Source: an optimization exercise on an open RTL-to-GDS flow (aim: small area, a short achievable clock period and few clock cycles). Production flows keep margins and buffers that such runs may drop. Where RTL was checked, it was by simulation tests only, not by an equivalence proof against the original. The series may have gaps, and a smaller design here may also do less where the tests do not look. Function not checked in runs 2 to 5 and 8: the RTL went through the layout flow alone. With no activity given, the tool overestimates toggling in this design, so its power and IR-drop figures are unreliable.

### flow/design.v
module mul (
    input wire clk,
    input wire rst_n,
    input wire [32-1:0] multiplicand_i,   
    input wire [32-1:0] multiplier_i,     
    input wire                       valid_in,         
    input wire                       ctrl_ready_i,     
    input wire [                3:0] op_i,             
    input wire [ 5-1:0] reg_waddr_i,     
    input wire [3-1:0] commit_id_i,     
    output reg [32-1:0] result_o,         
    output reg                       valid_o,          
    output reg [ 5-1:0] reg_waddr_o,     
    output reg [3-1:0] commit_id_o      
);
    wire                       pipeline_enable = ctrl_ready_i;
    reg  [                3:0] op_s1;
    reg  [32-1:0] abs_multiplicand_s1;
    reg  [32-1:0] abs_multiplier_s1;
    reg                        result_sign_s1;
    reg [15:0] a_low_s1, a_high_s1;
    reg [15:0] b_low_s1, b_high_s1;
    reg valid_s1;
    reg [ 5-1:0] reg_waddr_s1;
    reg [3-1:0] commit_id_s1;
    reg [3:0] op_s2;
    reg result_sign_s2;
    reg [31:0] mul_blk_s2[0:3];
    reg valid_s2;
    reg [ 5-1:0] reg_waddr_s2;
    reg [3-1:0] commit_id_s2;
    wire mcand_signed = (op_i == 4'b0001) || (op_i == 4'b0010) || (op_i == 4'b0100);
    wire mplier_signed = (op_i == 4'b0001) || (op_i == 4'b0010);
    wire both_unsigned = (op_i == 4'b1000);
    wire mcand_is_neg = mcand_signed && multiplicand_i[32-1];
    wire mplier_is_neg = mplier_signed && multiplier_i[32-1];
    wire [32-1:0] mcand_tmp  = both_unsigned ? multiplicand_i : (mcand_is_neg ? -multiplicand_i : multiplicand_i);
    wire [32-1:0] mplier_tmp = both_unsigned ? multiplier_i   : (mplier_is_neg ? -multiplier_i : multiplier_i);
    always @(posedge clk) begin
        if (!rst_n) begin
            op_s1                                      <= 4'h0;
            abs_multiplicand_s1                        <= 32'h0;
            abs_multiplier_s1                          <= 32'h0;
            result_sign_s1                             <= 1'b0;
            {a_low_s1, a_high_s1, b_low_s1, b_high_s1} <= 0;
            valid_s1                                   <= 1'b0;
            reg_waddr_s1                               <= {5{1'b0}};
            commit_id_s1                               <= {3{1'b0}};
        end else if (pipeline_enable) begin
            op_s1 <= op_i;
            abs_multiplicand_s1 <= mcand_tmp;
            abs_multiplier_s1 <= mplier_tmp;
            result_sign_s1 <= both_unsigned ? 1'b0 : ((mcand_is_neg ^ mplier_is_neg) && (mcand_signed || mplier_signed));
            a_low_s1 <= mcand_tmp[15:0];
            a_high_s1 <= mcand_tmp[31:16];
            b_low_s1 <= mplier_tmp[15:0];
            b_high_s1 <= mplier_tmp[31:16];
            valid_s1 <= valid_in;
            reg_waddr_s1 <= reg_waddr_i;
            commit_id_s1 <= commit_id_i;
        end
    end
    always @(posedge clk) begin
        if (!rst_n) begin
            op_s2          <= 4'h0;
            result_sign_s2 <= 1'b0;
            mul_blk_s2[0]  <= 32'b0;
            mul_blk_s2[1]  <= 32'b0;
            mul_blk_s2[2]  <= 32'b0;
            mul_blk_s2[3]  <= 32'b0;
            valid_s2       <= 1'b0;
            reg_waddr_s2   <= {5{1'b0}};
            commit_id_s2   <= {3{1'b0}};
        end else if (pipeline_enable) begin
            op_s2          <= op_s1;
            result_sign_s2 <= result_sign_s1;
            mul_blk_s2[0]  <= a_low_s1 * b_low_s1;
            mul_blk_s2[1]  <= a_high_s1 * b_low_s1;
            mul_blk_s2[2]  <= a_low_s1 * b_high_s1;
            mul_blk_s2[3]  <= a_high_s1 * b_high_s1;
            valid_s2       <= valid_s1;
            reg_waddr_s2   <= reg_waddr_s1;
            commit_id_s2   <= commit_id_s1;
        end
    end
    always @(posedge clk) begin
        if (!rst_n) begin
            result_o <= 32'h0;
            valid_o  <= 1'b0;
            reg_waddr_o <= {5{1'b0}};
            commit_id_o <= {3{1'b0}};
        end else if (pipeline_enable) begin
            logic [2*32-1:0] final_result;
            final_result = {32'b0, mul_blk_s2[0]} +
                          ({16'b0, mul_blk_s2[1], 16'b0}) +
                          ({16'b0, mul_blk_s2[2], 16'b0}) +
                          ({mul_blk_s2[3], 32'b0});
            if (op_s2 != 4'b1000) begin
                final_result = result_sign_s2 ? -final_result : final_result;
            end
            case (op_s2)
                4'b0001: result_o <= final_result[32-1:0];   
                4'b0010:
                result_o <= final_result[2*32-1:32];   
                4'b0100:
                result_o <= final_result[2*32-1:32];   
                4'b1000:
                result_o <= final_result[2*32-1:32];   
                default: result_o <= final_result[32-1:0];
            endcase
            valid_o <= valid_s2;
            reg_waddr_o <= reg_waddr_s2;
            commit_id_o <= commit_id_s2;
        end
    end
endmodule
### flow/run.sh
#!/bin/bash
# synth_recipe.tcl (not shown) runs the flow's synth.tcl, then flattens the netlist and writes it again
# the make line also repeats each setting of config.mk as NAME=value (left out here)
make -C /OpenROAD-flow-scripts/flow DESIGN_CONFIG=/design/flow/config.mk WORK_HOME=/design/flow/orfs CLKGATE_MAP_FILE= SYNTH_SCRIPT=/design/flow/synth_recipe.tcl finish
### flow/config.mk
export PLATFORM = sky130hd
export DESIGN_NAME = mul
export DESIGN_NICKNAME = mul
export VERILOG_FILES = /design/flow/design.v
export SDC_FILE = /design/flow/constraint.sdc
export NUM_CORES = 4
export LEC_CHECK = 0
export CAP_MARGIN = 20
export CORE_MARGIN = 2
export CORE_UTILIZATION = 40
export PLACE_DENSITY = 0.65
export SLEW_MARGIN = 20
### flow/constraint.sdc
create_clock -name core_clock -period 10.0 [get_ports {clk}]
set_input_delay 2.0000 -clock core_clock [delete_from_list [all_inputs] [get_ports {clk}]]
set_output_delay 2.0000 -clock core_clock [all_outputs]
set_load 0.01 [all_outputs]
Run 1, full-chip view from the flow's report step:
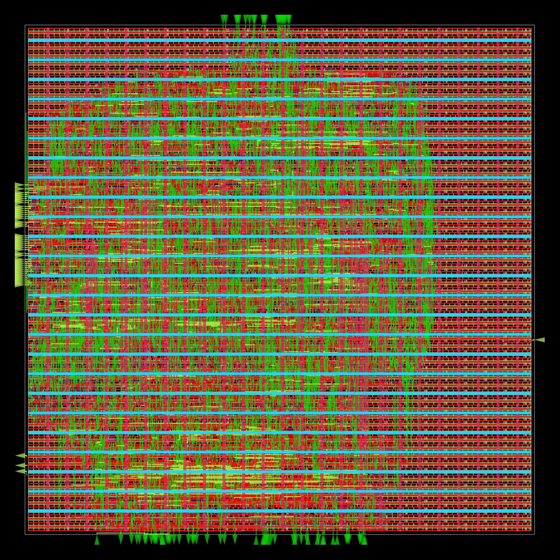
fraction of the core area covered by cells at the end of the flow: 0.435
number of standard cells in the layout, taps in and fillers out: 7208
die outline width: 353 um

Run 1, register map, names as in the netlist:
Other sequential cells in the stronger gray, the rest of the logic in the fainter gray.
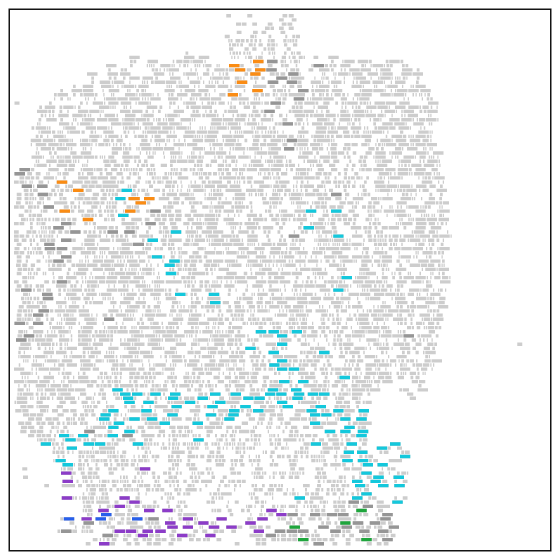
Blue stands for op_s2, placed flops 4, where lower left. Cyan stands for mul_blk_s2, placed flops 128. Green stands for reg_waddr_o, placed flops 5. Orange stands for a_high_s1, placed flops 16. Purple stands for result_o, placed flops 32.
Another 76 sequential cells are not colored.
Seq area share: 0.0990
FF/Latch Area: 5230 sq um

==> run summary, run 1 <==
STA:
- The post-route clock period utilization is 0.762.
- The summed negative setup slack over all endpoints is 0 ps.
- Static timing analysis puts the maximum clock frequency at 131 MHz.
- Setup repair after global routing left no endpoint under its margin.
- The final-report max-slew violation count is 0.
- The final critical delay including setup and external delays is 7620 ps.
- The worst hold margin is 438 ps.

Floorplanning:
- The die covers 125000 sq um.
- The design received a total of 1625 well taps at floorplan.
- The initial cell density of the core is 0.402.

Global routing:
- The initial antenna violation count is 1.
- The global routing usage summed across all routing layers is 0.220.
- The total overflow left after global routing is 0.
- The first global-routing pass estimated 218000 um of wire.

Worst setup path:
- The most repeated library cell on the critical path is sky130_fd_sc_hd__fa_1.
- The critical path is of the flip-flop to flip-flop type.
- For this run, the slowest stage of the critical path takes 1040 ps.
- The kind of cell adding the most delay to the critical path is adder cells.
- The slowest stage of the critical path is the sky130_fd_sc_hd__dfxtp_1 cell.
- The worst setup path is captured at a flip-flop.
- The worst setup path is launched from a flip-flop.
- The end of the worst register-to-register path is mul_blk_s2[2][29].
- The worst register-to-register path has a setup slack of 2380 ps.
- Data on the critical path is required at its endpoint by 10480 ps.

Outcome:
- The flow ran to the end and the layout has no timing, DRC or antenna violations.

Finish:
- The number of antenna diodes in the final layout is 1.
- Leaving out fill and tap cells, the most frequent cell in the layout is sky130_fd_sc_hd__inv_1.
- The clock network area share is 0.0240.
- The number of nets in the layout is 6897.
- The layout has 939 inverters outside the clock class.
- The area growth from synthesis to layout is 8.25%.
- The final layout contains a sequential cell count of 261.
- The multi-input logic area is 38900 sq um.
- For this run, combinational gates with multiple inputs come to 4116.
- Counting plain and timing-repair buffers in the layout gives 204.
- The layout has 46 clock buffers.
- By area, the class that comes first in the final layout consists of multi-input gates.
- In the final layout, the share of cells above drive strength 1 is 0.0340.
- After filler insertion, the fill cell instance count of the layout stands at 12.0k.

Hold path:
- Along the worst hold path, the cell count comes to 2.
- The startpoint identified for the worst hold timing path is result_o[9].

CTS:
- The TritonCTS clock tree is yes.
- The number of setup buffers added after CTS is 0.
- The clock tree root driver cell is sky130_fd_sc_hd__clkbuf_16.
- Counting every sink on the clock net gives 261.
- Clock latency on the worst-skew pair, taken at its later pin, is 580 ps.
- The clock transition at the registers of the reported paths is 60 ps.
- After clock tree synthesis, the flow added hold-fix buffers numbering 0.
- The number of levels the H-tree was split into is 2.
- Buffers inserted during clock tree synthesis total 35.

Logic synthesis:
- Of the total synthesized cell area, the portion taken by XOR and XNOR cells is 0.0445.
- The average instance area after synthesis is 8.68 sq um.
- The total of warnings raised by yosys is 2.
- The post-synthesis sequential area ratio is 0.107.
- The synthesized design contains 261 register bits.
- Yosys attributes the largest share of cell area to sky130_fd_sc_hd__fa_1 33%, sky130_fd_sc_hd__ha_1 12%, sky130_fd_sc_hd__dfxtp_1 11%.
- After synthesis, the largest family of logic cells by area is adder cells.
- The area share of the largest cell type after synthesis is 0.332.
- In the synthesized netlist, the number of instances is 5621.
- Of all flip-flops after synthesis, the portion carrying an async set or reset was 0.
- The complex-gate fraction of the synthesized area is 0.0952.
- The distinct cell type count of the synthesized netlist is 93.
- The post-synthesis net count is 6961.

Job:
- Max-cap violations in this run came to 0.

Routing:
- The per-cell via count in the routed design is 5.27.
- The residual DRC count is 0.
- The mean routed wirelength per cell is 19.0 um.
- For this block, the via count after detailed routing is 38.0k.

Placed design:
- The count of buffers inserted at the top-level ports is 120.
- The total cell area at the placement stage is 51600 sq um.
- Detailed placement ended at an HPWL of 108000 um.
Run 1, signal wires on met3:
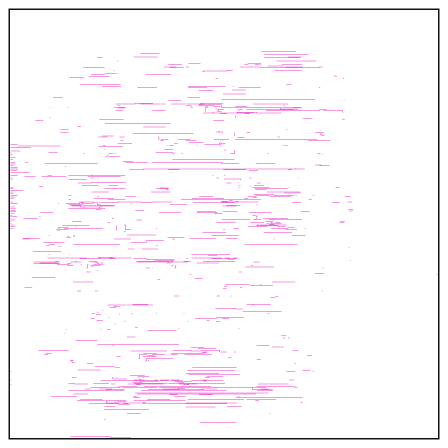
The layer holds 5.5% of the routed length. 349 nets have wire on it. The layer carries 7550 um of wire.

[run 1: routing by layer]
layer	up-vias	routed length, um	global-route usage
li1	17466	-	-
met1	19167	55100	0.277
met2	1117	66200	0.372
met3	261	7550	0.0248
met4	0	7940	0.115
met5	-	0	0
[run 1: synthesized netlist by cell type, types with 33 or more instances]
cell,count
sky130_fd_sc_hd__nor3_1,38
sky130_fd_sc_hd__mux2i_1,118
sky130_fd_sc_hd__xor2_1,104
sky130_fd_sc_hd__nand2_1,764
sky130_fd_sc_hd__nand3_1,64
sky130_fd_sc_hd__inv_1,937
sky130_fd_sc_hd__clkbuf_1,294
sky130_fd_sc_hd__o21ai_0,142
sky130_fd_sc_hd__dfxtp_1,261
sky130_fd_sc_hd__nand2b_1,33
sky130_fd_sc_hd__and2_1,490
sky130_fd_sc_hd__nor2_1,133
sky130_fd_sc_hd__xnor2_1,144
sky130_fd_sc_hd__ha_1,451
sky130_fd_sc_hd__fa_1,809
sky130_fd_sc_hd__a21o_1,51
sky130_fd_sc_hd__a21oi_1,193
sky130_fd_sc_hd__o211a_1,76
sky130_fd_sc_hd__nor2b_1,140
[run 1: state kept, by name, summed over array words and instances (netlist names), 4 cells and up]
signal	flops
reg_waddr_o	5
op_s1	4
op_s2	4
mul_blk_s2	128
b_low_s1	16
a_high_s1	16
reg_waddr_s1	5
result_o	32
b_high_s1	16
reg_waddr_s2	5
a_low_s1	16
[run 1: worst max path at each step]
stage / slack (ps) / cells past startpoint / from / to
after global routing: 1920 / 23 / b_high_s1[2] / mul_blk_s2[2][31]
after CTS: 2430 / 23 / b_high_s1[2] / mul_blk_s2[2][29]
after global placement: 2530 / 23 / b_high_s1[2] / mul_blk_s2[2][29]
after detailed placement: 2450 / 23 / b_high_s1[2] / mul_blk_s2[2][29]
final: 2380 / 23 / b_high_s1[2] / mul_blk_s2[2][29]
after floorplan: 3430 / 24 / b_high_s1[1] / mul_blk_s2[3][31]
[run 1: through the flow]
step           std cells  setup WS (ps)
6_report            7208           2380
5_1_grt             7207           1920
4_1_cts             7207           2430
3_5_place_dp        7145           2450
3_3_place_gp        7145           2530
2_1_floorplan       5621           3430
## Run 2: large edit since run 1, in outline
flow/design.v: 116 -> 2931 lines; modules unchanged: 0
  mul: edited, 116 -> 2931 lines
--- a/flow/config.mk
+++ b/flow/config.mk
@@ -6,4 +6,5 @@
 export NUM_CORES = 4
 export LEC_CHECK = 0
+export ABC_CLOCK_PERIOD_IN_PS = 2800
 export CAP_MARGIN = 20
 export CORE_MARGIN = 2
Run 2, register map, names as in the netlist:
Other sequential cells in the stronger gray, the rest of the logic in the fainter gray.
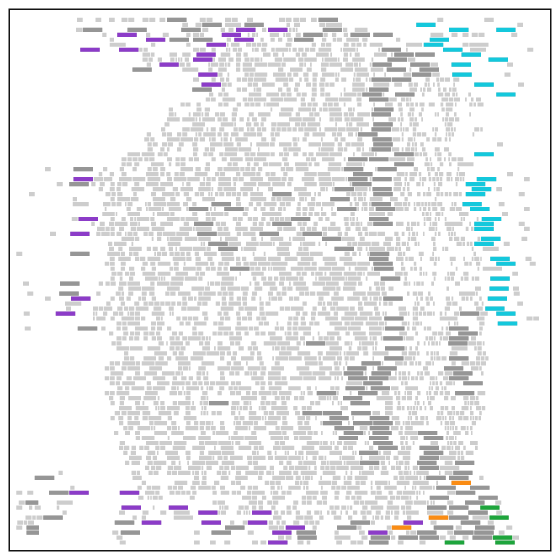
Green stands for reg_waddr_o, placed flops 5, where lower right. Orange stands for commit_id_s1, placed flops 3. Cyan stands for result_o, placed flops 32. Purple stands for b, placed flops 33.

Run 2, full-chip view from the flow's report step:
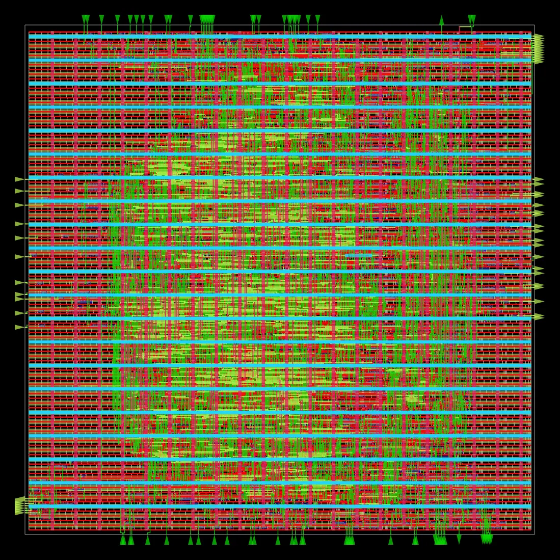
Chip Height: 295 um
I/O pin count: 121
# rows: 106

Run 2, signal wires on met2:
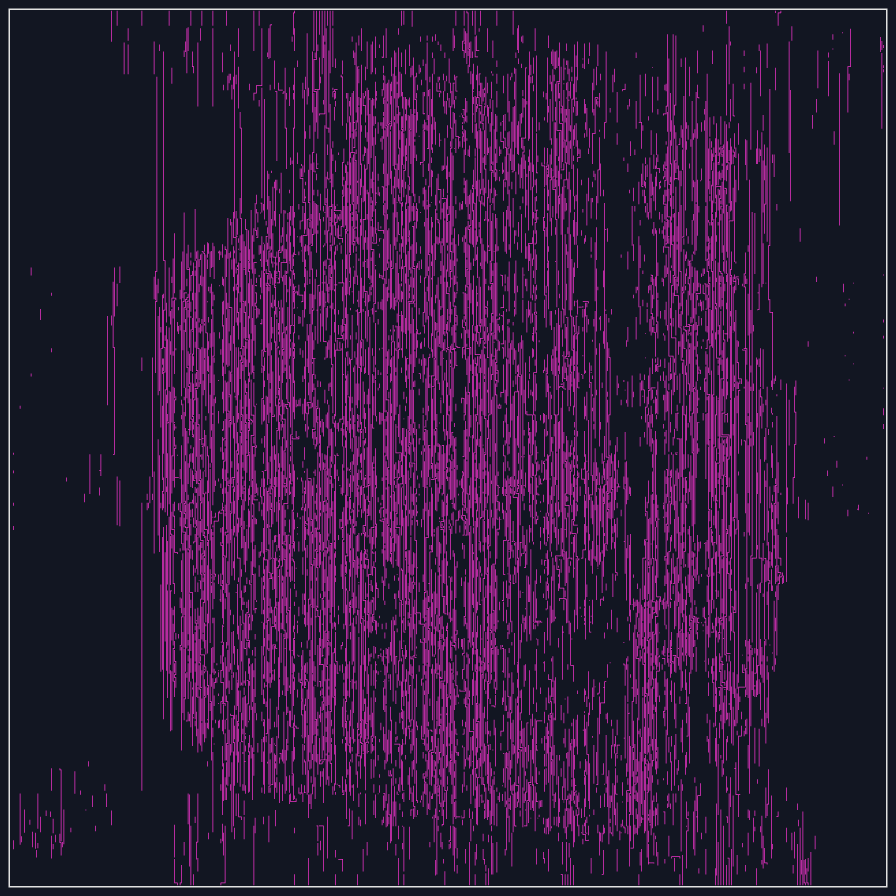
The layer carries 50.7 mm of wire. The longest straight run is 120 um. The layer holds 45% of the routed length. 3111 nets have wire on it. The wires run mostly vertical.
Post-Route WL: 113000 um
global routing usage on met2: 0.408

Run 2, cell density map:
30 x 30 tiles, from dark blue (low) to red (high), 0 to 100% covered.
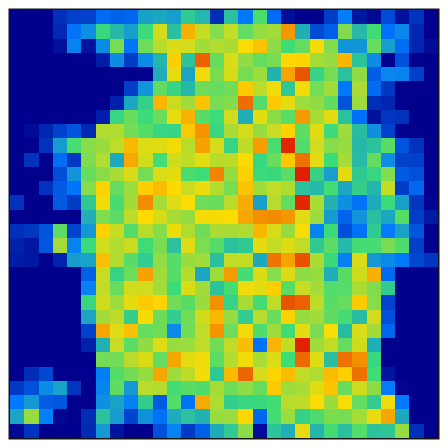
20% of the tiles are nearly empty. The emptiest ninth of the die: upper left. The fullest tile reaches 97%.
core region area: 83800 sq um
fraction of the core area covered by cells at the end of the flow: 0.445
starting density of the core: 0.404

==> run summary, run 2 <==
STA:
- The worst path meets setup with 4240 ps of slack.
- Headroom to the max-slew limit came out at 0.321.
- For the final routed database, the setup TNS stands at 0 ps.
- For the pin with the worst max-slew slack, the measured transition is 1020 ps.
- The final critical delay including setup and external delays is 5760 ps.
- The clock tree skew after final layout is 33.7 ps.
- The hold violation count in the final report is 0.
- Setup repair after global routing left no endpoint under its margin.
- Setup violations remaining at the end of the flow were counted as 0.
- The final-report max-slew violation count is 0.
- The post-route clock period utilization is 0.576.
- Static timing analysis puts the maximum clock frequency at 174 MHz.

CTS:
- Clock tree synthesis found a total of 254 sinks.
- In this run, CTS created clock tree buffers numbering 35.
- TritonCTS built the clock tree.
- In this run, post-CTS repair resized a total of 0 instances.
- The source-to-sink clock delay at the later pin of the worst-skew pair is 590 ps.
- The clock tree root driver cell is sky130_fd_sc_hd__clkbuf_16.
- The number of setup buffers added after CTS is 0.
- The H-tree was split into 2 levels.
- The maximum number of buffers from clock root to sink is 3.
- After clock tree synthesis, the flow added hold-fix buffers numbering 0.
- The clock transition at the registers of the reported paths is 60 ps.

Logic synthesis:
- sky130_fd_sc_hd__fa_1 takes more of the synthesized area than any other cell.
- In the synthesized netlist the dominant register cell turns out to be sky130_fd_sc_hd__edfxtp_1.
- The cell with the most instances after synthesis is sky130_fd_sc_hd__a22oi_1.
- For this run, the number of Yosys warnings is 1.
- The post-synthesis net count is 3951.
- The cell count after synthesis came out at 3271.
- The number of storage elements in the synthesis netlist is 254.
- Summing every instance area after synthesis gives 33900 sq um.
- The proportion of register bits with asynchronous set or reset after synthesis is 0.
- By area the synthesized netlist is led by sky130_fd_sc_hd__fa_1 28%, sky130_fd_sc_hd__edfxtp_1 22%, sky130_fd_sc_hd__a22oi_1 11%.
- The post-synthesis sequential area ratio is 0.224.
- The average instance area after synthesis is 10.4 sq um.
- The area share of the largest cell type after synthesis is 0.277.
- By count the netlist is led by 480 x sky130_fd_sc_hd__a22oi_1, 469 x sky130_fd_sc_hd__fa_1, 370 x sky130_fd_sc_hd__xor2_1.
- Counting flops with a built-in enable in the synthesized netlist gives 251.
- The distinct cell type count of the synthesized netlist is 67.

Global routing:
- The initial antenna violation count is 2.
- The first global-routing pass estimated 171000 um of wire.
- The largest net degree at the start of global routing is 145.
- The number of global-route vias before repair came to 27.1k.
- Across every metal layer, demand over resource in global routing totals 0.262.
- The overall overflow remaining after global route is 0.

Finish:
- The top cell types in the final layout, fill and taps aside, are 480 x sky130_fd_sc_hd__a22oi_1, 469 x sky130_fd_sc_hd__fa_1, 370 x sky130_fd_sc_hd__xor2_1.
- The multi-input combinational cells in the finished layout cover a total of 24100 sq um.
- The leading cell type in the layout, fill and taps excluded is sky130_fd_sc_hd__a22oi_1.
- The layout filler cell count is 7923.
- The largest registers in the layout are a (33), b (33), result_o (32).
- Compared with the post-synthesis result, the final layout area differs by 10.0%.
- The number of nets in the layout is 3858.
- The layout cell share with drive strength beyond 1 is 0.0615.
- The repair_antennas step left the layout with diodes totalling 0.
- The finished cells cover 37300 sq um.
- In the final layout, flip-flops and latches occupy 7600 sq um.

Routing:
- Dividing the detail-routed via count by the number of cells gives 5.98.
- Once detail routing completed, the nets flagged for antenna violations numbered 0.
- After detailed routing, the average wire length per cell comes to 26.1 um.
- The via total after detailed routing is 25.9k.
- The number of DRC markers in iteration 0 is 2922.
- The residual DRC count is 0.
- For this run, the detailed router's first-pass iteration total came to 7.

Placed design:
- The count of buffers inserted at the top-level ports is 120.
- The total cell area at the placement stage is 36100 sq um.
- The routability congestion estimate from global placement is 0.938.
- Summed over all nets, the half-perimeter wirelength after detailed placement is 72000 um.
- The worst-case setup slack after placement is 4260 ps.

Hold path:
- The worst hold path belongs to the class flip-flop to flip-flop.

Worst setup path:
- The slowest stage cell on the critical path is sky130_fd_sc_hd__clkinv_1.
- Broken down by cell family, the worst path's largest delay share belongs to adder cells.
- The endpoint arrival time on the critical path is 6080 ps.
- The maximum fanout count along the critical path is 19.
- The most numerous cell type found on the critical path is sky130_fd_sc_hd__fa_1.
- The combined buffer and inverter count along the critical path is 3.
- The critical path data required time is 10320 ps.
- The maximum single-stage delay on the critical path is 660 ps.
- The signal on the critical path passes through ha_1, nor2b_1, clkinv_1, buf_4, xnor2_1, fa_1, fa_1, fa_1, fa_1, fa_1, fa_1, inv_1.
- The worst setup path is captured at a flip-flop.
- The critical setup path kind is flip-flop to flip-flop.
- The kind of start point of the critical path is a flip-flop.

Outcome:
- The flow ran to the end and the layout has no timing, DRC or antenna violations.

Floorplanning:
- The area of the die is 87100 sq um.
- The chip width is 295 um.

Job:
- Across the run, the number of max-cap violations was 0.
==> run 2: changes by cell type in the layout (fill, tap and decap cells not counted), moves of 109 or more <==
cell                       change
sky130_fd_sc_hd__a22oi_1     +478
sky130_fd_sc_hd__and2_1      -488
sky130_fd_sc_hd__dfxtp_1     -255
sky130_fd_sc_hd__edfxtp_1    +251
sky130_fd_sc_hd__fa_1        -340
sky130_fd_sc_hd__ha_1        -329
sky130_fd_sc_hd__inv_1       -648
sky130_fd_sc_hd__nand2_1     -635
sky130_fd_sc_hd__nor2b_1     -109
sky130_fd_sc_hd__xor2_1      +266
==> run 2: metrics by stage <==
step / hold WS [ps] / cells
2_1_floorplan: 400 / 3271
3_3_place_gp: 401 / 4274
3_5_place_dp: 405 / 4274
4_1_cts: 417 / 4337
5_1_grt: 420 / 4338
6_report: 413 / 4338
==> run 2: area by class of cell <==
type,count,share of cell area
Clock buffer,37,0.0237
Sequential cell,254,0.204
Inverter,292,0.0294
Timing Repair Buffer,206,0.0502
Clock inverter,26,0.00832
Multi-Input combinational cell,2389,0.647
Tap cell,1134,0.0381
==> run 2: worst paths after layout <==
check	startpoint	end	slack, ps	cells past startpoint
setup / recovery	b[26]	r2_35_0	4240	12
hold reg to reg	commit_id_s2[0]	commit_id_o[0]	410	0
hold / removal	commit_id_s2[0]	commit_id_o[0]	410	0
setup reg to reg	b[26]	r2_35_0	4240	12
==> run 2: kinds of logic (layout without fill, tap and decap cells) <==
kind of cell    after synthesis  in the layout  share of synthesized area
compound gates              791            791                      0.163
xor+xnor                    621            621                      0.160
simple gates                363            363                     0.0532
buf+inv                     628            561                     0.0696
mux                          14             14                    0.00421
flops                       254            254                      0.224
fa+ha+maj                   600            600                      0.325
==> run 2: routing by layer <==
layer | routed length [um] | share of wire | global-route usage | vias up
met4 | 5790 | 0.051 | 0.125 | 2
met2 | 50700 | 0.45 | 0.408 | 1700
met5 | 13 | 0.00011 | 0 | -
met3 | 13600 | 0.12 | 0.0756 | 370
li1 | - | - | - | 10956
met1 | 43300 | 0.38 | 0.335 | 12921
## Run 3: what changed since run 2
--- a/flow/design.v
+++ b/flow/design.v
@@ -19,30 +19,38 @@
     wire op_mulhu  = (op_i == 4'b1000);
     wire a_sext = (op_mulh | op_mulhsu) & multiplicand_i[31];
     wire b_sext = op_mulh & multiplier_i[31];
+    wire [32:0] a_d  = {a_sext, multiplicand_i};
+    wire        hi_d = op_mulh | op_mulhsu | op_mulhu;
+    wire [34:0] bx = {b_sext, b_sext, multiplier_i, 1'b0};   
+    wire [16:0] one_d, two_d, neg_d;
+    genvar g;
+    generate for (g = 0; g < 17; g = g + 1) begin : enc
+        assign neg_d[g] = bx[2*g+2] & ~(bx[2*g+1] & bx[2*g]);
+        assign one_d[g] = bx[2*g+1] ^ bx[2*g];
+        assign two_d[g] = (bx[2*g+2] & ~bx[2*g+1] & ~bx[2*g]) | (~bx[2*g+2] & bx[2*g+1] & bx[2*g]);
+    end endgenerate
     reg [32:0] a;
     reg        hi_s1, valid_s1;
     reg [5-1:0]  reg_waddr_s1;
     reg [3-1:0] commit_id_s1;
-    wire [34:0] bx = {b_sext, b_sext, multiplier_i, 1'b0};   
-    reg [34:0] b;   
     wire [16:0] one, two, neg;
+    reg [16:0] one_s1, two_s1, neg_s1;
+    assign one = one_s1;
+    assign two = two_s1;
+    assign neg = neg_s1;
     always @(posedge clk) begin
         if (!rst_n) valid_s1 <= 1'b0;
         else if (en) valid_s1 <= valid_in;
         if (en) begin
-            a            <= {a_sext, multiplicand_i};
-            b            <= bx;
-            hi_s1        <= op_mulh | op_mulhsu | op_mulhu;
+            a            <= a_d;
+            one_s1       <= one_d;
+            two_s1       <= two_d;
+            neg_s1       <= neg_d;
+            hi_s1        <= hi_d;
             reg_waddr_s1 <= reg_waddr_i;
             commit_id_s1 <= commit_id_i;
         end
     end
-    genvar g;
-    generate for (g = 0; g < 17; g = g + 1) begin : enc
-        assign neg[g] = b[2*g+2] & ~(b[2*g+1] & b[2*g]);
-        assign one[g] = b[2*g+1] ^ b[2*g];
-        assign two[g] = (b[2*g+2] & ~b[2*g+1] & ~b[2*g]) | (~b[2*g+2] & b[2*g+1] & b[2*g]);
-    end endgenerate
     wire pp0_0;
     wire pp0_1;
     wire pp0_2;
@@ -1673,10 +1681,136 @@
     wire c1052;
     wire s1053;
     wire c1054;
-    reg r2_0_0, r2_0_1, r2_1_0, r2_2_0, r2_2_1, r2_3_0, r2_3_1, r2_4_0, r2_4_1, r2_5_0, r2_5_1, r2_6_0, r2_6_1, r2_7_0, r2_7_1, r2_8_0, r2_8_1, r2_9_0, r2_9_1, r2_10_0, r2_10_1, r2_11_0, r2_11_1, r2_12_0, r2_12_1, r2_13_0, r2_13_1, r2_14_0, r2_14_1, r2_15_0, r2_15_1, r2_16_0, r2_16_1, r2_17_0, r2_17_1, r2_18_0, r2_18_1, r2_19_0, r2_19_1, r2_20_0, r2_20_1, r2_21_0, r2_21_1, r2_22_0, r2_22_1, r2_23_0, r2_23_1, r2_24_0, r2_24_1, r2_25_0, r2_25_1, r2_26_0, r2_26_1, r2_27_0, r2_27_1, r2_28_0, r2_28_1, r2_29_0, r2_29_1, r2_30_0, r2_30_1, r2_31_0, r2_31_1, r2_32_0, r2_32_1, r2_33_0, r2_33_1, r2_34_0, r2_34_1, r2_35_0, r2_35_1, r2_36_0, r2_36_1, r2_37_0, r2_37_1, r2_38_0, r2_38_1, r2_39_0, r2_39_1, r2_40_0, r2_40_1, r2_41_0, r2_41_1, r2_42_0, r2_42_1, r2_43_0, r2_43_1, r2_44_0, r2_44_1, r2_45_0, r2_45_1, r2_46_0, r2_46_1, r2_47_0, r2_47_1, r2_48_0, r2_48_1, r2_49_0, r2_49_1, r2_50_0, r2_50_1, r2_51_0, r2_51_1, r2_52_0, r2_52_1, r2_53_0, r2_53_1, r2_54_0, r2_54_1, r2_55_0, r2_55_1, r2_56_0, r2_56_1, r2_57_0, r2_57_1, r2_58_0, r2_58_1, r2_59_0, r2_59_1, r2_60_0, r2_60_1, r2_61_0, r2_61_1, r2_62_0, r2_62_1, r2_63_0, r2_63_1;
-    reg        hi_s2, valid_s2;
-    reg [5-1:0]  reg_waddr_s2;
-    reg [3-1:0] commit_id_s2;
+    wire r2_0_0 = neg[0];
+    wire r2_0_1 = pp0_0;
+    wire r2_1_0 = pp0_1;
+    wire r2_2_0 = s931;
+    wire r2_2_1 = pp1_0;
+    wire r2_3_0 = s933;
+    wire r2_3_1 = c932;
+    wire r2_4_0 = s935;
+    wire r2_4_1 = c934;
+    wire r2_5_0 = s937;
+    wire r2_5_1 = c936;
+    wire r2_6_0 = s939;
+    wire r2_6_1 = c938;
+    wire r2_7_0 = s941;
+    wire r2_7_1 = c940;
+    wire r2_8_0 = s943;
+    wire r2_8_1 = c942;
+    wire r2_9_0 = s945;
+    wire r2_9_1 = c944;
+    wire r2_10_0 = s947;
+    wire r2_10_1 = c946;
+    wire r2_11_0 = s949;
+    wire r2_11_1 = c948;
+    wire r2_12_0 = s951;
+    wire r2_12_1 = c950;
+    wire r2_13_0 = s953;
+    wire r2_13_1 = c952;
+    wire r2_14_0 = s955;
+    wire r2_14_1 = c954;
+    wire r2_15_0 = s957;
+    wire r2_15_1 = c956;
+    wire r2_16_0 = s959;
+    wire r2_16_1 = c958;
+    wire r2_17_0 = s961;
+    wire r2_17_1 = c960;
+    wire r2_18_0 = s963;
+    wire r2_18_1 = c962;
+    wire r2_19_0 = s965;
+    wire r2_19_1 = c964;
+    wire r2_20_0 = s967;
+    wire r2_20_1 = c966;
+    wire r2_21_0 = s969;
+    wire r2_21_1 = c968;
+    wire r2_22_0 = s971;
+    wire r2_22_1 = c970;
+    wire r2_23_0 = s973;
+    wire r2_23_1 = c972;
+    wire r2_24_0 = s975;
+    wire r2_24_1 = c974;
+    wire r2_25_0 = s977;
+    wire r2_25_1 = c976;
+    wire r2_26_0 = s979;
+    wire r2_26_1 = c978;
+    wire r2_27_0 = s981;
+    wire r2_27_1 = c980;
+    wire r2_28_0 = s983;
+    wire r2_28_1 = c982;
+    wire r2_29_0 = s985;
+    wire r2_29_1 = c984;
+    wire r2_30_0 = s987;
+    wire r2_30_1 = c986;
+    wire r2_31_0 = s989;
+    wire r2_31_1 = c988;
+    wire r2_32_0 = s991;
+    wire r2_32_1 = c990;
+    wire r2_33_0 = s993;
+    wire r2_33_1 = c992;
+    wire r2_34_0 = s995;
+    wire r2_34_1 = c994;
+    wire r2_35_0 = s997;
+    wire r2_35_1 = c996;
+    wire r2_36_0 = s999;
+    wire r2_36_1 = c998;
+    wire r2_37_0 = s1001;
+    wire r2_37_1 = c1000;
+    wire r2_38_0 = s1003;
+    wire r2_38_1 = c1002;
+    wire r2_39_0 = s1005;
+    wire r2_39_1 = c1004;
+    wire r2_40_0 = s1007;
+    wire r2_40_1 = c1006;
+    wire r2_41_0 = s1009;
+    wire r2_41_1 = c1008;
+    wire r2_42_0 = s1011;
+    wire r2_42_1 = c1010;
+    wire r2_43_0 = s1013;
+    wire r2_43_1 = c1012;
+    wire r2_44_0 = s1015;
+    wire r2_44_1 = c1014;
+    wire r2_45_0 = s1017;
+    wire r2_45_1 = c1016;
+    wire r2_46_0 = s1019;
+    wire r2_46_1 = c1018;
+    wire r2_47_0 = s1021;
+    wire r2_47_1 = c1020;
+    wire r2_48_0 = s1023;
+    wire r2_48_1 = c1022;
+    wire r2_49_0 = s1025;
+    wire r2_49_1 = c1024;
+    wire r2_50_0 = s1027;
+    wire r2_50_1 = c1026;
+    wire r2_51_0 = s1029;
+    wire r2_51_1 = c1028;
+    wire r2_52_0 = s1031;
+    wire r2_52_1 = c1030;
+    wire r2_53_0 = s1033;
+    wire r2_53_1 = c1032;
+    wire r2_54_0 = s1035;
+    wire r2_54_1 = c1034;
+    wire r2_55_0 = s1037;
+    wire r2_55_1 = c1036;
+    wire r2_56_0 = s1039;
+    wire r2_56_1 = c1038;
+    wire r2_57_0 = s1041;
+    wire r2_57_1 = c1040;
+    wire r2_58_0 = s1043;
+    wire r2_58_1 = c1042;
+    wire r2_59_0 = s1045;
+    wire r2_59_1 = c1044;
+    wire r2_60_0 = s1047;
+    wire r2_60_1 = c1046;
+    wire r2_61_0 = s1049;
+    wire r2_61_1 = c1048;
+    wire r2_62_0 = s1051;
+    wire r2_62_1 = c1050;
+    wire r2_63_0 = s1053;
+    wire r2_63_1 = c1052;
+    wire        hi_s2 = hi_s1, valid_s2 = valid_s1;
+    wire [5-1:0]  reg_waddr_s2 = reg_waddr_s1;
+    wire [3-1:0] commit_id_s2 = commit_id_s1;
     assign pp0_0 = ((one[0] & a[0]) | (two[0] & 1'b0)) ^ neg[0];
     assign pp0_1 = ((one[0] & a[1]) | (two[0] & a[0])) ^ neg[0];
     assign pp0_2 = ((one[0] & a[2]) | (two[0] & a[1])) ^ neg[0];
@@ -2780,142 +2914,6 @@
     assign {c1050, s1049} = c812 + s927 + c926;
     assign {c1052, s1051} = pp16_30 + s929 + c928;
     assign {c1054, s1053} = pps15 + pp16_31 + c930;
-    always @(posedge clk) begin
-        if (!rst_n) valid_s2 <= 1'b0;
-        else if (en) valid_s2 <= valid_s1;
-        if (en) begin
-            r2_0_0 <= neg[0];
-            r2_0_1 <= pp0_0;
-            r2_1_0 <= pp0_1;
-            r2_2_0 <= s931;
-            r2_2_1 <= pp1_0;
-            r2_3_0 <= s933;
-            r2_3_1 <= c932;
-            r2_4_0 <= s935;
-            r2_4_1 <= c934;
-            r2_5_0 <= s937;
-            r2_5_1 <= c936;
-            r2_6_0 <= s939;
-            r2_6_1 <= c938;
-            r2_7_0 <= s941;
-            r2_7_1 <= c940;
-            r2_8_0 <= s943;
-            r2_8_1 <= c942;
-            r2_9_0 <= s945;
-            r2_9_1 <= c944;
-            r2_10_0 <= s947;
-            r2_10_1 <= c946;
-            r2_11_0 <= s949;
-            r2_11_1 <= c948;
-            r2_12_0 <= s951;
-            r2_12_1 <= c950;
-            r2_13_0 <= s953;
-            r2_13_1 <= c952;
-            r2_14_0 <= s955;
-            r2_14_1 <= c954;
-            r2_15_0 <= s957;
-            r2_15_1 <= c956;
-            r2_16_0 <= s959;
-            r2_16_1 <= c958;
-            r2_17_0 <= s961;
-            r2_17_1 <= c960;
-            r2_18_0 <= s963;
-            r2_18_1 <= c962;
-            r2_19_0 <= s965;
-            r2_19_1 <= c964;
-            r2_20_0 <= s967;
-            r2_20_1 <= c966;
-            r2_21_0 <= s969;
-            r2_21_1 <= c968;
-            r2_22_0 <= s971;
-            r2_22_1 <= c970;
-            r2_23_0 <= s973;
-            r2_23_1 <= c972;
-            r2_24_0 <= s975;
-            r2_24_1 <= c974;
-            r2_25_0 <= s977;
-            r2_25_1 <= c976;
-            r2_26_0 <= s979;
-            r2_26_1 <= c978;
-            r2_27_0 <= s981;
-            r2_27_1 <= c980;
-            r2_28_0 <= s983;
-            r2_28_1 <= c982;
-            r2_29_0 <= s985;
-            r2_29_1 <= c984;
-            r2_30_0 <= s987;
-            r2_30_1 <= c986;
-            r2_31_0 <= s989;
-            r2_31_1 <= c988;
-            r2_32_0 <= s991;
-            r2_32_1 <= c990;
-            r2_33_0 <= s993;
-            r2_33_1 <= c992;
-            r2_34_0 <= s995;
-            r2_34_1 <= c994;
-            r2_35_0 <= s997;
-            r2_35_1 <= c996;
-            r2_36_0 <= s999;
-            r2_36_1 <= c998;
-            r2_37_0 <= s1001;
-            r2_37_1 <= c1000;
-            r2_38_0 <= s1003;
-            r2_38_1 <= c1002;
-            r2_39_0 <= s1005;
-            r2_39_1 <= c1004;
-            r2_40_0 <= s1007;
-            r2_40_1 <= c1006;
-            r2_41_0 <= s1009;
-            r2_41_1 <= c1008;
-            r2_42_0 <= s1011;
-            r2_42_1 <= c1010;
-            r2_43_0 <= s1013;
-            r2_43_1 <= c1012;
-            r2_44_0 <= s1015;
-            r2_44_1 <= c1014;
-            r2_45_0 <= s1017;
-            r2_45_1 <= c1016;
-            r2_46_0 <= s1019;
-            r2_46_1 <= c1018;
-            r2_47_0 <= s1021;
-            r2_47_1 <= c1020;
-            r2_48_0 <= s1023;
-            r2_48_1 <= c1022;
-            r2_49_0 <= s1025;
-            r2_49_1 <= c1024;
-            r2_50_0 <= s1027;
-            r2_50_1 <= c1026;
-            r2_51_0 <= s1029;
-            r2_51_1 <= c1028;
-            r2_52_0 <= s1031;
-            r2_52_1 <= c1030;
-            r2_53_0 <= s1033;
-            r2_53_1 <= c1032;
-            r2_54_0 <= s1035;
-            r2_54_1 <= c1034;
-            r2_55_0 <= s1037;
-            r2_55_1 <= c1036;
-            r2_56_0 <= s1039;
-            r2_56_1 <= c1038;
-            r2_57_0 <= s1041;
-            r2_57_1 <= c1040;
-            r2_58_0 <= s1043;
-            r2_58_1 <= c1042;
-            r2_59_0 <= s1045;
-            r2_59_1 <= c1044;
-            r2_60_0 <= s1047;
-            r2_60_1 <= c1046;
-            r2_61_0 <= s1049;
-            r2_61_1 <= c1048;
-            r2_62_0 <= s1051;
-            r2_62_1 <= c1050;
-            r2_63_0 <= s1053;
-            r2_63_1 <= c1052;
-            hi_s2        <= hi_s1;
-            reg_waddr_s2 <= reg_waddr_s1;
-            commit_id_s2 <= commit_id_s1;
-        end
-    end
     wire [63:0] row0 = {r2_63_0, r2_62_0, r2_61_0, r2_60_0, r2_59_0, r2_58_0, r2_57_0, r2_56_0, r2_55_0, r2_54_0, r2_53_0, r2_52_0, r2_51_0, r2_50_0, r2_49_0, r2_48_0, r2_47_0, r2_46_0, r2_45_0, r2_44_0, r2_43_0, r2_42_0, r2_41_0, r2_40_0, r2_39_0, r2_38_0, r2_37_0, r2_36_0, r2_35_0, r2_34_0, r2_33_0, r2_32_0, r2_31_0, r2_30_0, r2_29_0, r2_28_0, r2_27_0, r2_26_0, r2_25_0, r2_24_0, r2_23_0, r2_22_0, r2_21_0, r2_20_0, r2_19_0, r2_18_0, r2_17_0, r2_16_0, r2_15_0, r2_14_0, r2_13_0, r2_12_0, r2_11_0, r2_10_0, r2_9_0, r2_8_0, r2_7_0, r2_6_0, r2_5_0, r2_4_0, r2_3_0, r2_2_0, r2_1_0, r2_0_0};
     wire [63:0] row1 = {r2_63_1, r2_62_1, r2_61_1, r2_60_1, r2_59_1, r2_58_1, r2_57_1, r2_56_1, r2_55_1, r2_54_1, r2_53_1, r2_52_1, r2_51_1, r2_50_1, r2_49_1, r2_48_1, r2_47_1, r2_46_1, r2_45_1, r2_44_1, r2_43_1, r2_42_1, r2_41_1, r2_40_1, r2_39_1, r2_38_1, r2_37_1, r2_36_1, r2_35_1, r2_34_1, r2_33_1, r2_32_1, r2_31_1, r2_30_1, r2_29_1, r2_28_1, r2_27_1, r2_26_1, r2_25_1, r2_24_1, r2_23_1, r2_22_1, r2_21_1, r2_20_1, r2_19_1, r2_18_1, r2_17_1, r2_16_1, r2_15_1, r2_14_1, r2_13_1, r2_12_1, r2_11_1, r2_10_1, r2_9_1, r2_8_1, r2_7_1, r2_6_1, r2_5_1, r2_4_1, r2_3_1, r2_2_1, 1'b0, r2_0_1};
     wire [63:0] prod = row0 + row1;
==> flow/flow/run.sh (new file) <==
#!/bin/bash
set -o pipefail
bash standard.sh SETUP_SLACK_MARGIN=5.5 finish > standard_flow.log 2>&1
==> flow/standard.sh (new file) <==
#!/bin/bash
# synth_recipe.tcl (not shown) runs the flow's synth.tcl, then flattens the netlist and writes it again
# the make line also repeats each setting of config.mk as NAME=value (left out here)
make -C /OpenROAD-flow-scripts/flow DESIGN_CONFIG=/design/flow/config.mk WORK_HOME=/design/flow/orfs CLKGATE_MAP_FILE= SYNTH_SCRIPT=/design/flow/synth_recipe.tcl "${@:-finish}"
--- a/flow/config.mk
+++ b/flow/config.mk
@@ -10,4 +10,6 @@
 export CORE_MARGIN = 2
 export CORE_UTILIZATION = 40
 export PLACE_DENSITY = 0.65
+export SETUP_SLACK_MARGIN = 5
 export SLEW_MARGIN = 20
+export TNS_END_PERCENT = 100
removed: flow/run.sh
Run 3, register map, names as in the netlist:
Other sequential cells in the stronger gray, the rest of the logic in the fainter gray.
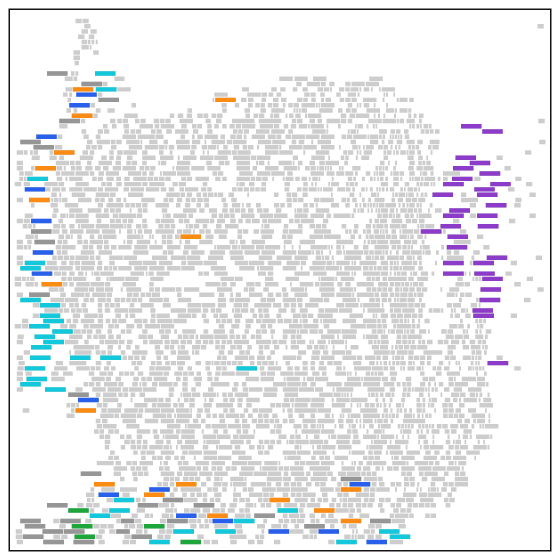
Green stands for reg_waddr_o, placed flops 5, where lower left. Purple stands for result_o, placed flops 32, where middle right. Cyan stands for a, placed flops 33. Orange stands for neg_s1, placed flops 17. Blue stands for two, placed flops 16.
Another 31 sequential cells are not colored.

Run 3, cell density map:
28 x 28 tiles, from dark blue (low) to red (high), 0 to 100% covered.
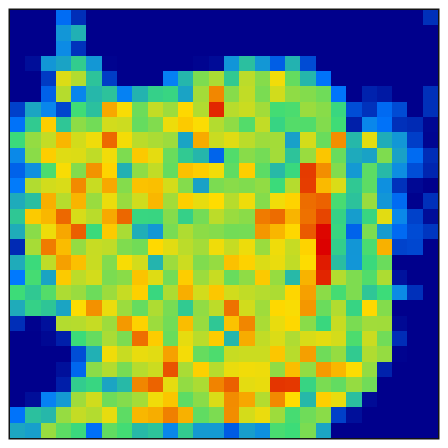
The fullest tile reaches 100%. The mean over all tiles is 44%. 14% of the tiles are over 75% full. The emptiest ninth of the die: upper right. 22% of the tiles are nearly empty.

Run 3, full-chip view from the flow's report step:
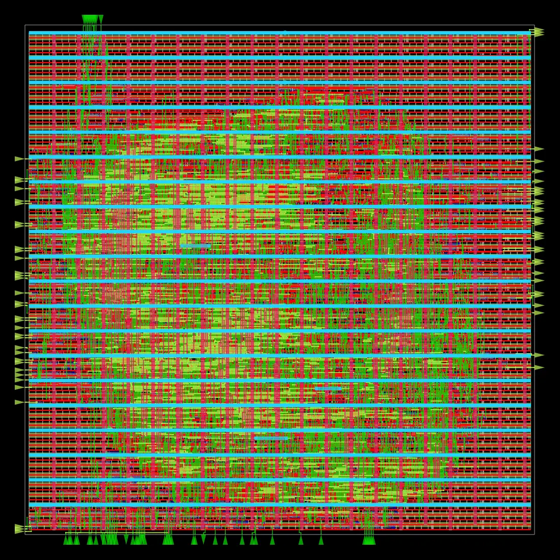
fraction of the core area covered by cells at the end of the flow: 0.476
# rows: 100

Run 3, signal wires on met2:
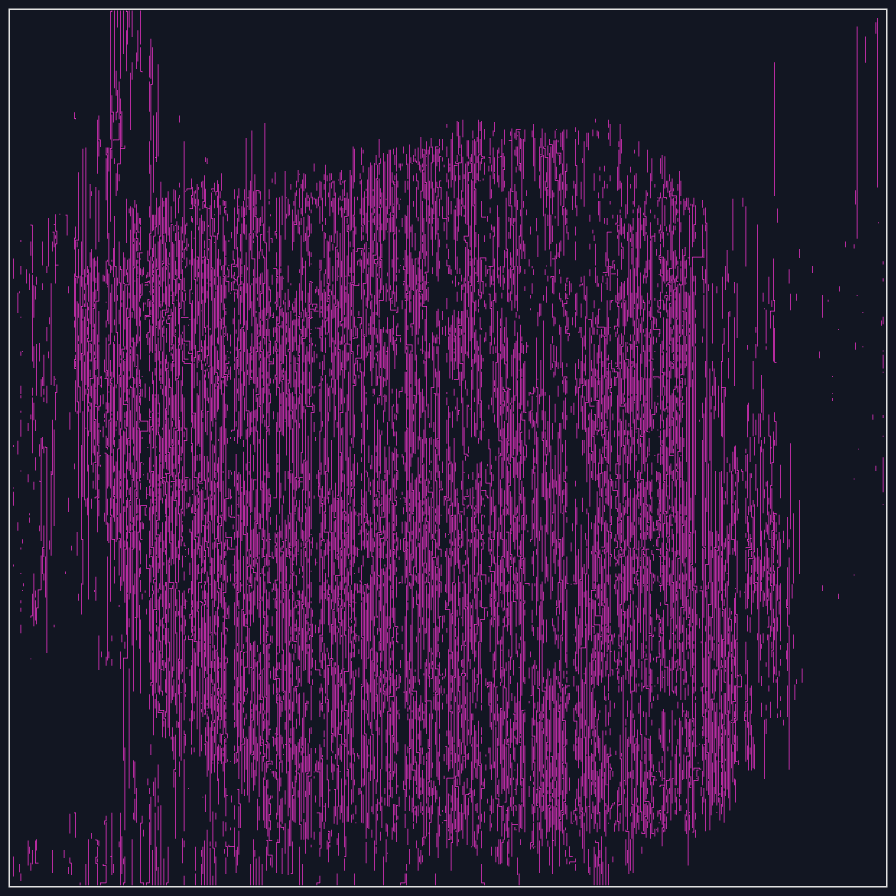
The wires run mostly vertical. 3192 nets have wire on it. The longest straight run is 96.7 um. The layer holds 44% of the routed length. The layer carries 49.4 mm of wire.
global routing usage on met2: 0.437
routed via count: 25.8k

==> run summary, run 3 <==
Global routing:
- The first global-routing pass estimated 168000 um of wire.
- The overall overflow remaining after global route is 0.
- For this run, the total global-route usage over all layers was measured as 0.287.
- The number of global-route vias before repair is 27.1k.
- The largest net degree at the start of global routing is 80.

Routing:
- The mean routed wirelength per cell is 27.5 um.
- The count of nets left with antenna violations once routing finished came out at 0.
- The residual DRC count is 0.
- The first TritonRoute pass finished after 6 iterations.
- The final wirelength is 113000 um.
- After detailed routing, the number of vias per cell comes to 6.30.

Worst setup path:
- In this run the register-to-register setup slack is 3590 ps.
- The worst register-to-register path ends at result_o[30].
- The maximum fanout count along the critical path is 15.
- STA classifies the critical path endpoint as a flip-flop.
- The origin of the critical flop-to-flop path is a[27].

Floorplanning:
- The total area inside the core boundary comes to 74700 sq um.
- For this configuration, the core starts out at a cell density of 0.405.
- During I/O placement, the number of pins put on the boundary was 121.
- In this run the horizontal extent of the chip is 279 um.

Logic synthesis:
- Yosys mapped a number of flops with a built-in enable equal to 132.
- By area, the combinational part of the netlist is dominated by adder cells.
- Counting instances in the post-synthesis netlist gives the leading cell types as 513 x sky130_fd_sc_hd__a22oi_1, 469 x sky130_fd_sc_hd__fa_1, 386 x sky130_fd_sc_hd__xor2_1.
- The distinct cell type count of the synthesized netlist is 73.
- The synthesized netlist cell count is 3134.
- The xor-xnor portion of the synthesized cell area is 0.183.
- In the post-synthesis netlist, the biggest area contributors are sky130_fd_sc_hd__fa_1 31%, sky130_fd_sc_hd__edfxtp_1 13%, sky130_fd_sc_hd__a22oi_1 13%.
- The complex-gate fraction of the synthesized area is 0.187.
- The fraction of synthesized area in multiplexers is 0.00339.
- For this run, the number of Yosys warnings is 1.
- The area share of the largest cell type after synthesis is 0.310.

STA:
- The slew at the pin closest to its max-slew limit is 872 ps.
- Setup repair after global routing could not meet its margin everywhere.
- Static timing analysis puts the maximum clock frequency at 156 MHz.
- Summed over all failing endpoints, the final setup total negative slack is 0 ps.
- The total of endpoints with negative setup slack in the final report is 0.
- The worst hold margin is 423 ps.
- The final-report max-slew violation count is 0.
- The clock tree skew after final layout is 25.0 ps.
- In the finished design, the share of the clock period the worst path needs comes to 0.641.

CTS:
- The clock net in this run drives a total of 134 sinks.
- The clock tree root driver cell is sky130_fd_sc_hd__clkbuf_16.
- The number of buffers inserted during clock tree synthesis is 17.
- The TritonCTS clock tree is yes.

Finish:
- The register with the most flip-flops is a.
- After routing the design area is 35600 sq um.
- The leading cell type in the layout, fill and taps excluded is sky130_fd_sc_hd__a22oi_1.
- At the end of the flow, the number of nets in the layout was 3800.
- The synthesis-to-finish area growth is 17.6%.
- The largest registers in the layout are a (33), result_o (32).
- Of the cells placed in the final design, the portion with a size suffix greater than 1 is 0.158.

Job:
- The max-capacitance violation count is 0.

Placed design:
- Buffers placed on the I/O ports in this run total 120.
- The total cell area at the placement stage is 32400 sq um.
- Counting tap cells, the placed design contains a total of 3943 instances.
- The routability congestion estimate from global placement is 0.941.

Outcome:
- The flow ran to the end and the layout has no timing, DRC or antenna violations.

Hold path:
- The worst hold path stage count is 0.
[run 3: cell type report]
cell class | count | area (sq um) | share of cell area
diodes | 1 | 2.50 | 0.0000703
clock buffers | 18 | 429 | 0.0121
clock inverters | 14 | 186 | 0.00524
inverters | 260 | 997 | 0.0280
multi-input cells | 2373 | 25200 | 0.708
flip-flops and latches | 134 | 4000 | 0.113
well taps | 969 | 1210 | 0.0341
repair buffers | 335 | 3560 | 0.100
[run 3: cell families after synthesis]
logic type      after synthesis
compound gates              807
xor+xnor                    631
fa+ha+maj                   599
buf+inv                     627
flops                       134
mux                          10
other cells                   1
simple gates                325
[run 3: layer usage]
metal / wire [um] / part of all wire / GRT usage
met2: 49400 / 0.44 / 0.437
met4: 6290 / 0.056 / 0.149
met1: 42200 / 0.37 / 0.362
met5: 44 / 0.00039 / 0
met3: 15000 / 0.13 / 0.0962
[run 3: repair_timing]
action / 4_1_cts / 5_1_grt
cloned: 7 / 2
hold endpoints to repair: 0 / 0
pin swaps: 106 / 61
hold buffers: 0 / 0
setup buffers: 94 / 25
setup endpoints to repair: 32 / 32
resized for setup: 259 / 67
[run 3: worst max-delay path: stages, from the launching register on]
cell,delay (ps)
sky130_fd_sc_hd__edfxtp_1,440
sky130_fd_sc_hd__buf_12,190
sky130_fd_sc_hd__buf_4,150
sky130_fd_sc_hd__a22oi_2,190
sky130_fd_sc_hd__xnor2_2,100
sky130_fd_sc_hd__fa_1,560
sky130_fd_sc_hd__inv_2,50
sky130_fd_sc_hd__fa_1,510
sky130_fd_sc_hd__fa_2,450
sky130_fd_sc_hd__fa_2,350
sky130_fd_sc_hd__fa_1,480
sky130_fd_sc_hd__fa_2,600
sky130_fd_sc_hd__inv_2,60
sky130_fd_sc_hd__ha_4,230
sky130_fd_sc_hd__buf_4,140
sky130_fd_sc_hd__a21oi_1,220
sky130_fd_sc_hd__o21ai_2,130
sky130_fd_sc_hd__a41oi_2,180
sky130_fd_sc_hd__o21ai_1,150
sky130_fd_sc_hd__a21oi_2,210
sky130_fd_sc_hd__a2bb2oi_1,250
sky130_fd_sc_hd__o211ai_1,190
sky130_fd_sc_hd__a211o_1,310
## Run 4: what changed since run 3
--- a/flow/design.v
+++ b/flow/design.v
@@ -29,28 +29,11 @@
         assign one_d[g] = bx[2*g+1] ^ bx[2*g];
         assign two_d[g] = (bx[2*g+2] & ~bx[2*g+1] & ~bx[2*g]) | (~bx[2*g+2] & bx[2*g+1] & bx[2*g]);
     end endgenerate
-    reg [32:0] a;
-    reg        hi_s1, valid_s1;
-    reg [5-1:0]  reg_waddr_s1;
-    reg [3-1:0] commit_id_s1;
-    wire [16:0] one, two, neg;
-    reg [16:0] one_s1, two_s1, neg_s1;
-    assign one = one_s1;
-    assign two = two_s1;
-    assign neg = neg_s1;
-    always @(posedge clk) begin
-        if (!rst_n) valid_s1 <= 1'b0;
-        else if (en) valid_s1 <= valid_in;
-        if (en) begin
-            a            <= a_d;
-            one_s1       <= one_d;
-            two_s1       <= two_d;
-            neg_s1       <= neg_d;
-            hi_s1        <= hi_d;
-            reg_waddr_s1 <= reg_waddr_i;
-            commit_id_s1 <= commit_id_i;
-        end
-    end
+    wire [32:0] a = a_d;
+    wire [16:0] one = one_d, two = two_d, neg = neg_d;
+    wire        hi_s1 = hi_d, valid_s1 = valid_in;
+    wire [5-1:0]  reg_waddr_s1 = reg_waddr_i;
+    wire [3-1:0] commit_id_s1 = commit_id_i;
     wire pp0_0;
     wire pp0_1;
     wire pp0_2;
==> flow/run.sh (new file) <==
#!/bin/bash
# synth_recipe.tcl (not shown) runs the flow's synth.tcl, then flattens the netlist and writes it again
# the make line also repeats each setting of config.mk as NAME=value (left out here)
make -C /OpenROAD-flow-scripts/flow DESIGN_CONFIG=/design/flow/config.mk WORK_HOME=/design/flow/orfs CLKGATE_MAP_FILE= SYNTH_SCRIPT=/design/flow/synth_recipe.tcl finish
==> flow/config.mk (replaced) <==
export PLATFORM = sky130hd
export DESIGN_NAME = mul
export DESIGN_NICKNAME = mul
export VERILOG_FILES = /design/flow/design.v
export SDC_FILE = /design/flow/constraint.sdc
export NUM_CORES = 4
export LEC_CHECK = 0
export ABC_CLOCK_PERIOD_IN_PS = 5000
export CAP_MARGIN = 20
export CORE_MARGIN = 2
export CORE_UTILIZATION = 40
export PLACE_DENSITY = 0.65
export SETUP_SLACK_MARGIN = 3
export SLEW_MARGIN = 20
export TNS_END_PERCENT = 100
removed: flow/flow/run.sh
removed: flow/standard.sh
Run 4, signal wires on met3:
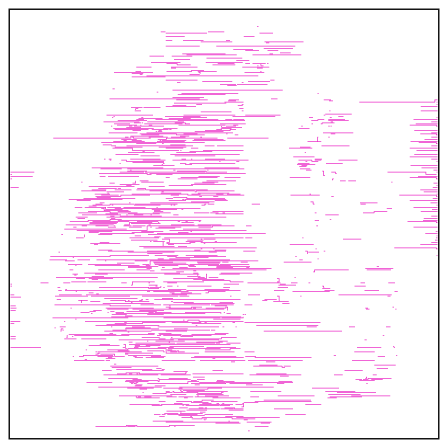
550 nets have wire on it. The longest straight run is 82.6 um.
met3 track utilization from global routing: 0.0718
routed via count: 25.4k

Run 4, signal wires on met2:
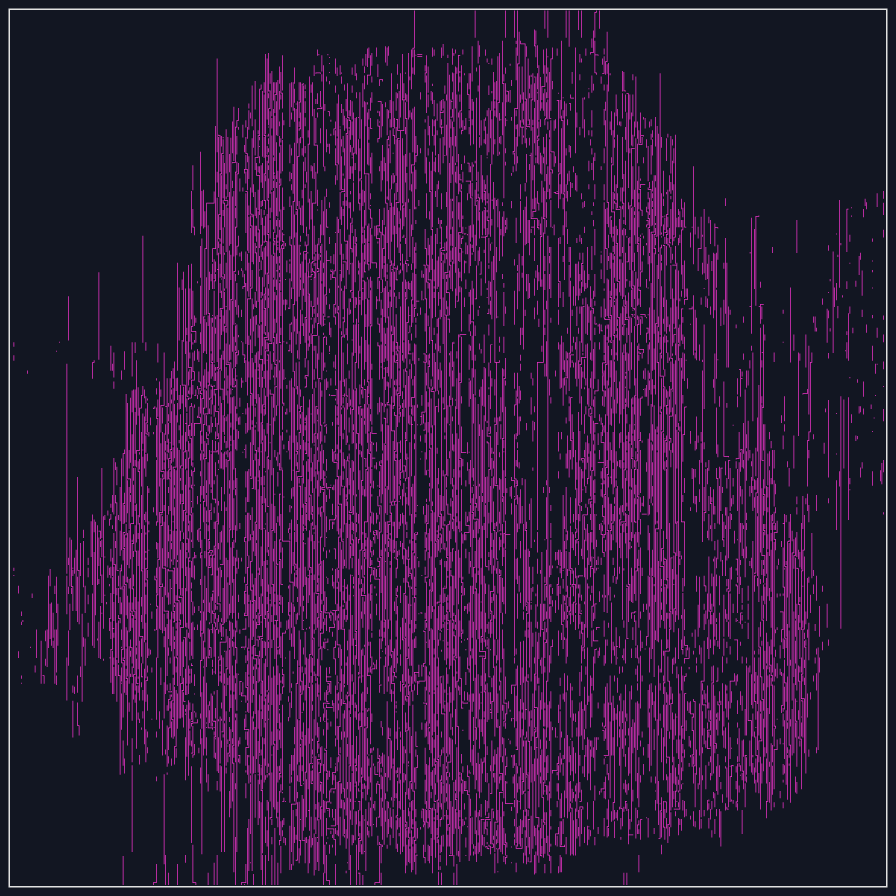
The layer holds 43% of the routed length. The layer carries 47.1 mm of wire.

Run 4, IR drop map:
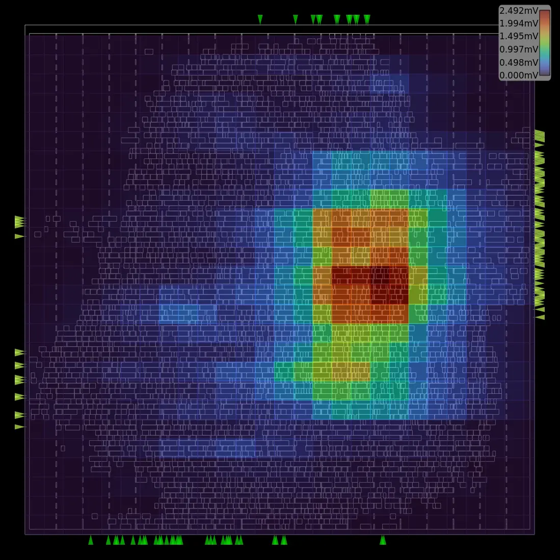

Run 4, cell density map:
27 x 27 tiles, from dark blue (low) to red (high), 0 to 100% covered.
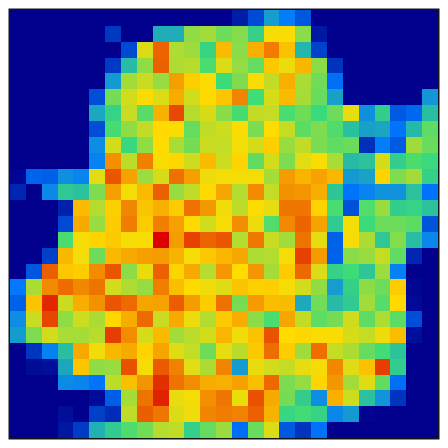
23% of the tiles are nearly empty. The fullest tile reaches 100%. The emptiest ninth of the die: upper left. The mean over all tiles is 48%.
core region area: 67400 sq um
starting density of the core: 0.406
fraction of the core area covered by cells at the end of the flow: 0.520

==> run summary, run 4 <==
Finish:
- After the last flow step, the layout net total stands at 3919.
- In the final layout, the registers with the most flip-flops are result_o (32), reg_waddr_o (5), commit_id_o (3).
- The final non-filler cell area is 35100 sq um.
- Relative to the synthesized area, the layout overhead comes to 28.1%.
- The repair_antennas step left the layout with diodes totalling 0.
- The layout filler cell count is 5960.
- The number of flip-flops under the largest register name is 32.
- Of the cells placed in the final design, the portion with a size suffix greater than 1 is 0.271.
- result_o holds more flip-flops than any other register.
- Leaving out fill and tap cells, the most frequent cells in the layout are 399 x sky130_fd_sc_hd__a22oi_1, 390 x sky130_fd_sc_hd__fa_1, 373 x sky130_fd_sc_hd__xor2_1.
- For this run, the number of standard cells in the final layout without fillers is 4113.
- Leaving out fill and tap cells, the most frequent cell in the layout is sky130_fd_sc_hd__a22oi_1.

Logic synthesis:
- The number of storage elements in the synthesis netlist is 41.
- The flip-flop cell with the highest count after synthesis is sky130_fd_sc_hd__edfxtp_1.
- The proportion of register bits with asynchronous set or reset after synthesis is 0.
- After synthesis, the netlist uses 88 different library cells.
- Synthesis produced a netlist with a net count of 3704.
- The area share of the largest cell type after synthesis is 0.343.
- In the synthesized netlist, the number of instances is 3025.
- Ranked by instance count, the synthesized netlist is headed by 469 x sky130_fd_sc_hd__fa_1, 465 x sky130_fd_sc_hd__a22oi_1, 378 x sky130_fd_sc_hd__xor2_1.
- After synthesis, the mean cell area works out to 9.05 sq um.
- Summed over all instances, the cell type with the most area after synthesis is sky130_fd_sc_hd__fa_1.
- The cell area after synthesis is 27400 sq um.
- Counting flops with a built-in enable in the synthesized netlist gives 40.
- The share of the Yosys chip area taken by registers is 0.0446.
- The cell with the most instances after synthesis is sky130_fd_sc_hd__fa_1.
- Ranked by total cell area, the synthesized netlist is headed by sky130_fd_sc_hd__fa_1 34%, sky130_fd_sc_hd__a22oi_1 13%, sky130_fd_sc_hd__xor2_1 12%.
- The total of warnings raised by yosys is 1.

CTS:
- The tree is rooted in a sky130_fd_sc_hd__clkbuf_16.
- In this run the number of H-tree levels came out at 2.
- The clock passes through at most 2 buffers.
- TritonCTS built the clock tree.
- Clock-pin slew was measured on the worst setup and hold paths at 60 ps.
- The clock sink count is 41.

Routing:
- The per-cell via count in the routed design is 6.17.
- After detailed routing, the number of remaining DRC violations is 0.
- For this block, the routed nets add up to 109000 um of wire.
- The number of DRC markers in iteration 0 is 3019.
- In the final routed layout, each cell accounts on average for 26.6 um.
- The first TritonRoute pass finished after 7 iterations.
- The remaining number of nets flagged by the antenna check after routing is 0.

Floorplanning:
- The number of placement rows is 95.
- The die is 266 um tall.
- The area of the die is 70500 sq um.
- During I/O placement, the number of pins put on the boundary was 121.
- In this run the horizontal extent of the chip is 266 um.

Worst setup path:
- The maximum fanout count along the critical path is 7.
- The kind of cell adding the most delay to the critical path is adder cells.
- At the worst endpoint, the arrival time is 8030 ps.
- The logic depth of the worst setup path including buffers is 25.
- The critical setup path kind is input pin to flip-flop.
- The maximum single-stage delay on the critical path is 590 ps.
- The worst setup path is launched from an input pin.
- The worst register-to-register path has a depth of 2.
- The critical path endpoint category is a flip-flop.
- The combined buffer and inverter count along the critical path is 7.
- The cell that appears most often on the critical path is sky130_fd_sc_hd__fa_1.

Global routing:
- The overall overflow remaining after global route is 0.
- The global routing usage summed across all routing layers is 0.307.
- The initial antenna violation count is 3.
- Entering global routing, the biggest net connects 52 pins.
- The first global-routing pass estimated 166000 um of wire.
- The number of global-route vias before repair came to 26.1k.

STA:
- The slew at the pin closest to its max-slew limit is 941 ps.
- The hold violation count in the final report is 0.
- The clock arrives with 0 ps of skew.
- Setup total negative slack on the finished layout was measured at 0 ps.
- Setup repair after global routing could not meet its margin everywhere.
- The total of endpoints with negative setup slack in the final report is 0.
- The achievable clock frequency is 125 MHz.
- Of the available clock period, the critical path in the final layout requires 0.800.
- Subtracting the final worst setup slack from the clock period gives 8000 ps.
- The relative slew slack is 0.373.

Placed design:
- The number of instances in the placed design is 3832.
- Buffers placed on the I/O ports in this run total 120.
- The placed wire-length estimate after detailed placement is 73900 um.

Hold path:
- Along the worst hold path, the cell count comes to 2.
- The worst min-delay path category is flip-flop to flip-flop.

Job:
- The max-capacitance violation count is 0.

Outcome:
- The run finished with no timing, DRC or antenna violations.
## run 4: worst paths after layout
kind                                      start            to  slack (ps)
worst max-delay path            multiplier_i[5]  result_o[27]        2000
worst min-delay path                    valid_o       valid_o         520
worst max register to register          valid_o       valid_o        9410
worst min register to register          valid_o       valid_o         520
## run 4: metrics by stage
stage / hold WS (ps) / setup slack, ps / utilization
after floorplan: 538 / 2300 / -
after global placement: 503 / 786 / 0.451
after detailed placement: 512 / 679 / 0.451
after CTS: 524 / 2040 / 0.509
after global routing: 550 / 1820 / 0.520
final: 519 / 2000 / 0.520
## run 4: area by class of cell
type                       count  area, sq um  area share
multi-input combinational   2382        26000       0.742
timing repair buffer         546         5610       0.160
sequential                    41         1220      0.0348
tap                          873         1090      0.0312
inverter                     264         1000      0.0285
clock buffer                   6          129     0.00368
clock inverter                 1         3.75    0.000107
## run 4: per-layer routing
layer / wire, um / GRT usage / up-vias
met5: 27 / 0 / -
met4: 7230 / 0.154 / 4
met2: 47100 / 0.470 / 1798
met1: 41800 / 0.406 / 12548
li1: - / - / 10635
met3: 13100 / 0.0718 / 407
## run 4: what timing repair did
| item | CTS | global route |
|---|---|---|
| buffers inserted | 204 | 53 |
| gates resized for setup | 537 | 115 |
| hold endpoints to repair | 0 | 0 |
| gates cloned | 17 | 0 |
| endpoints found under the setup margin | 32 | 32 |
| pin swaps | 200 | 143 |
## run 4: cells by family (layout without fill, tap and decap cells)
logic type | after synthesis | in the layout | synth area share
AO/OA/AOI/OAI | 811 | 811 | 0.211
XOR/XNOR | 594 | 594 | 0.190
adder cells (fa/ha/maj) | 599 | 599 | 0.403
buffers and inverters | 602 | 817 | 0.0840
flip-flops | 41 | 41 | 0.0446
multiplexers | 6 | 6 | 0.00219
other | 1 | 1 | 0.000137
AND/OR/NAND/NOR | 371 | 371 | 0.0658
==> run 5: too many edits to list; what changed since run 4 <==
flow/design.v: 2912 -> 2992 lines; modules unchanged: 0
  mul: edited, 2912 -> 2992 lines
--- a/flow/config.mk
+++ b/flow/config.mk
@@ -6,10 +6,8 @@
 export NUM_CORES = 4
 export LEC_CHECK = 0
-export ABC_CLOCK_PERIOD_IN_PS = 5000
+export ABC_CLOCK_PERIOD_IN_PS = 2800
 export CAP_MARGIN = 20
 export CORE_MARGIN = 2
 export CORE_UTILIZATION = 40
 export PLACE_DENSITY = 0.65
-export SETUP_SLACK_MARGIN = 3
 export SLEW_MARGIN = 20
-export TNS_END_PERCENT = 100
Run 5, full-chip view from the flow's report step:
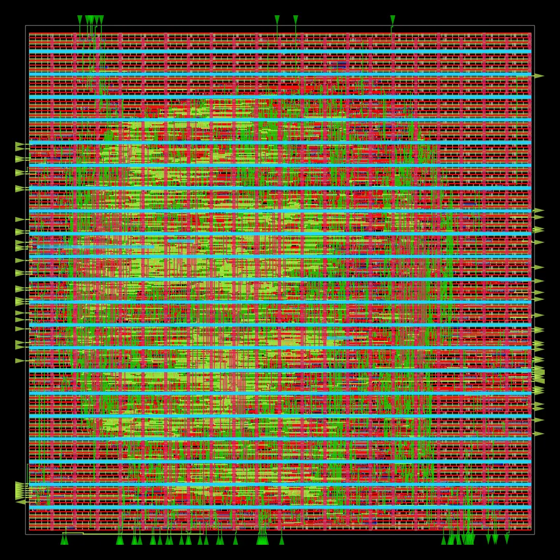
die outline width: 304 um
Chip Height: 304 um
# rows: 109
number of standard cells in the layout, taps in and fillers out: 4445

Run 5, cell density map:
30 x 30 tiles, from dark blue (low) to red (high), 0 to 100% covered.
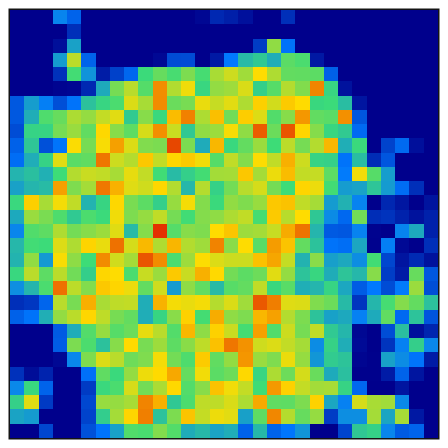
The fullest tile reaches 95%. The emptiest ninth of the die: upper right. 21% of the tiles are nearly empty. 11% of the tiles are over 75% full.

Run 5, IR drop map:
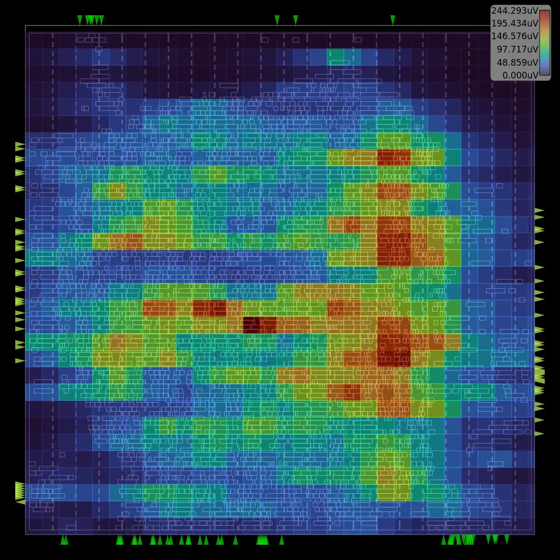

Run 5, routed clock nets over the placement:
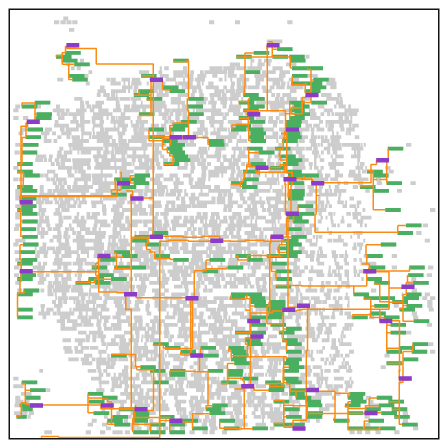
Green stands for flip-flops, count 315. Orange stands for clock wires, length 5280 um. Purple stands for clock drivers, count 41.
There are 42 routed clock nets.
clk_skew: 33.2 ps
clock network latency to the later pin of the worst-skew pair: 600 ps

==> run summary, run 5 <==
Global routing:
- The number of global-route vias before repair is 27.8k.
- Global routing finished with a remaining overflow of 0.
- The wire length of the first global-routing pass is 181000 um.
- The global routing usage summed across all routing layers is 0.261.
- The largest net degree at the start of global routing is 83.
- The initial antenna violation count came to 3.

STA:
- The hold violation count in the final report came to 0.
- Setup violations remaining at the end of the flow were counted as 0.
- Setup repair after global routing left no endpoint under its margin.
- At the pin with the least slew margin, the transition time is 1140 ps.
- The worst pin sits at a relative slew slack of 0.237.
- The final critical delay including setup and external delays is 5200 ps.
- Once routing completed, OpenROAD measured the worst setup slack at 4800 ps.
- The final-report max-slew violation count is 0.
- Based on the critical path, the design can be clocked at up to 192 MHz.
- The summed negative setup slack over all endpoints is 0 ps.
- Of the available clock period, the critical path in the final layout requires 0.520.

Routing:
- In the routed design, unresolved DRC markers number 0.
- For this block, the via count after detailed routing is 27.0k.
- The final wirelength is 122000 um.
- The remaining number of nets flagged by the antenna check after routing is 0.
- The mean routed wirelength per cell is 27.4 um.
- The pre-antenna-repair detailed-routing pass consisted of 7 iterations.
- The number of DRC markers in iteration 0 is 3477.
- After detailed routing, the number of vias per cell comes to 6.07.

Logic synthesis:
- The cell area after synthesis is 36000 sq um.
- The area share of the largest cell type after synthesis is 0.261.
- The proportion of register bits with asynchronous set or reset after synthesis is 0.
- The total of warnings raised by yosys is 1.
- The netlist uses 80 different library cells.
- Counting flops with a built-in enable in the synthesized netlist gives 312.
- The post-synthesis net count is 4020.
- The synthesized netlist cell count is 3340.
- The number of storage elements in the synthesis netlist is 315.
- Yosys attributes the largest share of cell area to sky130_fd_sc_hd__fa_1 26%, sky130_fd_sc_hd__edfxtp_1 26%, sky130_fd_sc_hd__a22oi_1 10%.
- The leading area contributor after synthesis is sky130_fd_sc_hd__fa_1.
- The post-synthesis sequential area ratio is 0.262.
- sky130_fd_sc_hd__a22oi_1 is the most common cell in the netlist.
- The most used flip-flop cell after synthesis is sky130_fd_sc_hd__edfxtp_1.
- The commonest cells after synthesis are 488 x sky130_fd_sc_hd__a22oi_1, 469 x sky130_fd_sc_hd__fa_1, 342 x sky130_fd_sc_hd__inv_1.
- A synthesized cell averages 10.8 sq um.

Floorplanning:
- The initial utilization of the core area, before any placement, comes to 0.405.
- The area of the die is 92300 sq um.
- The total I/O pin count is 121.
- The core region is 88800 sq um.

Finish:
- At the end of the flow, the number of nets in the layout was 3928.
- Of the cells placed in the final design, the portion with a size suffix greater than 1 is 0.0640.
- The largest registers in the layout are a (33), b (33), result_o (32).
- The final core area utilization is 0.444.
- Compared with the post-synthesis result, the final layout area differs by 9.66%.
- Summing all non-filler instances in the final layout gives an area of 39400 sq um.
- The library cells used most frequently in the layout, excluding fill and tap cells, are 488 x sky130_fd_sc_hd__a22oi_1, 469 x sky130_fd_sc_hd__fa_1, 342 x sky130_fd_sc_hd__inv_1.
- The leading cell type in the layout, fill and taps excluded is sky130_fd_sc_hd__a22oi_1.

Placed design:
- The routability congestion estimate from global placement is 0.910.
- The count of buffers inserted at the top-level ports is 120.
- The placed instances occupy a cell area of 38000 sq um.
- The placed wire-length estimate after detailed placement is 75700 um.
- The worst-case setup slack after placement is 4830 ps.

CTS:
- The clock net in this run drives a total of 315 sinks.
- Buffers inserted to repair hold after CTS numbered 0.
- Buffers inserted during clock tree synthesis total 41.
- The clock tree root driver cell is sky130_fd_sc_hd__clkbuf_16.
- Clock-pin slew was measured on the worst setup and hold paths at 60 ps.
- TritonCTS built the clock tree.
- In this run, post-CTS repair resized a total of 0 instances.
- The number of setup buffers added after CTS is 0.
- The longest clock path from root to sink contains 3 buffers.
- CTS built an H-tree with a depth of 2.

Job:
- The max-capacitance violation count is 0.

Worst setup path:
- At the worst endpoint, the required time is 10340 ps.
- The kind of start point of the critical path is a flip-flop.
- STA puts the critical path data arrival time at 5540 ps.
- The critical path endpoint category is a flip-flop.
- By startpoint and endpoint, the worst setup path is classified as flip-flop to flip-flop.
- The maximum fanout count along the critical path is 28.

Hold path:
- In this run the worst hold path is classified as flip-flop to flip-flop.

Outcome:
- The flow ran to the end and the layout has no timing, DRC or antenna violations.
run 5: final cells by class:
class / instances / area [sq um]
fill: 8177 / 49400
multi-input combinational: 2342 / 24000
sequential: 315 / 9430
timing repair buffer: 202 / 1820
tap: 1165 / 1460
inverter: 346 / 1300
clock buffer: 48 / 1050
clock inverter: 26 / 320
antenna: 1 / 2.50
run 5: per-layer routing:
| layer | wire [um] | up-vias | track usage |
|---|---|---|---|
| met3 | 16800 | 443 | 0.0926 |
| li1 | - | 11188 | - |
| met4 | 6790 | 6 | 0.126 |
| met2 | 51300 | 1994 | 0.383 |
| met1 | 46700 | 13341 | 0.343 |
| met5 | 95 | - | 0.00517 |
run 5: final timing paths:
path | startpoint | to | slack, ps | depth (start not counted)
worst min-delay path | commit_id_s1[1] | commit_id_s2[1] | 420 | 0
worst min register to register | commit_id_s1[1] | commit_id_s2[1] | 420 | 0
worst max register to register | b[20] | r2_34_0 | 4800 | 10
worst max-delay path | b[20] | r2_34_0 | 4800 | 10
run 5: logic make-up after synthesis:
kind of cell | synth area share
mux | 0.0110
simple gates | 0.0447
compound gates | 0.155
flops | 0.262
xor+xnor | 0.147
buf+inv | 0.0734
fa+ha+maj | 0.307
run 5: critical path, stage by stage, from the launching register on:
cell and delay, ps:
sky130_fd_sc_hd__edfxtp_1 450, sky130_fd_sc_hd__ha_1 230, sky130_fd_sc_hd__nor2b_1 710, sky130_fd_sc_hd__inv_2 670
sky130_fd_sc_hd__xnor2_1 410, sky130_fd_sc_hd__fa_1 480, sky130_fd_sc_hd__fa_1 500, sky130_fd_sc_hd__fa_1 530
sky130_fd_sc_hd__inv_1 60, sky130_fd_sc_hd__fa_1 410, sky130_fd_sc_hd__fa_1 470
run 5: per-stage QoR:
step / std cells / hold slack (ps)
after CTS: 4444 / 417
after global routing: 4444 / 424
after floorplan: 3340 / 400
final: 4445 / 417
after global placement: 4370 / 401
after detailed placement: 4370 / 405
## Run 6: what changed since run 5
--- a/flow/design.v
+++ b/flow/design.v
@@ -19,30 +19,38 @@
     wire op_mulhu  = (op_i == 4'b1000);
     wire a_sext = (op_mulh | op_mulhsu) & multiplicand_i[31];
     wire b_sext = op_mulh & multiplier_i[31];
+    wire [32:0] a_d  = {a_sext, multiplicand_i};
+    wire        hi_d = op_mulh | op_mulhsu | op_mulhu;
+    wire [34:0] bx = {b_sext, b_sext, multiplier_i, 1'b0};   
+    wire [16:0] one_d, two_d, neg_d;
+    genvar g;
+    generate for (g = 0; g < 17; g = g + 1) begin : enc
+        assign neg_d[g] = bx[2*g+2] & ~(bx[2*g+1] & bx[2*g]);
+        assign one_d[g] = bx[2*g+1] ^ bx[2*g];
+        assign two_d[g] = (bx[2*g+2] & ~bx[2*g+1] & ~bx[2*g]) | (~bx[2*g+2] & bx[2*g+1] & bx[2*g]);
+    end endgenerate
     reg [32:0] a;
     reg        hi_s1, valid_s1;
     reg [5-1:0]  reg_waddr_s1;
     reg [3-1:0] commit_id_s1;
-    wire [34:0] bx = {b_sext, b_sext, multiplier_i, 1'b0};   
-    reg [34:0] b;   
     wire [16:0] one, two, neg;
+    reg [16:0] one_s1, two_s1, neg_s1;
+    assign one = one_s1;
+    assign two = two_s1;
+    assign neg = neg_s1;
     always @(posedge clk) begin
         if (!rst_n) valid_s1 <= 1'b0;
         else if (en) valid_s1 <= valid_in;
         if (en) begin
-            a            <= {a_sext, multiplicand_i};
-            b            <= bx;
-            hi_s1        <= op_mulh | op_mulhsu | op_mulhu;
+            a            <= a_d;
+            one_s1       <= one_d;
+            two_s1       <= two_d;
+            neg_s1       <= neg_d;
+            hi_s1        <= hi_d;
             reg_waddr_s1 <= reg_waddr_i;
             commit_id_s1 <= commit_id_i;
         end
     end
-    genvar g;
-    generate for (g = 0; g < 17; g = g + 1) begin : enc
-        assign neg[g] = b[2*g+2] & ~(b[2*g+1] & b[2*g]);
-        assign one[g] = b[2*g+1] ^ b[2*g];
-        assign two[g] = (b[2*g+2] & ~b[2*g+1] & ~b[2*g]) | (~b[2*g+2] & b[2*g+1] & b[2*g]);
-    end endgenerate
     wire pp0_0;
     wire pp0_1;
     wire pp0_2;
==> flow/flow/run.sh (new file) <==
#!/bin/bash
set -o pipefail
bash standard.sh SETUP_SLACK_MARGIN=7 finish > standard_flow.log 2>&1
==> flow/standard.sh (new file) <==
#!/bin/bash
# synth_recipe.tcl (not shown) runs the flow's synth.tcl, then flattens the netlist and writes it again
# the make line also repeats each setting of config.mk as NAME=value (left out here)
make -C /OpenROAD-flow-scripts/flow DESIGN_CONFIG=/design/flow/config.mk WORK_HOME=/design/flow/orfs CLKGATE_MAP_FILE= SYNTH_SCRIPT=/design/flow/synth_recipe.tcl "${@:-finish}"
--- a/flow/config.mk
+++ b/flow/config.mk
@@ -10,4 +10,6 @@
 export CORE_MARGIN = 2
 export CORE_UTILIZATION = 40
 export PLACE_DENSITY = 0.65
+export SETUP_SLACK_MARGIN = 5
 export SLEW_MARGIN = 20
+export TNS_END_PERCENT = 100
removed: flow/run.sh
Run 6, signal wires on met3:
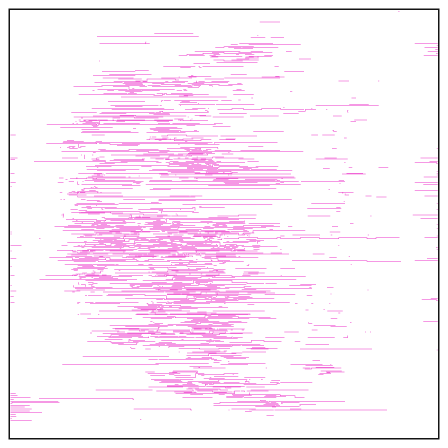
The layer carries 19700 um of wire. 489 nets have wire on it. The layer holds 14% of the routed length. The wires run mostly horizontal. The longest straight run is 110 um.
Post-Route WL: 142000 um
met3 track utilization from global routing: 0.103
routed via count: 29.2k

Run 6, register map, names as in the netlist:
Other sequential cells in the stronger gray, the rest of the logic in the fainter gray.
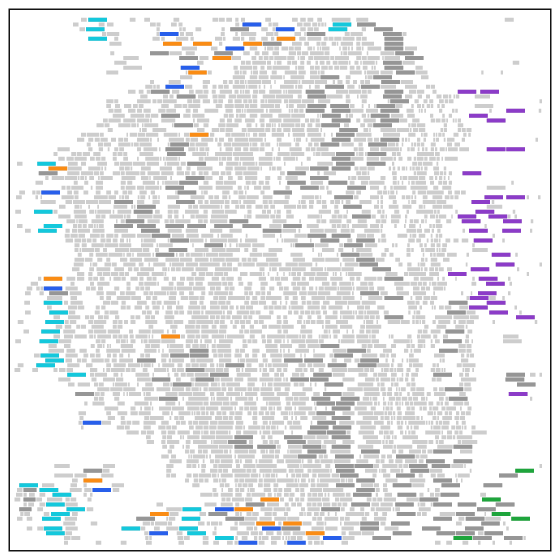
Cyan stands for a, placed flops 33. Purple stands for result_o, placed flops 32. Blue stands for two, placed flops 16. Orange stands for neg_s1, placed flops 17. Green stands for reg_waddr_o, placed flops 5, where lower right.
Another 229 sequential cells are not colored.

Run 6, signal wires on met2:
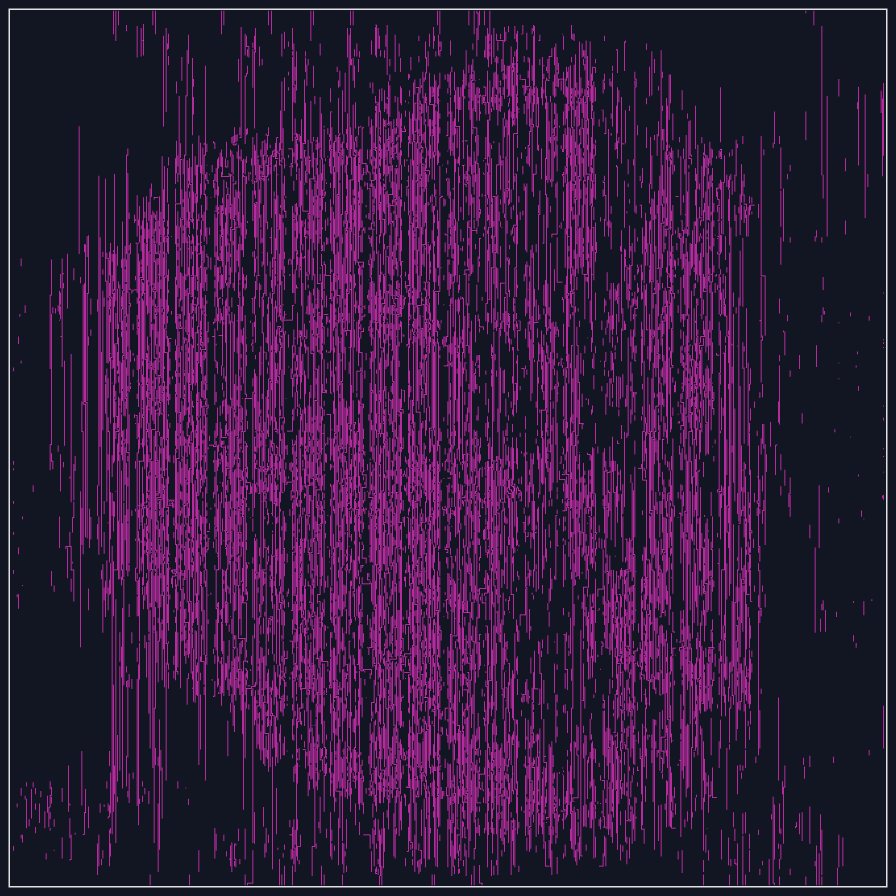
3554 nets have wire on it. The layer carries 60.5 mm of wire. The layer holds 43% of the routed length.
global routing usage on met2: 0.446

Run 6, cell density map:
31 x 31 tiles, from dark blue (low) to red (high), 0 to 100% covered.
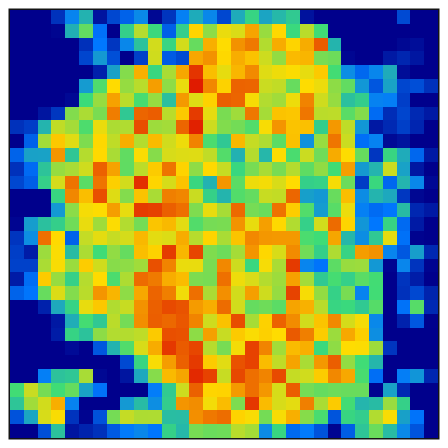
24% of the tiles are over 75% full. 15% of the tiles are nearly empty. The fullest tile reaches 97%. The mean over all tiles is 49%.
core region area: 90100 sq um
starting density of the core: 0.405
fraction of the core area covered by cells at the end of the flow: 0.521

==> run summary, run 6 <==
Outcome:
- The flow ran to the end and the layout has no timing, DRC or antenna violations.

STA:
- Based on the critical path, the design can be clocked at up to 266 MHz.
- The final-report max-slew violation count is 0.
- Setup repair after global routing could not meet its margin everywhere.
- Final hold analysis gives a worst-case slack of 417 ps.
- The total of endpoints with negative setup slack in the final report is 0.
- At the pin with the least slew margin, the transition time is 805 ps.
- The relative slew slack is 0.464.
- The hold violation count in the final report is 0.
- The clock tree skew after final layout is 21.3 ps.
- The routed design could run at a clock period as short as 3760 ps.
- The post-route clock period utilization is 0.376.
- The post-layout worst setup margin is 6240 ps.
- The summed negative setup slack over all endpoints is 0 ps.

Worst setup path:
- The worst register-to-register path has a depth of 10.
- The kind of start point of the critical path is a flip-flop.
- The cell family contributing the most delay on the critical path is adder cells.
- The maximum fanout count along the critical path is 7.
- The most repeated library cell on the critical path is sky130_fd_sc_hd__fa_2.
- The critical path data required time is 10350 ps.
- The combined buffer and inverter count along the critical path is 3.
- The signal on the critical path passes through buf_6, buf_12, a22oi_1, xor2_1, fa_2, fa_2, fa_1, inv_1, fa_2, fa_2.
- Data arrives at the worst endpoint at 4120 ps.
- For flop-to-flop paths, the worst setup slack is 6240 ps.
- The endpoint identified for the worst register-to-register timing path is r2_34_0.
- By startpoint and endpoint, the worst setup path is classified as flip-flop to flip-flop.
- STA classifies the critical path endpoint as a flip-flop.
- The maximum single-stage delay on the critical path is 510 ps.
- The origin of the critical flop-to-flop path is a[22].
- Among all stages on the critical path, the largest delay is contributed by sky130_fd_sc_hd__fa_2.

Routing:
- The total iterations of the first detailed-routing run is 7.
- After detailed routing, the wire length on met1 is 51800 um.
- Dividing the detail-routed wire length by the instance count gives 29.9 um.
- The sum of met2 wire segment lengths after detailed routing is 60500 um.
- The top routing layer in use is met5.
- For this run, design rule violations remaining after detail routing come to 0.
- The count of nets left with antenna violations once routing finished came out at 0.
- The number of DRC markers in iteration 0 is 3775.
- The per-cell via count in the routed design is 6.15.
- The routed wire length on met3 is 19700 um.

Placed design:
- The total cell area at the placement stage is 39400 sq um.
- The routability congestion estimate from global placement is 0.904.
- Including well taps, the total number of placed cells is 4405.
- Prior to clock tree synthesis, the placed netlist has a worst setup slack of 5570 ps.
- The count of buffers inserted at the top-level ports is 120.
- Detailed placement finished with a half-perimeter wire length of 77200 um.

Logic synthesis:
- The total of warnings raised by yosys is 1.
- The post-synthesis net count is 4065.
- Of all flip-flops after synthesis, the portion carrying an async set or reset was 0.
- Counting distinct cell types in the post-synthesis netlist gives 71.
- The cell with the most instances after synthesis is sky130_fd_sc_hd__a22oi_1.
- Counting flops with a built-in enable in the synthesized netlist gives 329.
- After synthesis the netlist holds a flip-flop and latch count of 332.
- In the synthesized netlist the dominant register cell turns out to be sky130_fd_sc_hd__edfxtp_1.
- The post-synthesis sequential area ratio is 0.272.
- By area the synthesized netlist is led by sky130_fd_sc_hd__edfxtp_1 27%, sky130_fd_sc_hd__fa_1 26%, sky130_fd_sc_hd__a22oi_1 11%.
- Of the post-synthesis cell area, the dominant cell type holds 0.271.
- The average instance area after synthesis is 10.8 sq um.
- By count the netlist is led by 512 x sky130_fd_sc_hd__a22oi_1, 469 x sky130_fd_sc_hd__fa_1, 342 x sky130_fd_sc_hd__inv_1.
- The leading area contributor after synthesis is sky130_fd_sc_hd__edfxtp_1.
- The synthesized netlist occupies a cell area of 36500 sq um.
- Counting every instance in the synthesized netlist gives 3386.

Finish:
- The layout cell share with drive strength beyond 1 is 0.308.
- The register with the most flip-flops is a.
- The largest registers in the layout are a (33), result_o (32).
- The non-filler instance count after layout is 4748.
- The number of flip-flops under the largest register name is 33.
- The layout filler cell count is 7553.
- The synthesis-to-finish area growth is 28.8%.
- The leading cell type in the layout, fill and taps excluded is sky130_fd_sc_hd__edfxtp_1.
- The final non-filler cell area is 47000 sq um.
- After the last flow step, the layout net total stands at 4216.
- Leaving out fill and tap cells, the most frequent cells in the layout are 329 x sky130_fd_sc_hd__edfxtp_1, 325 x sky130_fd_sc_hd__a22oi_1, 317 x sky130_fd_sc_hd__fa_1.

Hold path:
- Counting instances, the worst hold path has a depth of 0.
- The worst hold path startpoint is commit_id_s2[2].
- The path with the worst hold slack has its endpoint at commit_id_o[2].
- The worst min-delay path category is flip-flop to flip-flop.

Job:
- The tool flagged a number of max-cap violations equal to 0.

Floorplanning:
- The die covers 93700 sq um.
- The floorplan has 110 rows.
- During I/O placement, the number of pins put on the boundary was 121.
- The chip width is 306 um.
- The die outline height is 306 um.

CTS:
- The TritonCTS clock tree is yes.
- The source-to-sink clock delay at the later pin of the worst-skew pair is 630 ps.
- The H-tree was split into 2 levels.
- The longest clock path from root to sink contains 3 buffers.
- Buffers inserted during clock tree synthesis total 44.
- The clock transition at the registers of the reported paths is 60 ps.
- After clock tree synthesis, the flow added hold-fix buffers numbering 0.
- The clock tree root driver cell is sky130_fd_sc_hd__clkbuf_16.
- The clock sink count is 332.

Global routing:
- The initial antenna violation count is 0.
- Global routing finished with a remaining overflow of 0.
- For this run, the total global-route usage over all layers was measured as 0.299.
- Entering global routing, the biggest net connects 127 pins.
- The wire length of the first global-routing pass is 206000 um.
- The number of global-route vias before repair is 30.3k.
Testbench counts for the RTL of run 6, summed over its fixed seeds: cycles 8,824.
-- run 6: changes by cell type after synthesis, sizes merged, moves of 15 or more --
cell    delta
a22oi     +25
mux2i     -26
clkbuf    +40
xor2      +39
nor2b     -15
a22o      -20
edfxtp    +17
nor2      -27
nand2     +32
-- run 6: worst max-delay path by stage --
| stage | start | end | slack, ps | cells after the start |
|---|---|---|---|---|
| 2_1_floorplan | a[26] | r2_36_0 | 6480 | 10 |
| 3_3_place_gp | neg_s1[4] | r2_36_0 | 5660 | 8 |
| 3_5_place_dp | neg_s1[4] | r2_36_0 | 5570 | 8 |
| 4_1_cts | a[25] | r2_36_0 | 6340 | 10 |
| 5_1_grt | a[8] | r2_35_0 | 6180 | 10 |
| 6_report | a[22] | r2_34_0 | 6240 | 10 |
-- run 6: logic make-up (layout without fill, tap and decap cells) --
logic type | Yosys count | count (layout) | synth area share
compound gates | 789 | 789 | 0.154
buf+inv | 708 | 893 | 0.0732
xor+xnor | 636 | 636 | 0.153
fa+ha+maj | 599 | 599 | 0.302
flops | 332 | 332 | 0.272
simple gates | 306 | 306 | 0.0419
mux | 15 | 15 | 0.00432
other cells | 1 | 2 | 0.000103
-- run 6: area by class of cell --
| cell class | instances | area (sq um) | share of cell area |
|---|---|---|---|
| diodes | 1 | 2.50 | 0.0000533 |
| clock buffers | 49 | 1130 | 0.0240 |
| clock inverters | 31 | 414 | 0.00882 |
| repair buffers | 468 | 5850 | 0.125 |
| multi-input cells | 2346 | 26800 | 0.571 |
| inverters | 345 | 1330 | 0.0283 |
| well taps | 1176 | 1470 | 0.0313 |
| flip-flops and latches | 332 | 9940 | 0.212 |
-- run 6: what timing repair did --
action	CTS	global route
cloned	36	3
endpoints found under the setup margin	339	193
gates resized for setup	773	212
buffers inserted	148	75
pin swaps	196	164
-- run 6: metal layers --
layer	vias to the layer above	track usage
li1	11819	-
met1	14532	0.375
met2	2286	0.446
met3	579	0.103
met4	2	0.175
met5	-	0.00207
## Run 7: what changed since run 6
==> flow/run.sh (new file) <==
#!/bin/bash
# synth_recipe.tcl (not shown) runs the flow's synth.tcl, then flattens the netlist and writes it again
# the make line also repeats each setting of config.mk as NAME=value (left out here)
make -C /OpenROAD-flow-scripts/flow DESIGN_CONFIG=/design/flow/config.mk WORK_HOME=/design/flow/orfs CLKGATE_MAP_FILE= SYNTH_SCRIPT=/design/flow/synth_recipe.tcl finish
removed: flow/flow/run.sh
removed: flow/standard.sh
Run 7, signal wires on met2:
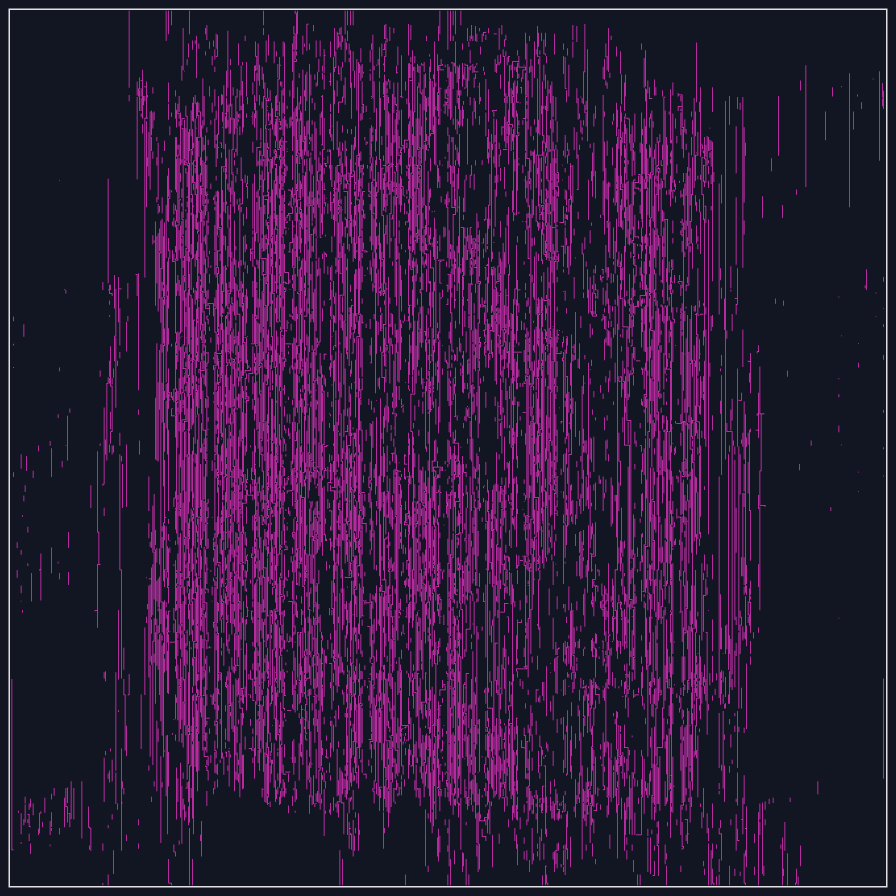
The layer carries 52.4 mm of wire. The wires run mostly vertical.

Run 7, signal wires on met3:
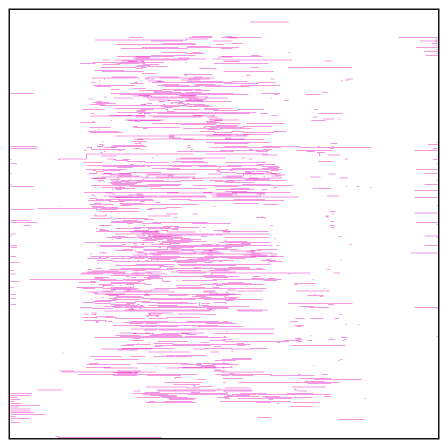
The layer carries 16700 um of wire. The longest straight run is 110 um.

Run 7, IR drop map:
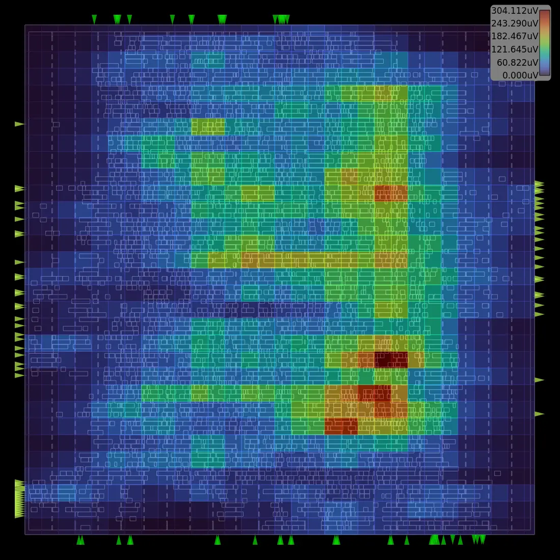

Run 7, full-chip view from the flow's report step:
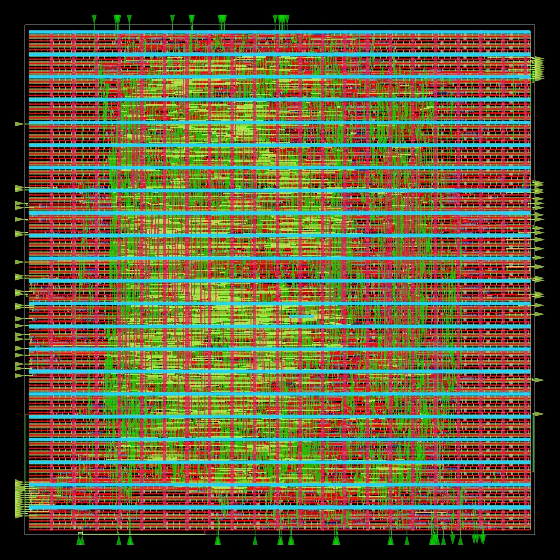
fraction of the core area covered by cells at the end of the flow: 0.441
Chip Height: 306 um
# rows: 110
post-route cell area: 39800 sq um

==> run summary, run 7 <==
Outcome:
- The flow ran to the end and the layout has no timing, DRC or antenna violations.

Floorplanning:
- The floorplan step defined a die boundary enclosing 93700 sq um.
- The initial cell density of the core is 0.405.
- For this design the top-level I/O count stands at 121.
- The core area is 90100 sq um.

STA:
- The final-report max-slew violation count is 0.
- The post-layout worst setup margin is 5440 ps.
- Static timing analysis puts the maximum clock frequency at 219 MHz.
- The relative slew slack is 0.331.
- The summed negative setup slack over all endpoints is 0 ps.
- For the pin with the worst max-slew slack, the measured transition is 1000 ps.
- Setup violations remaining at the end of the flow were counted as 0.
- The hold violation count in the final report is 0.
- Setup repair after global routing left no endpoint under its margin.

Worst setup path:
- In this design, the critical path's most frequently occurring cell is sky130_fd_sc_hd__fa_1.
- The critical setup path kind is flip-flop to flip-flop.
- The largest single stage delay on the critical path is 560 ps.
- The setup slack of the worst register-to-register path is 5440 ps.
- In this run the critical register-to-register path is captured at r2_38_0.
- The slowest stage of the critical path is the sky130_fd_sc_hd__edfxtp_1 cell.
- The kind of cell adding the most delay to the critical path is adder cells.
- The worst register-to-register path has a depth of 9.
- Traced cell by cell, the critical path runs through clkinv_1, buf_4, xnor2_1, fa_1, fa_1, fa_1, inv_1, fa_1, fa_1.
- The maximum fanout count along the critical path is 22.
- STA classifies the critical path startpoint as a flip-flop.
- The critical path endpoint category is a flip-flop.
- The critical path data required time is 10360 ps.
- The origin of the critical flop-to-flop path is neg_s1[7].

Placed design:
- The count of buffers inserted at the top-level ports is 120.
- The worst-case setup slack after placement is 5500 ps.
- Once detailed placement completed, the half-perimeter wirelength came to 78800 um.
- The congestion estimate from routability-driven global placement came to 0.896.

Logic synthesis:
- By area, the combinational part of the netlist is dominated by adder cells.
- The total of warnings raised by yosys is 1.
- The post-synthesis share of cell area spent on full adders, half adders and majority gates is 0.302.
- The cell with the most instances after synthesis is sky130_fd_sc_hd__a22oi_1.
- Summed over all instances, the cell type with the most area after synthesis is sky130_fd_sc_hd__edfxtp_1.
- Synthesis produced 3386 cells.
- The share of the Yosys chip area taken by registers is 0.272.
- For this run, the leading register cell type out of synthesis is sky130_fd_sc_hd__edfxtp_1.
- The number of flops mapped to enable cells by yosys is 329.
- In this run, synthesis produced a sequential element count of 332.
- By area the synthesized netlist is led by sky130_fd_sc_hd__edfxtp_1 27%, sky130_fd_sc_hd__fa_1 26%, sky130_fd_sc_hd__a22oi_1 11%.
- Of the total synthesized cell area, the portion taken by AND, OR, NAND and NOR gates is 0.0419.
- The complex-gate fraction of the synthesized area is 0.154.
- The commonest cells after synthesis are 512 x sky130_fd_sc_hd__a22oi_1, 469 x sky130_fd_sc_hd__fa_1, 342 x sky130_fd_sc_hd__inv_1.
- The area share of the largest cell type after synthesis is 0.271.
- Measured against the total synthesized area, the mux share comes to 0.00432.
- Summing every instance area after synthesis gives 36500 sq um.
- The distinct cell type count of the synthesized netlist is 71.
- Of the total synthesized cell area, the portion taken by XOR and XNOR cells is 0.153.

Finish:
- The filler cells instantiated in the layout total 8324.
- The area taken by flip-flops and latches is 9940 sq um.
- The library cells used most frequently in the layout, excluding fill and tap cells, are 512 x sky130_fd_sc_hd__a22oi_1, 469 x sky130_fd_sc_hd__fa_1, 342 x sky130_fd_sc_hd__inv_1.
- From synthesis to final layout, the design area changed by 9.07%.
- The largest registers in the layout are a (33), result_o (32).
- The antenna diode count is 0.
- Summing all multi-input logic gate instances after layout gives 23900 sq um.
- More flip-flops sit in one register than any other, and that register is a.

Routing:
- Wires add up to 122000 um.
- The count of nets left with antenna violations once routing finished came out at 0.
- For this run, design rule violations remaining after detail routing come to 0.
- Using the TritonRoute via totals, the vias-per-cell ratio works out to 6.00.
- In the final routed layout, each cell accounts on average for 27.2 um.

Global routing:
- The number of global-route vias before repair is 28.1k.
- The first global-routing pass estimated 184000 um of wire.
- The initial antenna violation count is 1.
- Entering global routing, the biggest net connects 75 pins.

CTS:
- Clock latency on the worst-skew pair, taken at its later pin, is 610 ps.
- After clock tree synthesis, the flow added hold-fix buffers numbering 0.
- The clock sink count is 332.
- The clock tree root driver cell is sky130_fd_sc_hd__clkbuf_16.
- In this run the post-CTS setup repair buffer count came out at 0.
- The number of buffers inserted during clock tree synthesis is 43.
- The maximum number of buffers from clock root to sink is 3.
- The clock tree synthesis step divided the H-tree into 2 levels.
- TritonCTS built the clock tree.

Hold path:
- In this run the worst hold path is classified as flip-flop to flip-flop.
- The worst hold path terminates at commit_id_s2[2].
- The worst hold path stage count is 0.

Job:
- Max-cap violations in this run came to 0.
[run 7: kinds of logic (layout without fill, tap and decap cells)]
| family | after synthesis | count (layout) |
|---|---|---|
| compound gates | 789 | 789 |
| buf+inv | 708 | 630 |
| xor+xnor | 636 | 636 |
| fa+ha+maj | 599 | 599 |
| flops | 332 | 332 |
| simple gates | 306 | 306 |
| mux | 15 | 15 |
| other cells | 1 | 1 |
[run 7: routing by layer]
layer / wire [um] / track usage / vias up
met4: 5720 / 0.114 / 2
met1: 47000 / 0.346 / 13332
li1: - / - / 11265
met3: 16700 / 0.0843 / 346
met2: 52400 / 0.389 / 1950
met5: 12 / 0 / -
[run 7: cell type report]
class	count	area share
timing repair buffer	207	0.0467
clock inverter	30	0.00648
clock buffer	48	0.0275
inverter	345	0.0325
sequential	332	0.250
multi-input combinational	2346	0.600
tap	1176	0.0370
[run 7: per-stage QoR]
step            util  hold WS [ps]  cells  cell area [sq um]
2_1_floorplan      -           400   3386              36500
3_5_place_dp   0.426           405   4406              38400
4_1_cts        0.441           419   4484              39800
5_1_grt        0.441           425   4484              39800
6_report       0.441           417   4484              39800
3_3_place_gp   0.426           400   4406              38400
[run 7: how the worst max path moves through the flow]
| stage | start | endpoint | slack (ps) | depth (start not counted) |
|---|---|---|---|---|
| detailed placement | neg_s1[7] | r2_38_0 | 5500 | 9 |
| CTS | neg_s1[7] | r2_38_0 | 5480 | 9 |
| floorplan | neg_s1[10] | r2_37_0 | 5900 | 10 |
| global route | neg_s1[7] | r2_39_0 | 5360 | 9 |
| finish | neg_s1[7] | r2_38_0 | 5440 | 9 |
| global placement | neg_s1[4] | r2_38_0 | 5550 | 9 |
==> run 8: too many edits to list; what changed since run 7 <==
flow/design.v: 3000 -> 3055 lines; modules unchanged: 0
  mul: edited, 3000 -> 3055 lines
Run 8, signal wires on met2:
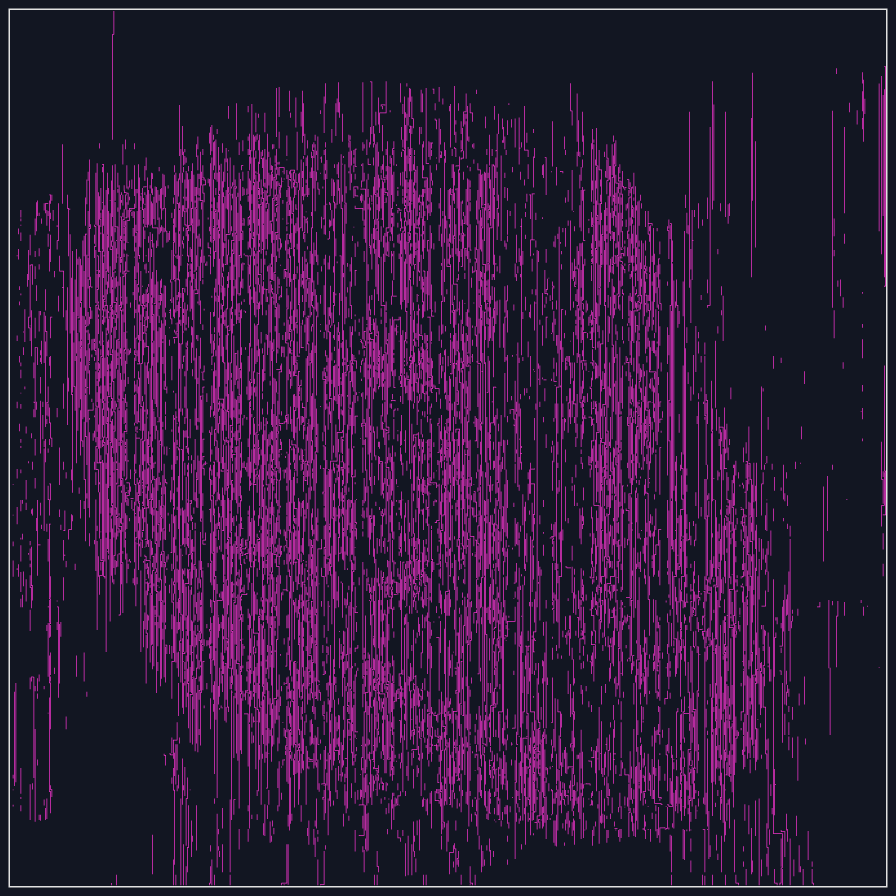
3220 nets have wire on it. The layer holds 43% of the routed length. The longest straight run is 127 um.
Post-Route WL: 125000 um
routed via count: 27.7k
global routing usage on met2: 0.385

Run 8, cell density map:
31 x 31 tiles, from dark blue (low) to red (high), 0 to 100% covered.
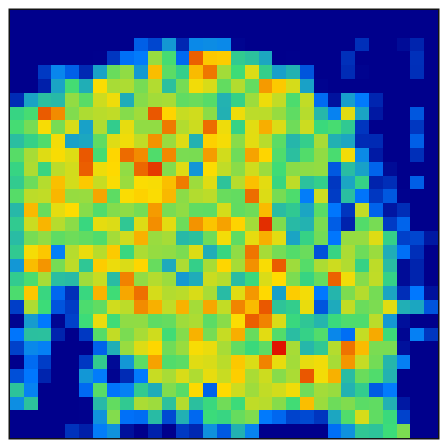
The fullest tile reaches 98%. The emptiest ninth of the die: upper right. The mean over all tiles is 41%. 22% of the tiles are nearly empty.

Run 8, signal wires on met3:
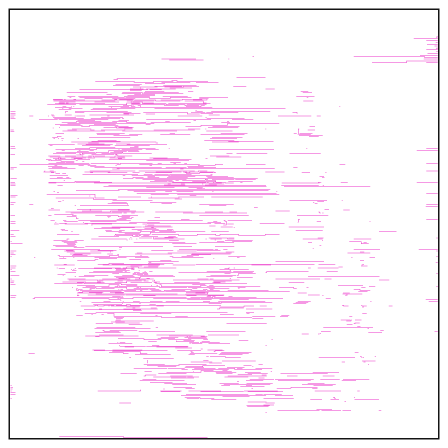
The layer holds 13% of the routed length. The layer carries 16500 um of wire. The longest straight run is 119 um. The wires run mostly horizontal.

Run 8, register map, names as in the netlist:
Other sequential cells in the stronger gray, the rest of the logic in the fainter gray.
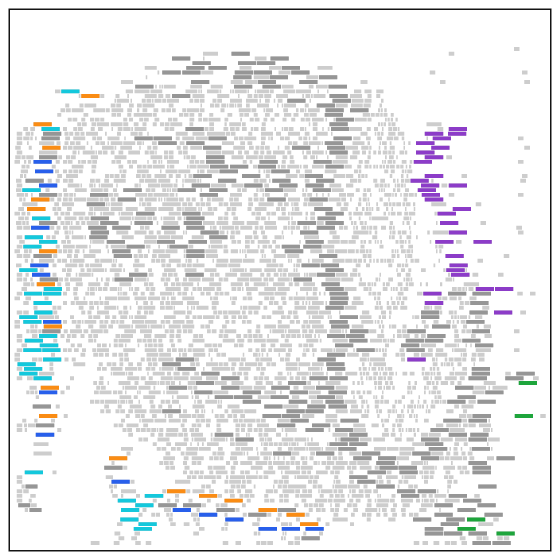
Green stands for reg_waddr_o, placed flops 5, where lower right. Purple stands for result_o, placed flops 32. Blue stands for two, placed flops 16. Orange stands for neg_s1, placed flops 17. Cyan stands for a, placed flops 33.
Another 284 sequential cells are not colored.

==> run summary, run 8 <==
Floorplanning:
- In this run the standard cell core region covers 94600 sq um.
- 121 I/O pins were placed.
- The die is 312 um tall.
- The initial utilization of the core area, before any placement, comes to 0.402.
- The chip width is 312 um.
- The area of the die is 97500 sq um.

Worst setup path:
- The worst setup path is launched from a flip-flop.
- In this design, the largest share of critical-path delay is due to compound AO/OA/AOI/OAI gates.
- The critical setup path kind is flip-flop to flip-flop.
- The slowest stage cell on the critical path is sky130_fd_sc_hd__a31oi_1.
- At the worst endpoint, the arrival time is 4920 ps.
- The critical path contains buffers and inverters numbering 0 combined.
- The startpoint identified for the worst register-to-register timing path is r2_7_0.
- The critical path data required time is 10320 ps.
- STA classifies the critical path endpoint as a flip-flop.
- Counting cells, the worst reg-to-reg path comes to 13.

CTS:
- No sink is reached through more buffers than the 3 on the longest clock path.
- Counting every sink on the clock net gives 387.
- The clock transition at the registers of the reported paths is 60 ps.
- The number of setup buffers added after CTS is 0.
- The number of levels the H-tree was split into is 2.
- In this run the clock root is driven by a sky130_fd_sc_hd__clkbuf_16.
- Clock latency on the worst-skew pair, taken at its later pin, is 630 ps.
- TritonCTS built the clock tree.
- Buffers inserted during clock tree synthesis total 49.

STA:
- Across all hold checks on the routed design, the worst slack comes to 418 ps.
- The final critical delay including setup and external delays is 4600 ps.
- The final-report max-slew violation count is 0.
- Setup slack on the critical path of the routed design comes to 5400 ps.
- The slew at the pin closest to its max-slew limit is 1120 ps.
- Setup repair after global routing left no endpoint under its margin.
- The hold violation count in the final report is 0.
- The total of endpoints with negative setup slack in the final report is 0.

Logic synthesis:
- For this run, the number of Yosys warnings is 1.
- Summed over all instances, the cell type with the most area after synthesis is sky130_fd_sc_hd__edfxtp_1.
- The mapped netlist covers 38000 sq um.
- The average instance area after synthesis is 11.1 sq um.
- In the synthesized netlist the async set-or-reset flop fraction comes to 0.
- The synthesized netlist cell count is 3411.
- The post-synthesis net count is 4090.

Global routing:
- The largest net degree at the start of global routing is 164.
- The global routing usage summed across all routing layers is 0.256.
- The number of global-route vias before repair is 29.2k.
- The first global-routing pass estimated 188000 um of wire.
- The initial antenna violation count was 1.

Job:
- The max-capacitance violation count is 0.

Finish:
- More flip-flops sit in one register than any other, and that register is a.
- The largest registers in the layout are a (33), result_o (32).
- Summing all multi-input logic gate instances after layout gives 23800 sq um.
- The area growth from synthesis to layout is 9.84%.
- The register with the most flip-flops in the layout has 33 of them.
- Of the cells placed in the final design, the portion with a size suffix greater than 1 is 0.0567.
- Leaving out fill and tap cells, the most frequent cells in the layout are 514 x sky130_fd_sc_hd__a22oi_1, 469 x sky130_fd_sc_hd__fa_1, 384 x sky130_fd_sc_hd__edfxtp_1.
- The number of nets in the layout is 3991.
- The layout filler cell count is 8818.

Outcome:
- The flow ran to the end and the layout has no timing, DRC or antenna violations.

Routing:
- The number of DRC markers in iteration 0 is 3609.
- The first TritonRoute pass finished after 6 iterations.
- The remaining number of nets flagged by the antenna check after routing is 0.
- Dividing the detail-routed via count by the number of cells gives 6.00.

Placed design:
- The placed wire-length estimate after detailed placement is 76800 um.
- The worst-case setup slack after placement is 5470 ps.
- Routability-driven placement finished with a final weighted congestion of 0.928.

Hold path:
- For hold timing, the worst endpoint is commit_id_o[0].
-- run 8: cell count changes in the layout (fill, tap and decap cells not counted), moves of 5 or more --
cell,change
sky130_fd_sc_hd__nand4_1,-8
sky130_fd_sc_hd__nand3_1,-5
sky130_fd_sc_hd__a21oi_2,-8
sky130_fd_sc_hd__nor2_1,+11
sky130_fd_sc_hd__xnor2_1,-70
sky130_fd_sc_hd__edfxtp_1,+55
sky130_fd_sc_hd__xor2_1,+73
sky130_fd_sc_hd__nand2b_1,-6
sky130_fd_sc_hd__o21ai_0,+6
sky130_fd_sc_hd__clkinv_1,-6
sky130_fd_sc_hd__nand2_1,-6
sky130_fd_sc_hd__inv_1,-8
sky130_fd_sc_hd__clkbuf_16,+7
-- run 8: layout make-up --
class	count	share of cell area
flip-flops and latches	387	0.278
well taps	1265	0.0379
repair buffers	207	0.0451
clock buffers	58	0.0307
clock inverters	33	0.00938
inverters	334	0.0300
multi-input cells	2333	0.569
-- run 8: kinds of logic after synthesis --
group | after synthesis | share of synthesized area
XOR/XNOR | 639 | 0.147
other | 1 | 0.0000987
multiplexers | 10 | 0.00277
AND/OR/NAND/NOR | 283 | 0.0360
buffers and inverters | 691 | 0.0698
AO/OA/AOI/OAI | 801 | 0.149
adder cells (fa/ha/maj) | 599 | 0.290
flip-flops | 387 | 0.305
-- run 8: metrics by stage --
step,area [sq um],std cells
after floorplan,38000,3411
after global placement,40100,4526
after detailed placement,40100,4526
after CTS,41700,4617
after global routing,41700,4617
final,41700,4617
-- run 8: how the worst max path moves through the flow --
stage | start | endpoint | cells after the start
floorplan | r2_14_0 | result_o[27] | 13
detailed placement | r2_14_0 | result_o[27] | 13
CTS | r2_14_0 | result_o[27] | 13
finish | r2_7_0 | result_o[4] | 13
global placement | r2_14_0 | result_o[27] | 13
global route | r2_9_0 | result_o[28] | 13
-- run 8: metal layers --
metal | vias up | part of all wire
met4 | 0 | 0.050
met1 | 13708 | 0.38
met3 | 439 | 0.13
li1 | 11435 | -
met5 | - | 0
met2 | 2116 | 0.43

==> notes/layouts.md <==
Pictures saved along the way, in no particular order.

IR drop map.
panel A
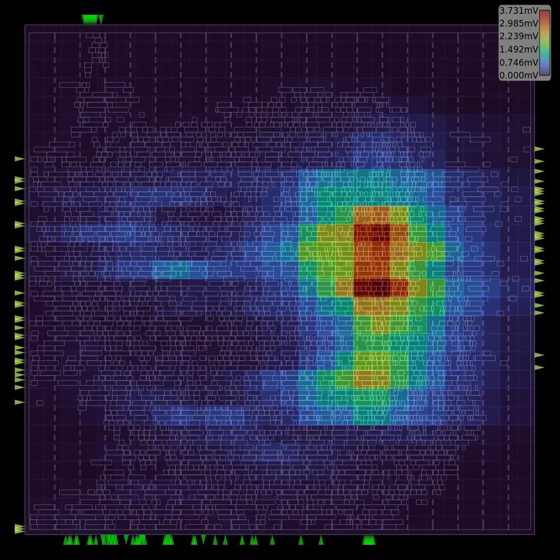
panel B
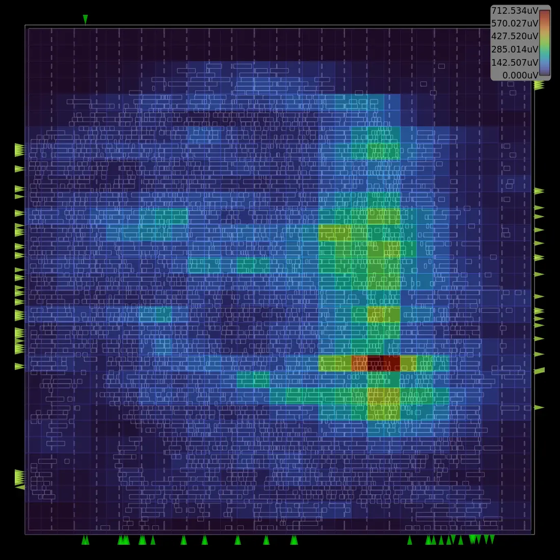
panel C
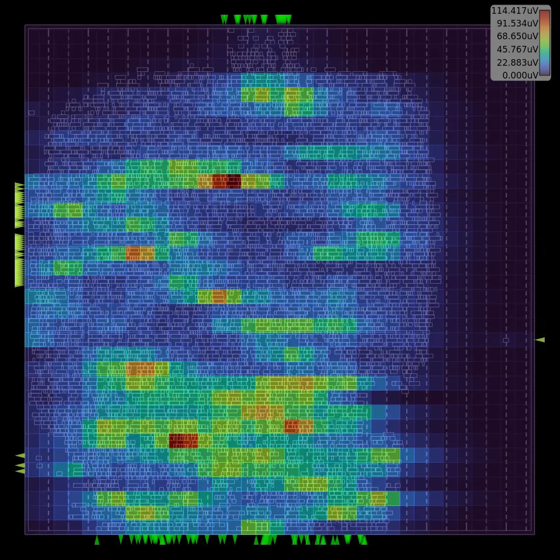
panel D
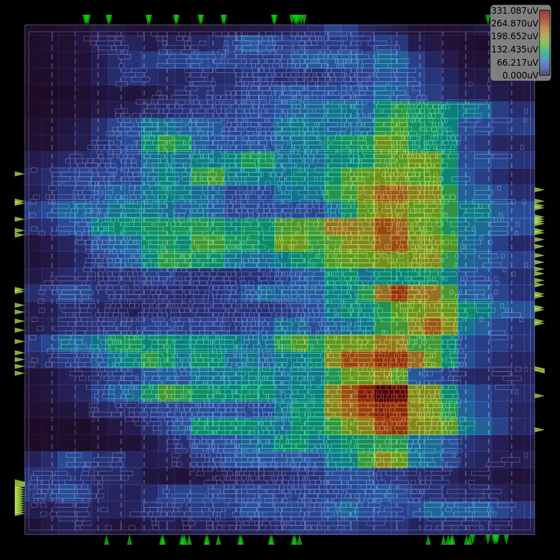
panel E
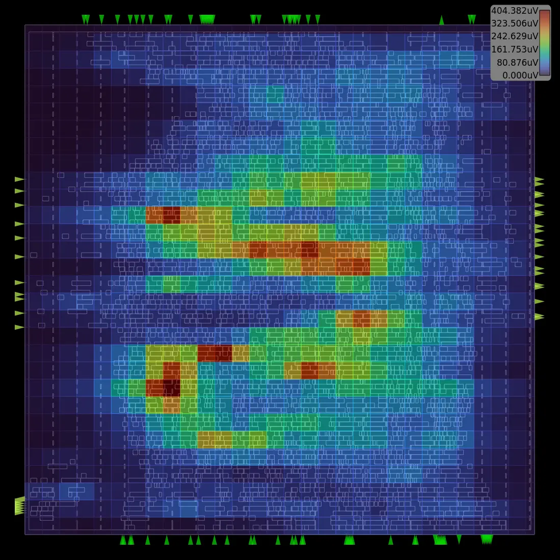
- run 3 = panel A
- run 2 = panel E
- run 6 = panel D
- run 8 = panel B
- run 1 = panel C


==> gallery <==
Full-chip view from the flow's report step.
shot_01.png
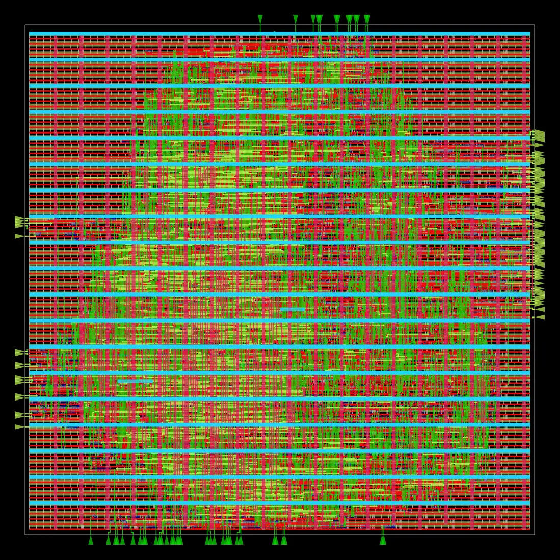
shot_02.png
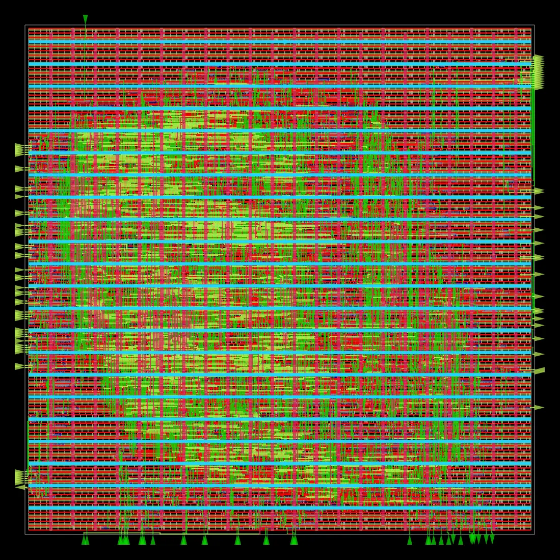
- shot_01.png = run 4
- shot_02.png = run 8

[what the ideal ports hide]
No port has a modelled driver above. Below, the same layouts with a new extraction and two added sets of constraints. Step 1 sets driving cells, clkbuf_16 on the clock port and buf_2 on the other inputs (assumed; they add their load-dependent delay and slew). Step 2 adds t to the input delays and takes it off the output delays; t is the mean of the earliest and latest rising clock arrival at the registers after step 1. Input paths then give back, and output paths get back, about the clock's delay inside the block. Slacks: no drivers / after step 1 / after step 2; pairs: no drivers / after step 1.
run	t, ns	setup WS [ns]	worst setup path after step 2
run 1	0.634	2.381 / 2.381 / 2.381	register to register
run 2	0.641	4.244 / 4.244 / 4.244	register to register
run 3	0.557	3.590 / 3.590 / 3.590	register to register
run 4	0.305	2.004 / 2.008 / 1.702	input to register
run 5	0.650	4.802 / 4.802 / 4.802	register to register
run 6	0.687	6.238 / 6.238 / 6.238	register to register
run 7	0.669	5.438 / 5.438 / 5.438	register to register
run 8	0.667	5.397 / 5.397 / 5.397	register to register
After both steps setup and hold are still met in every run listed. For run 4, which loses most, drivers alone change the setup slack by +0.004 ns; drivers and shift together by -0.302 ns.
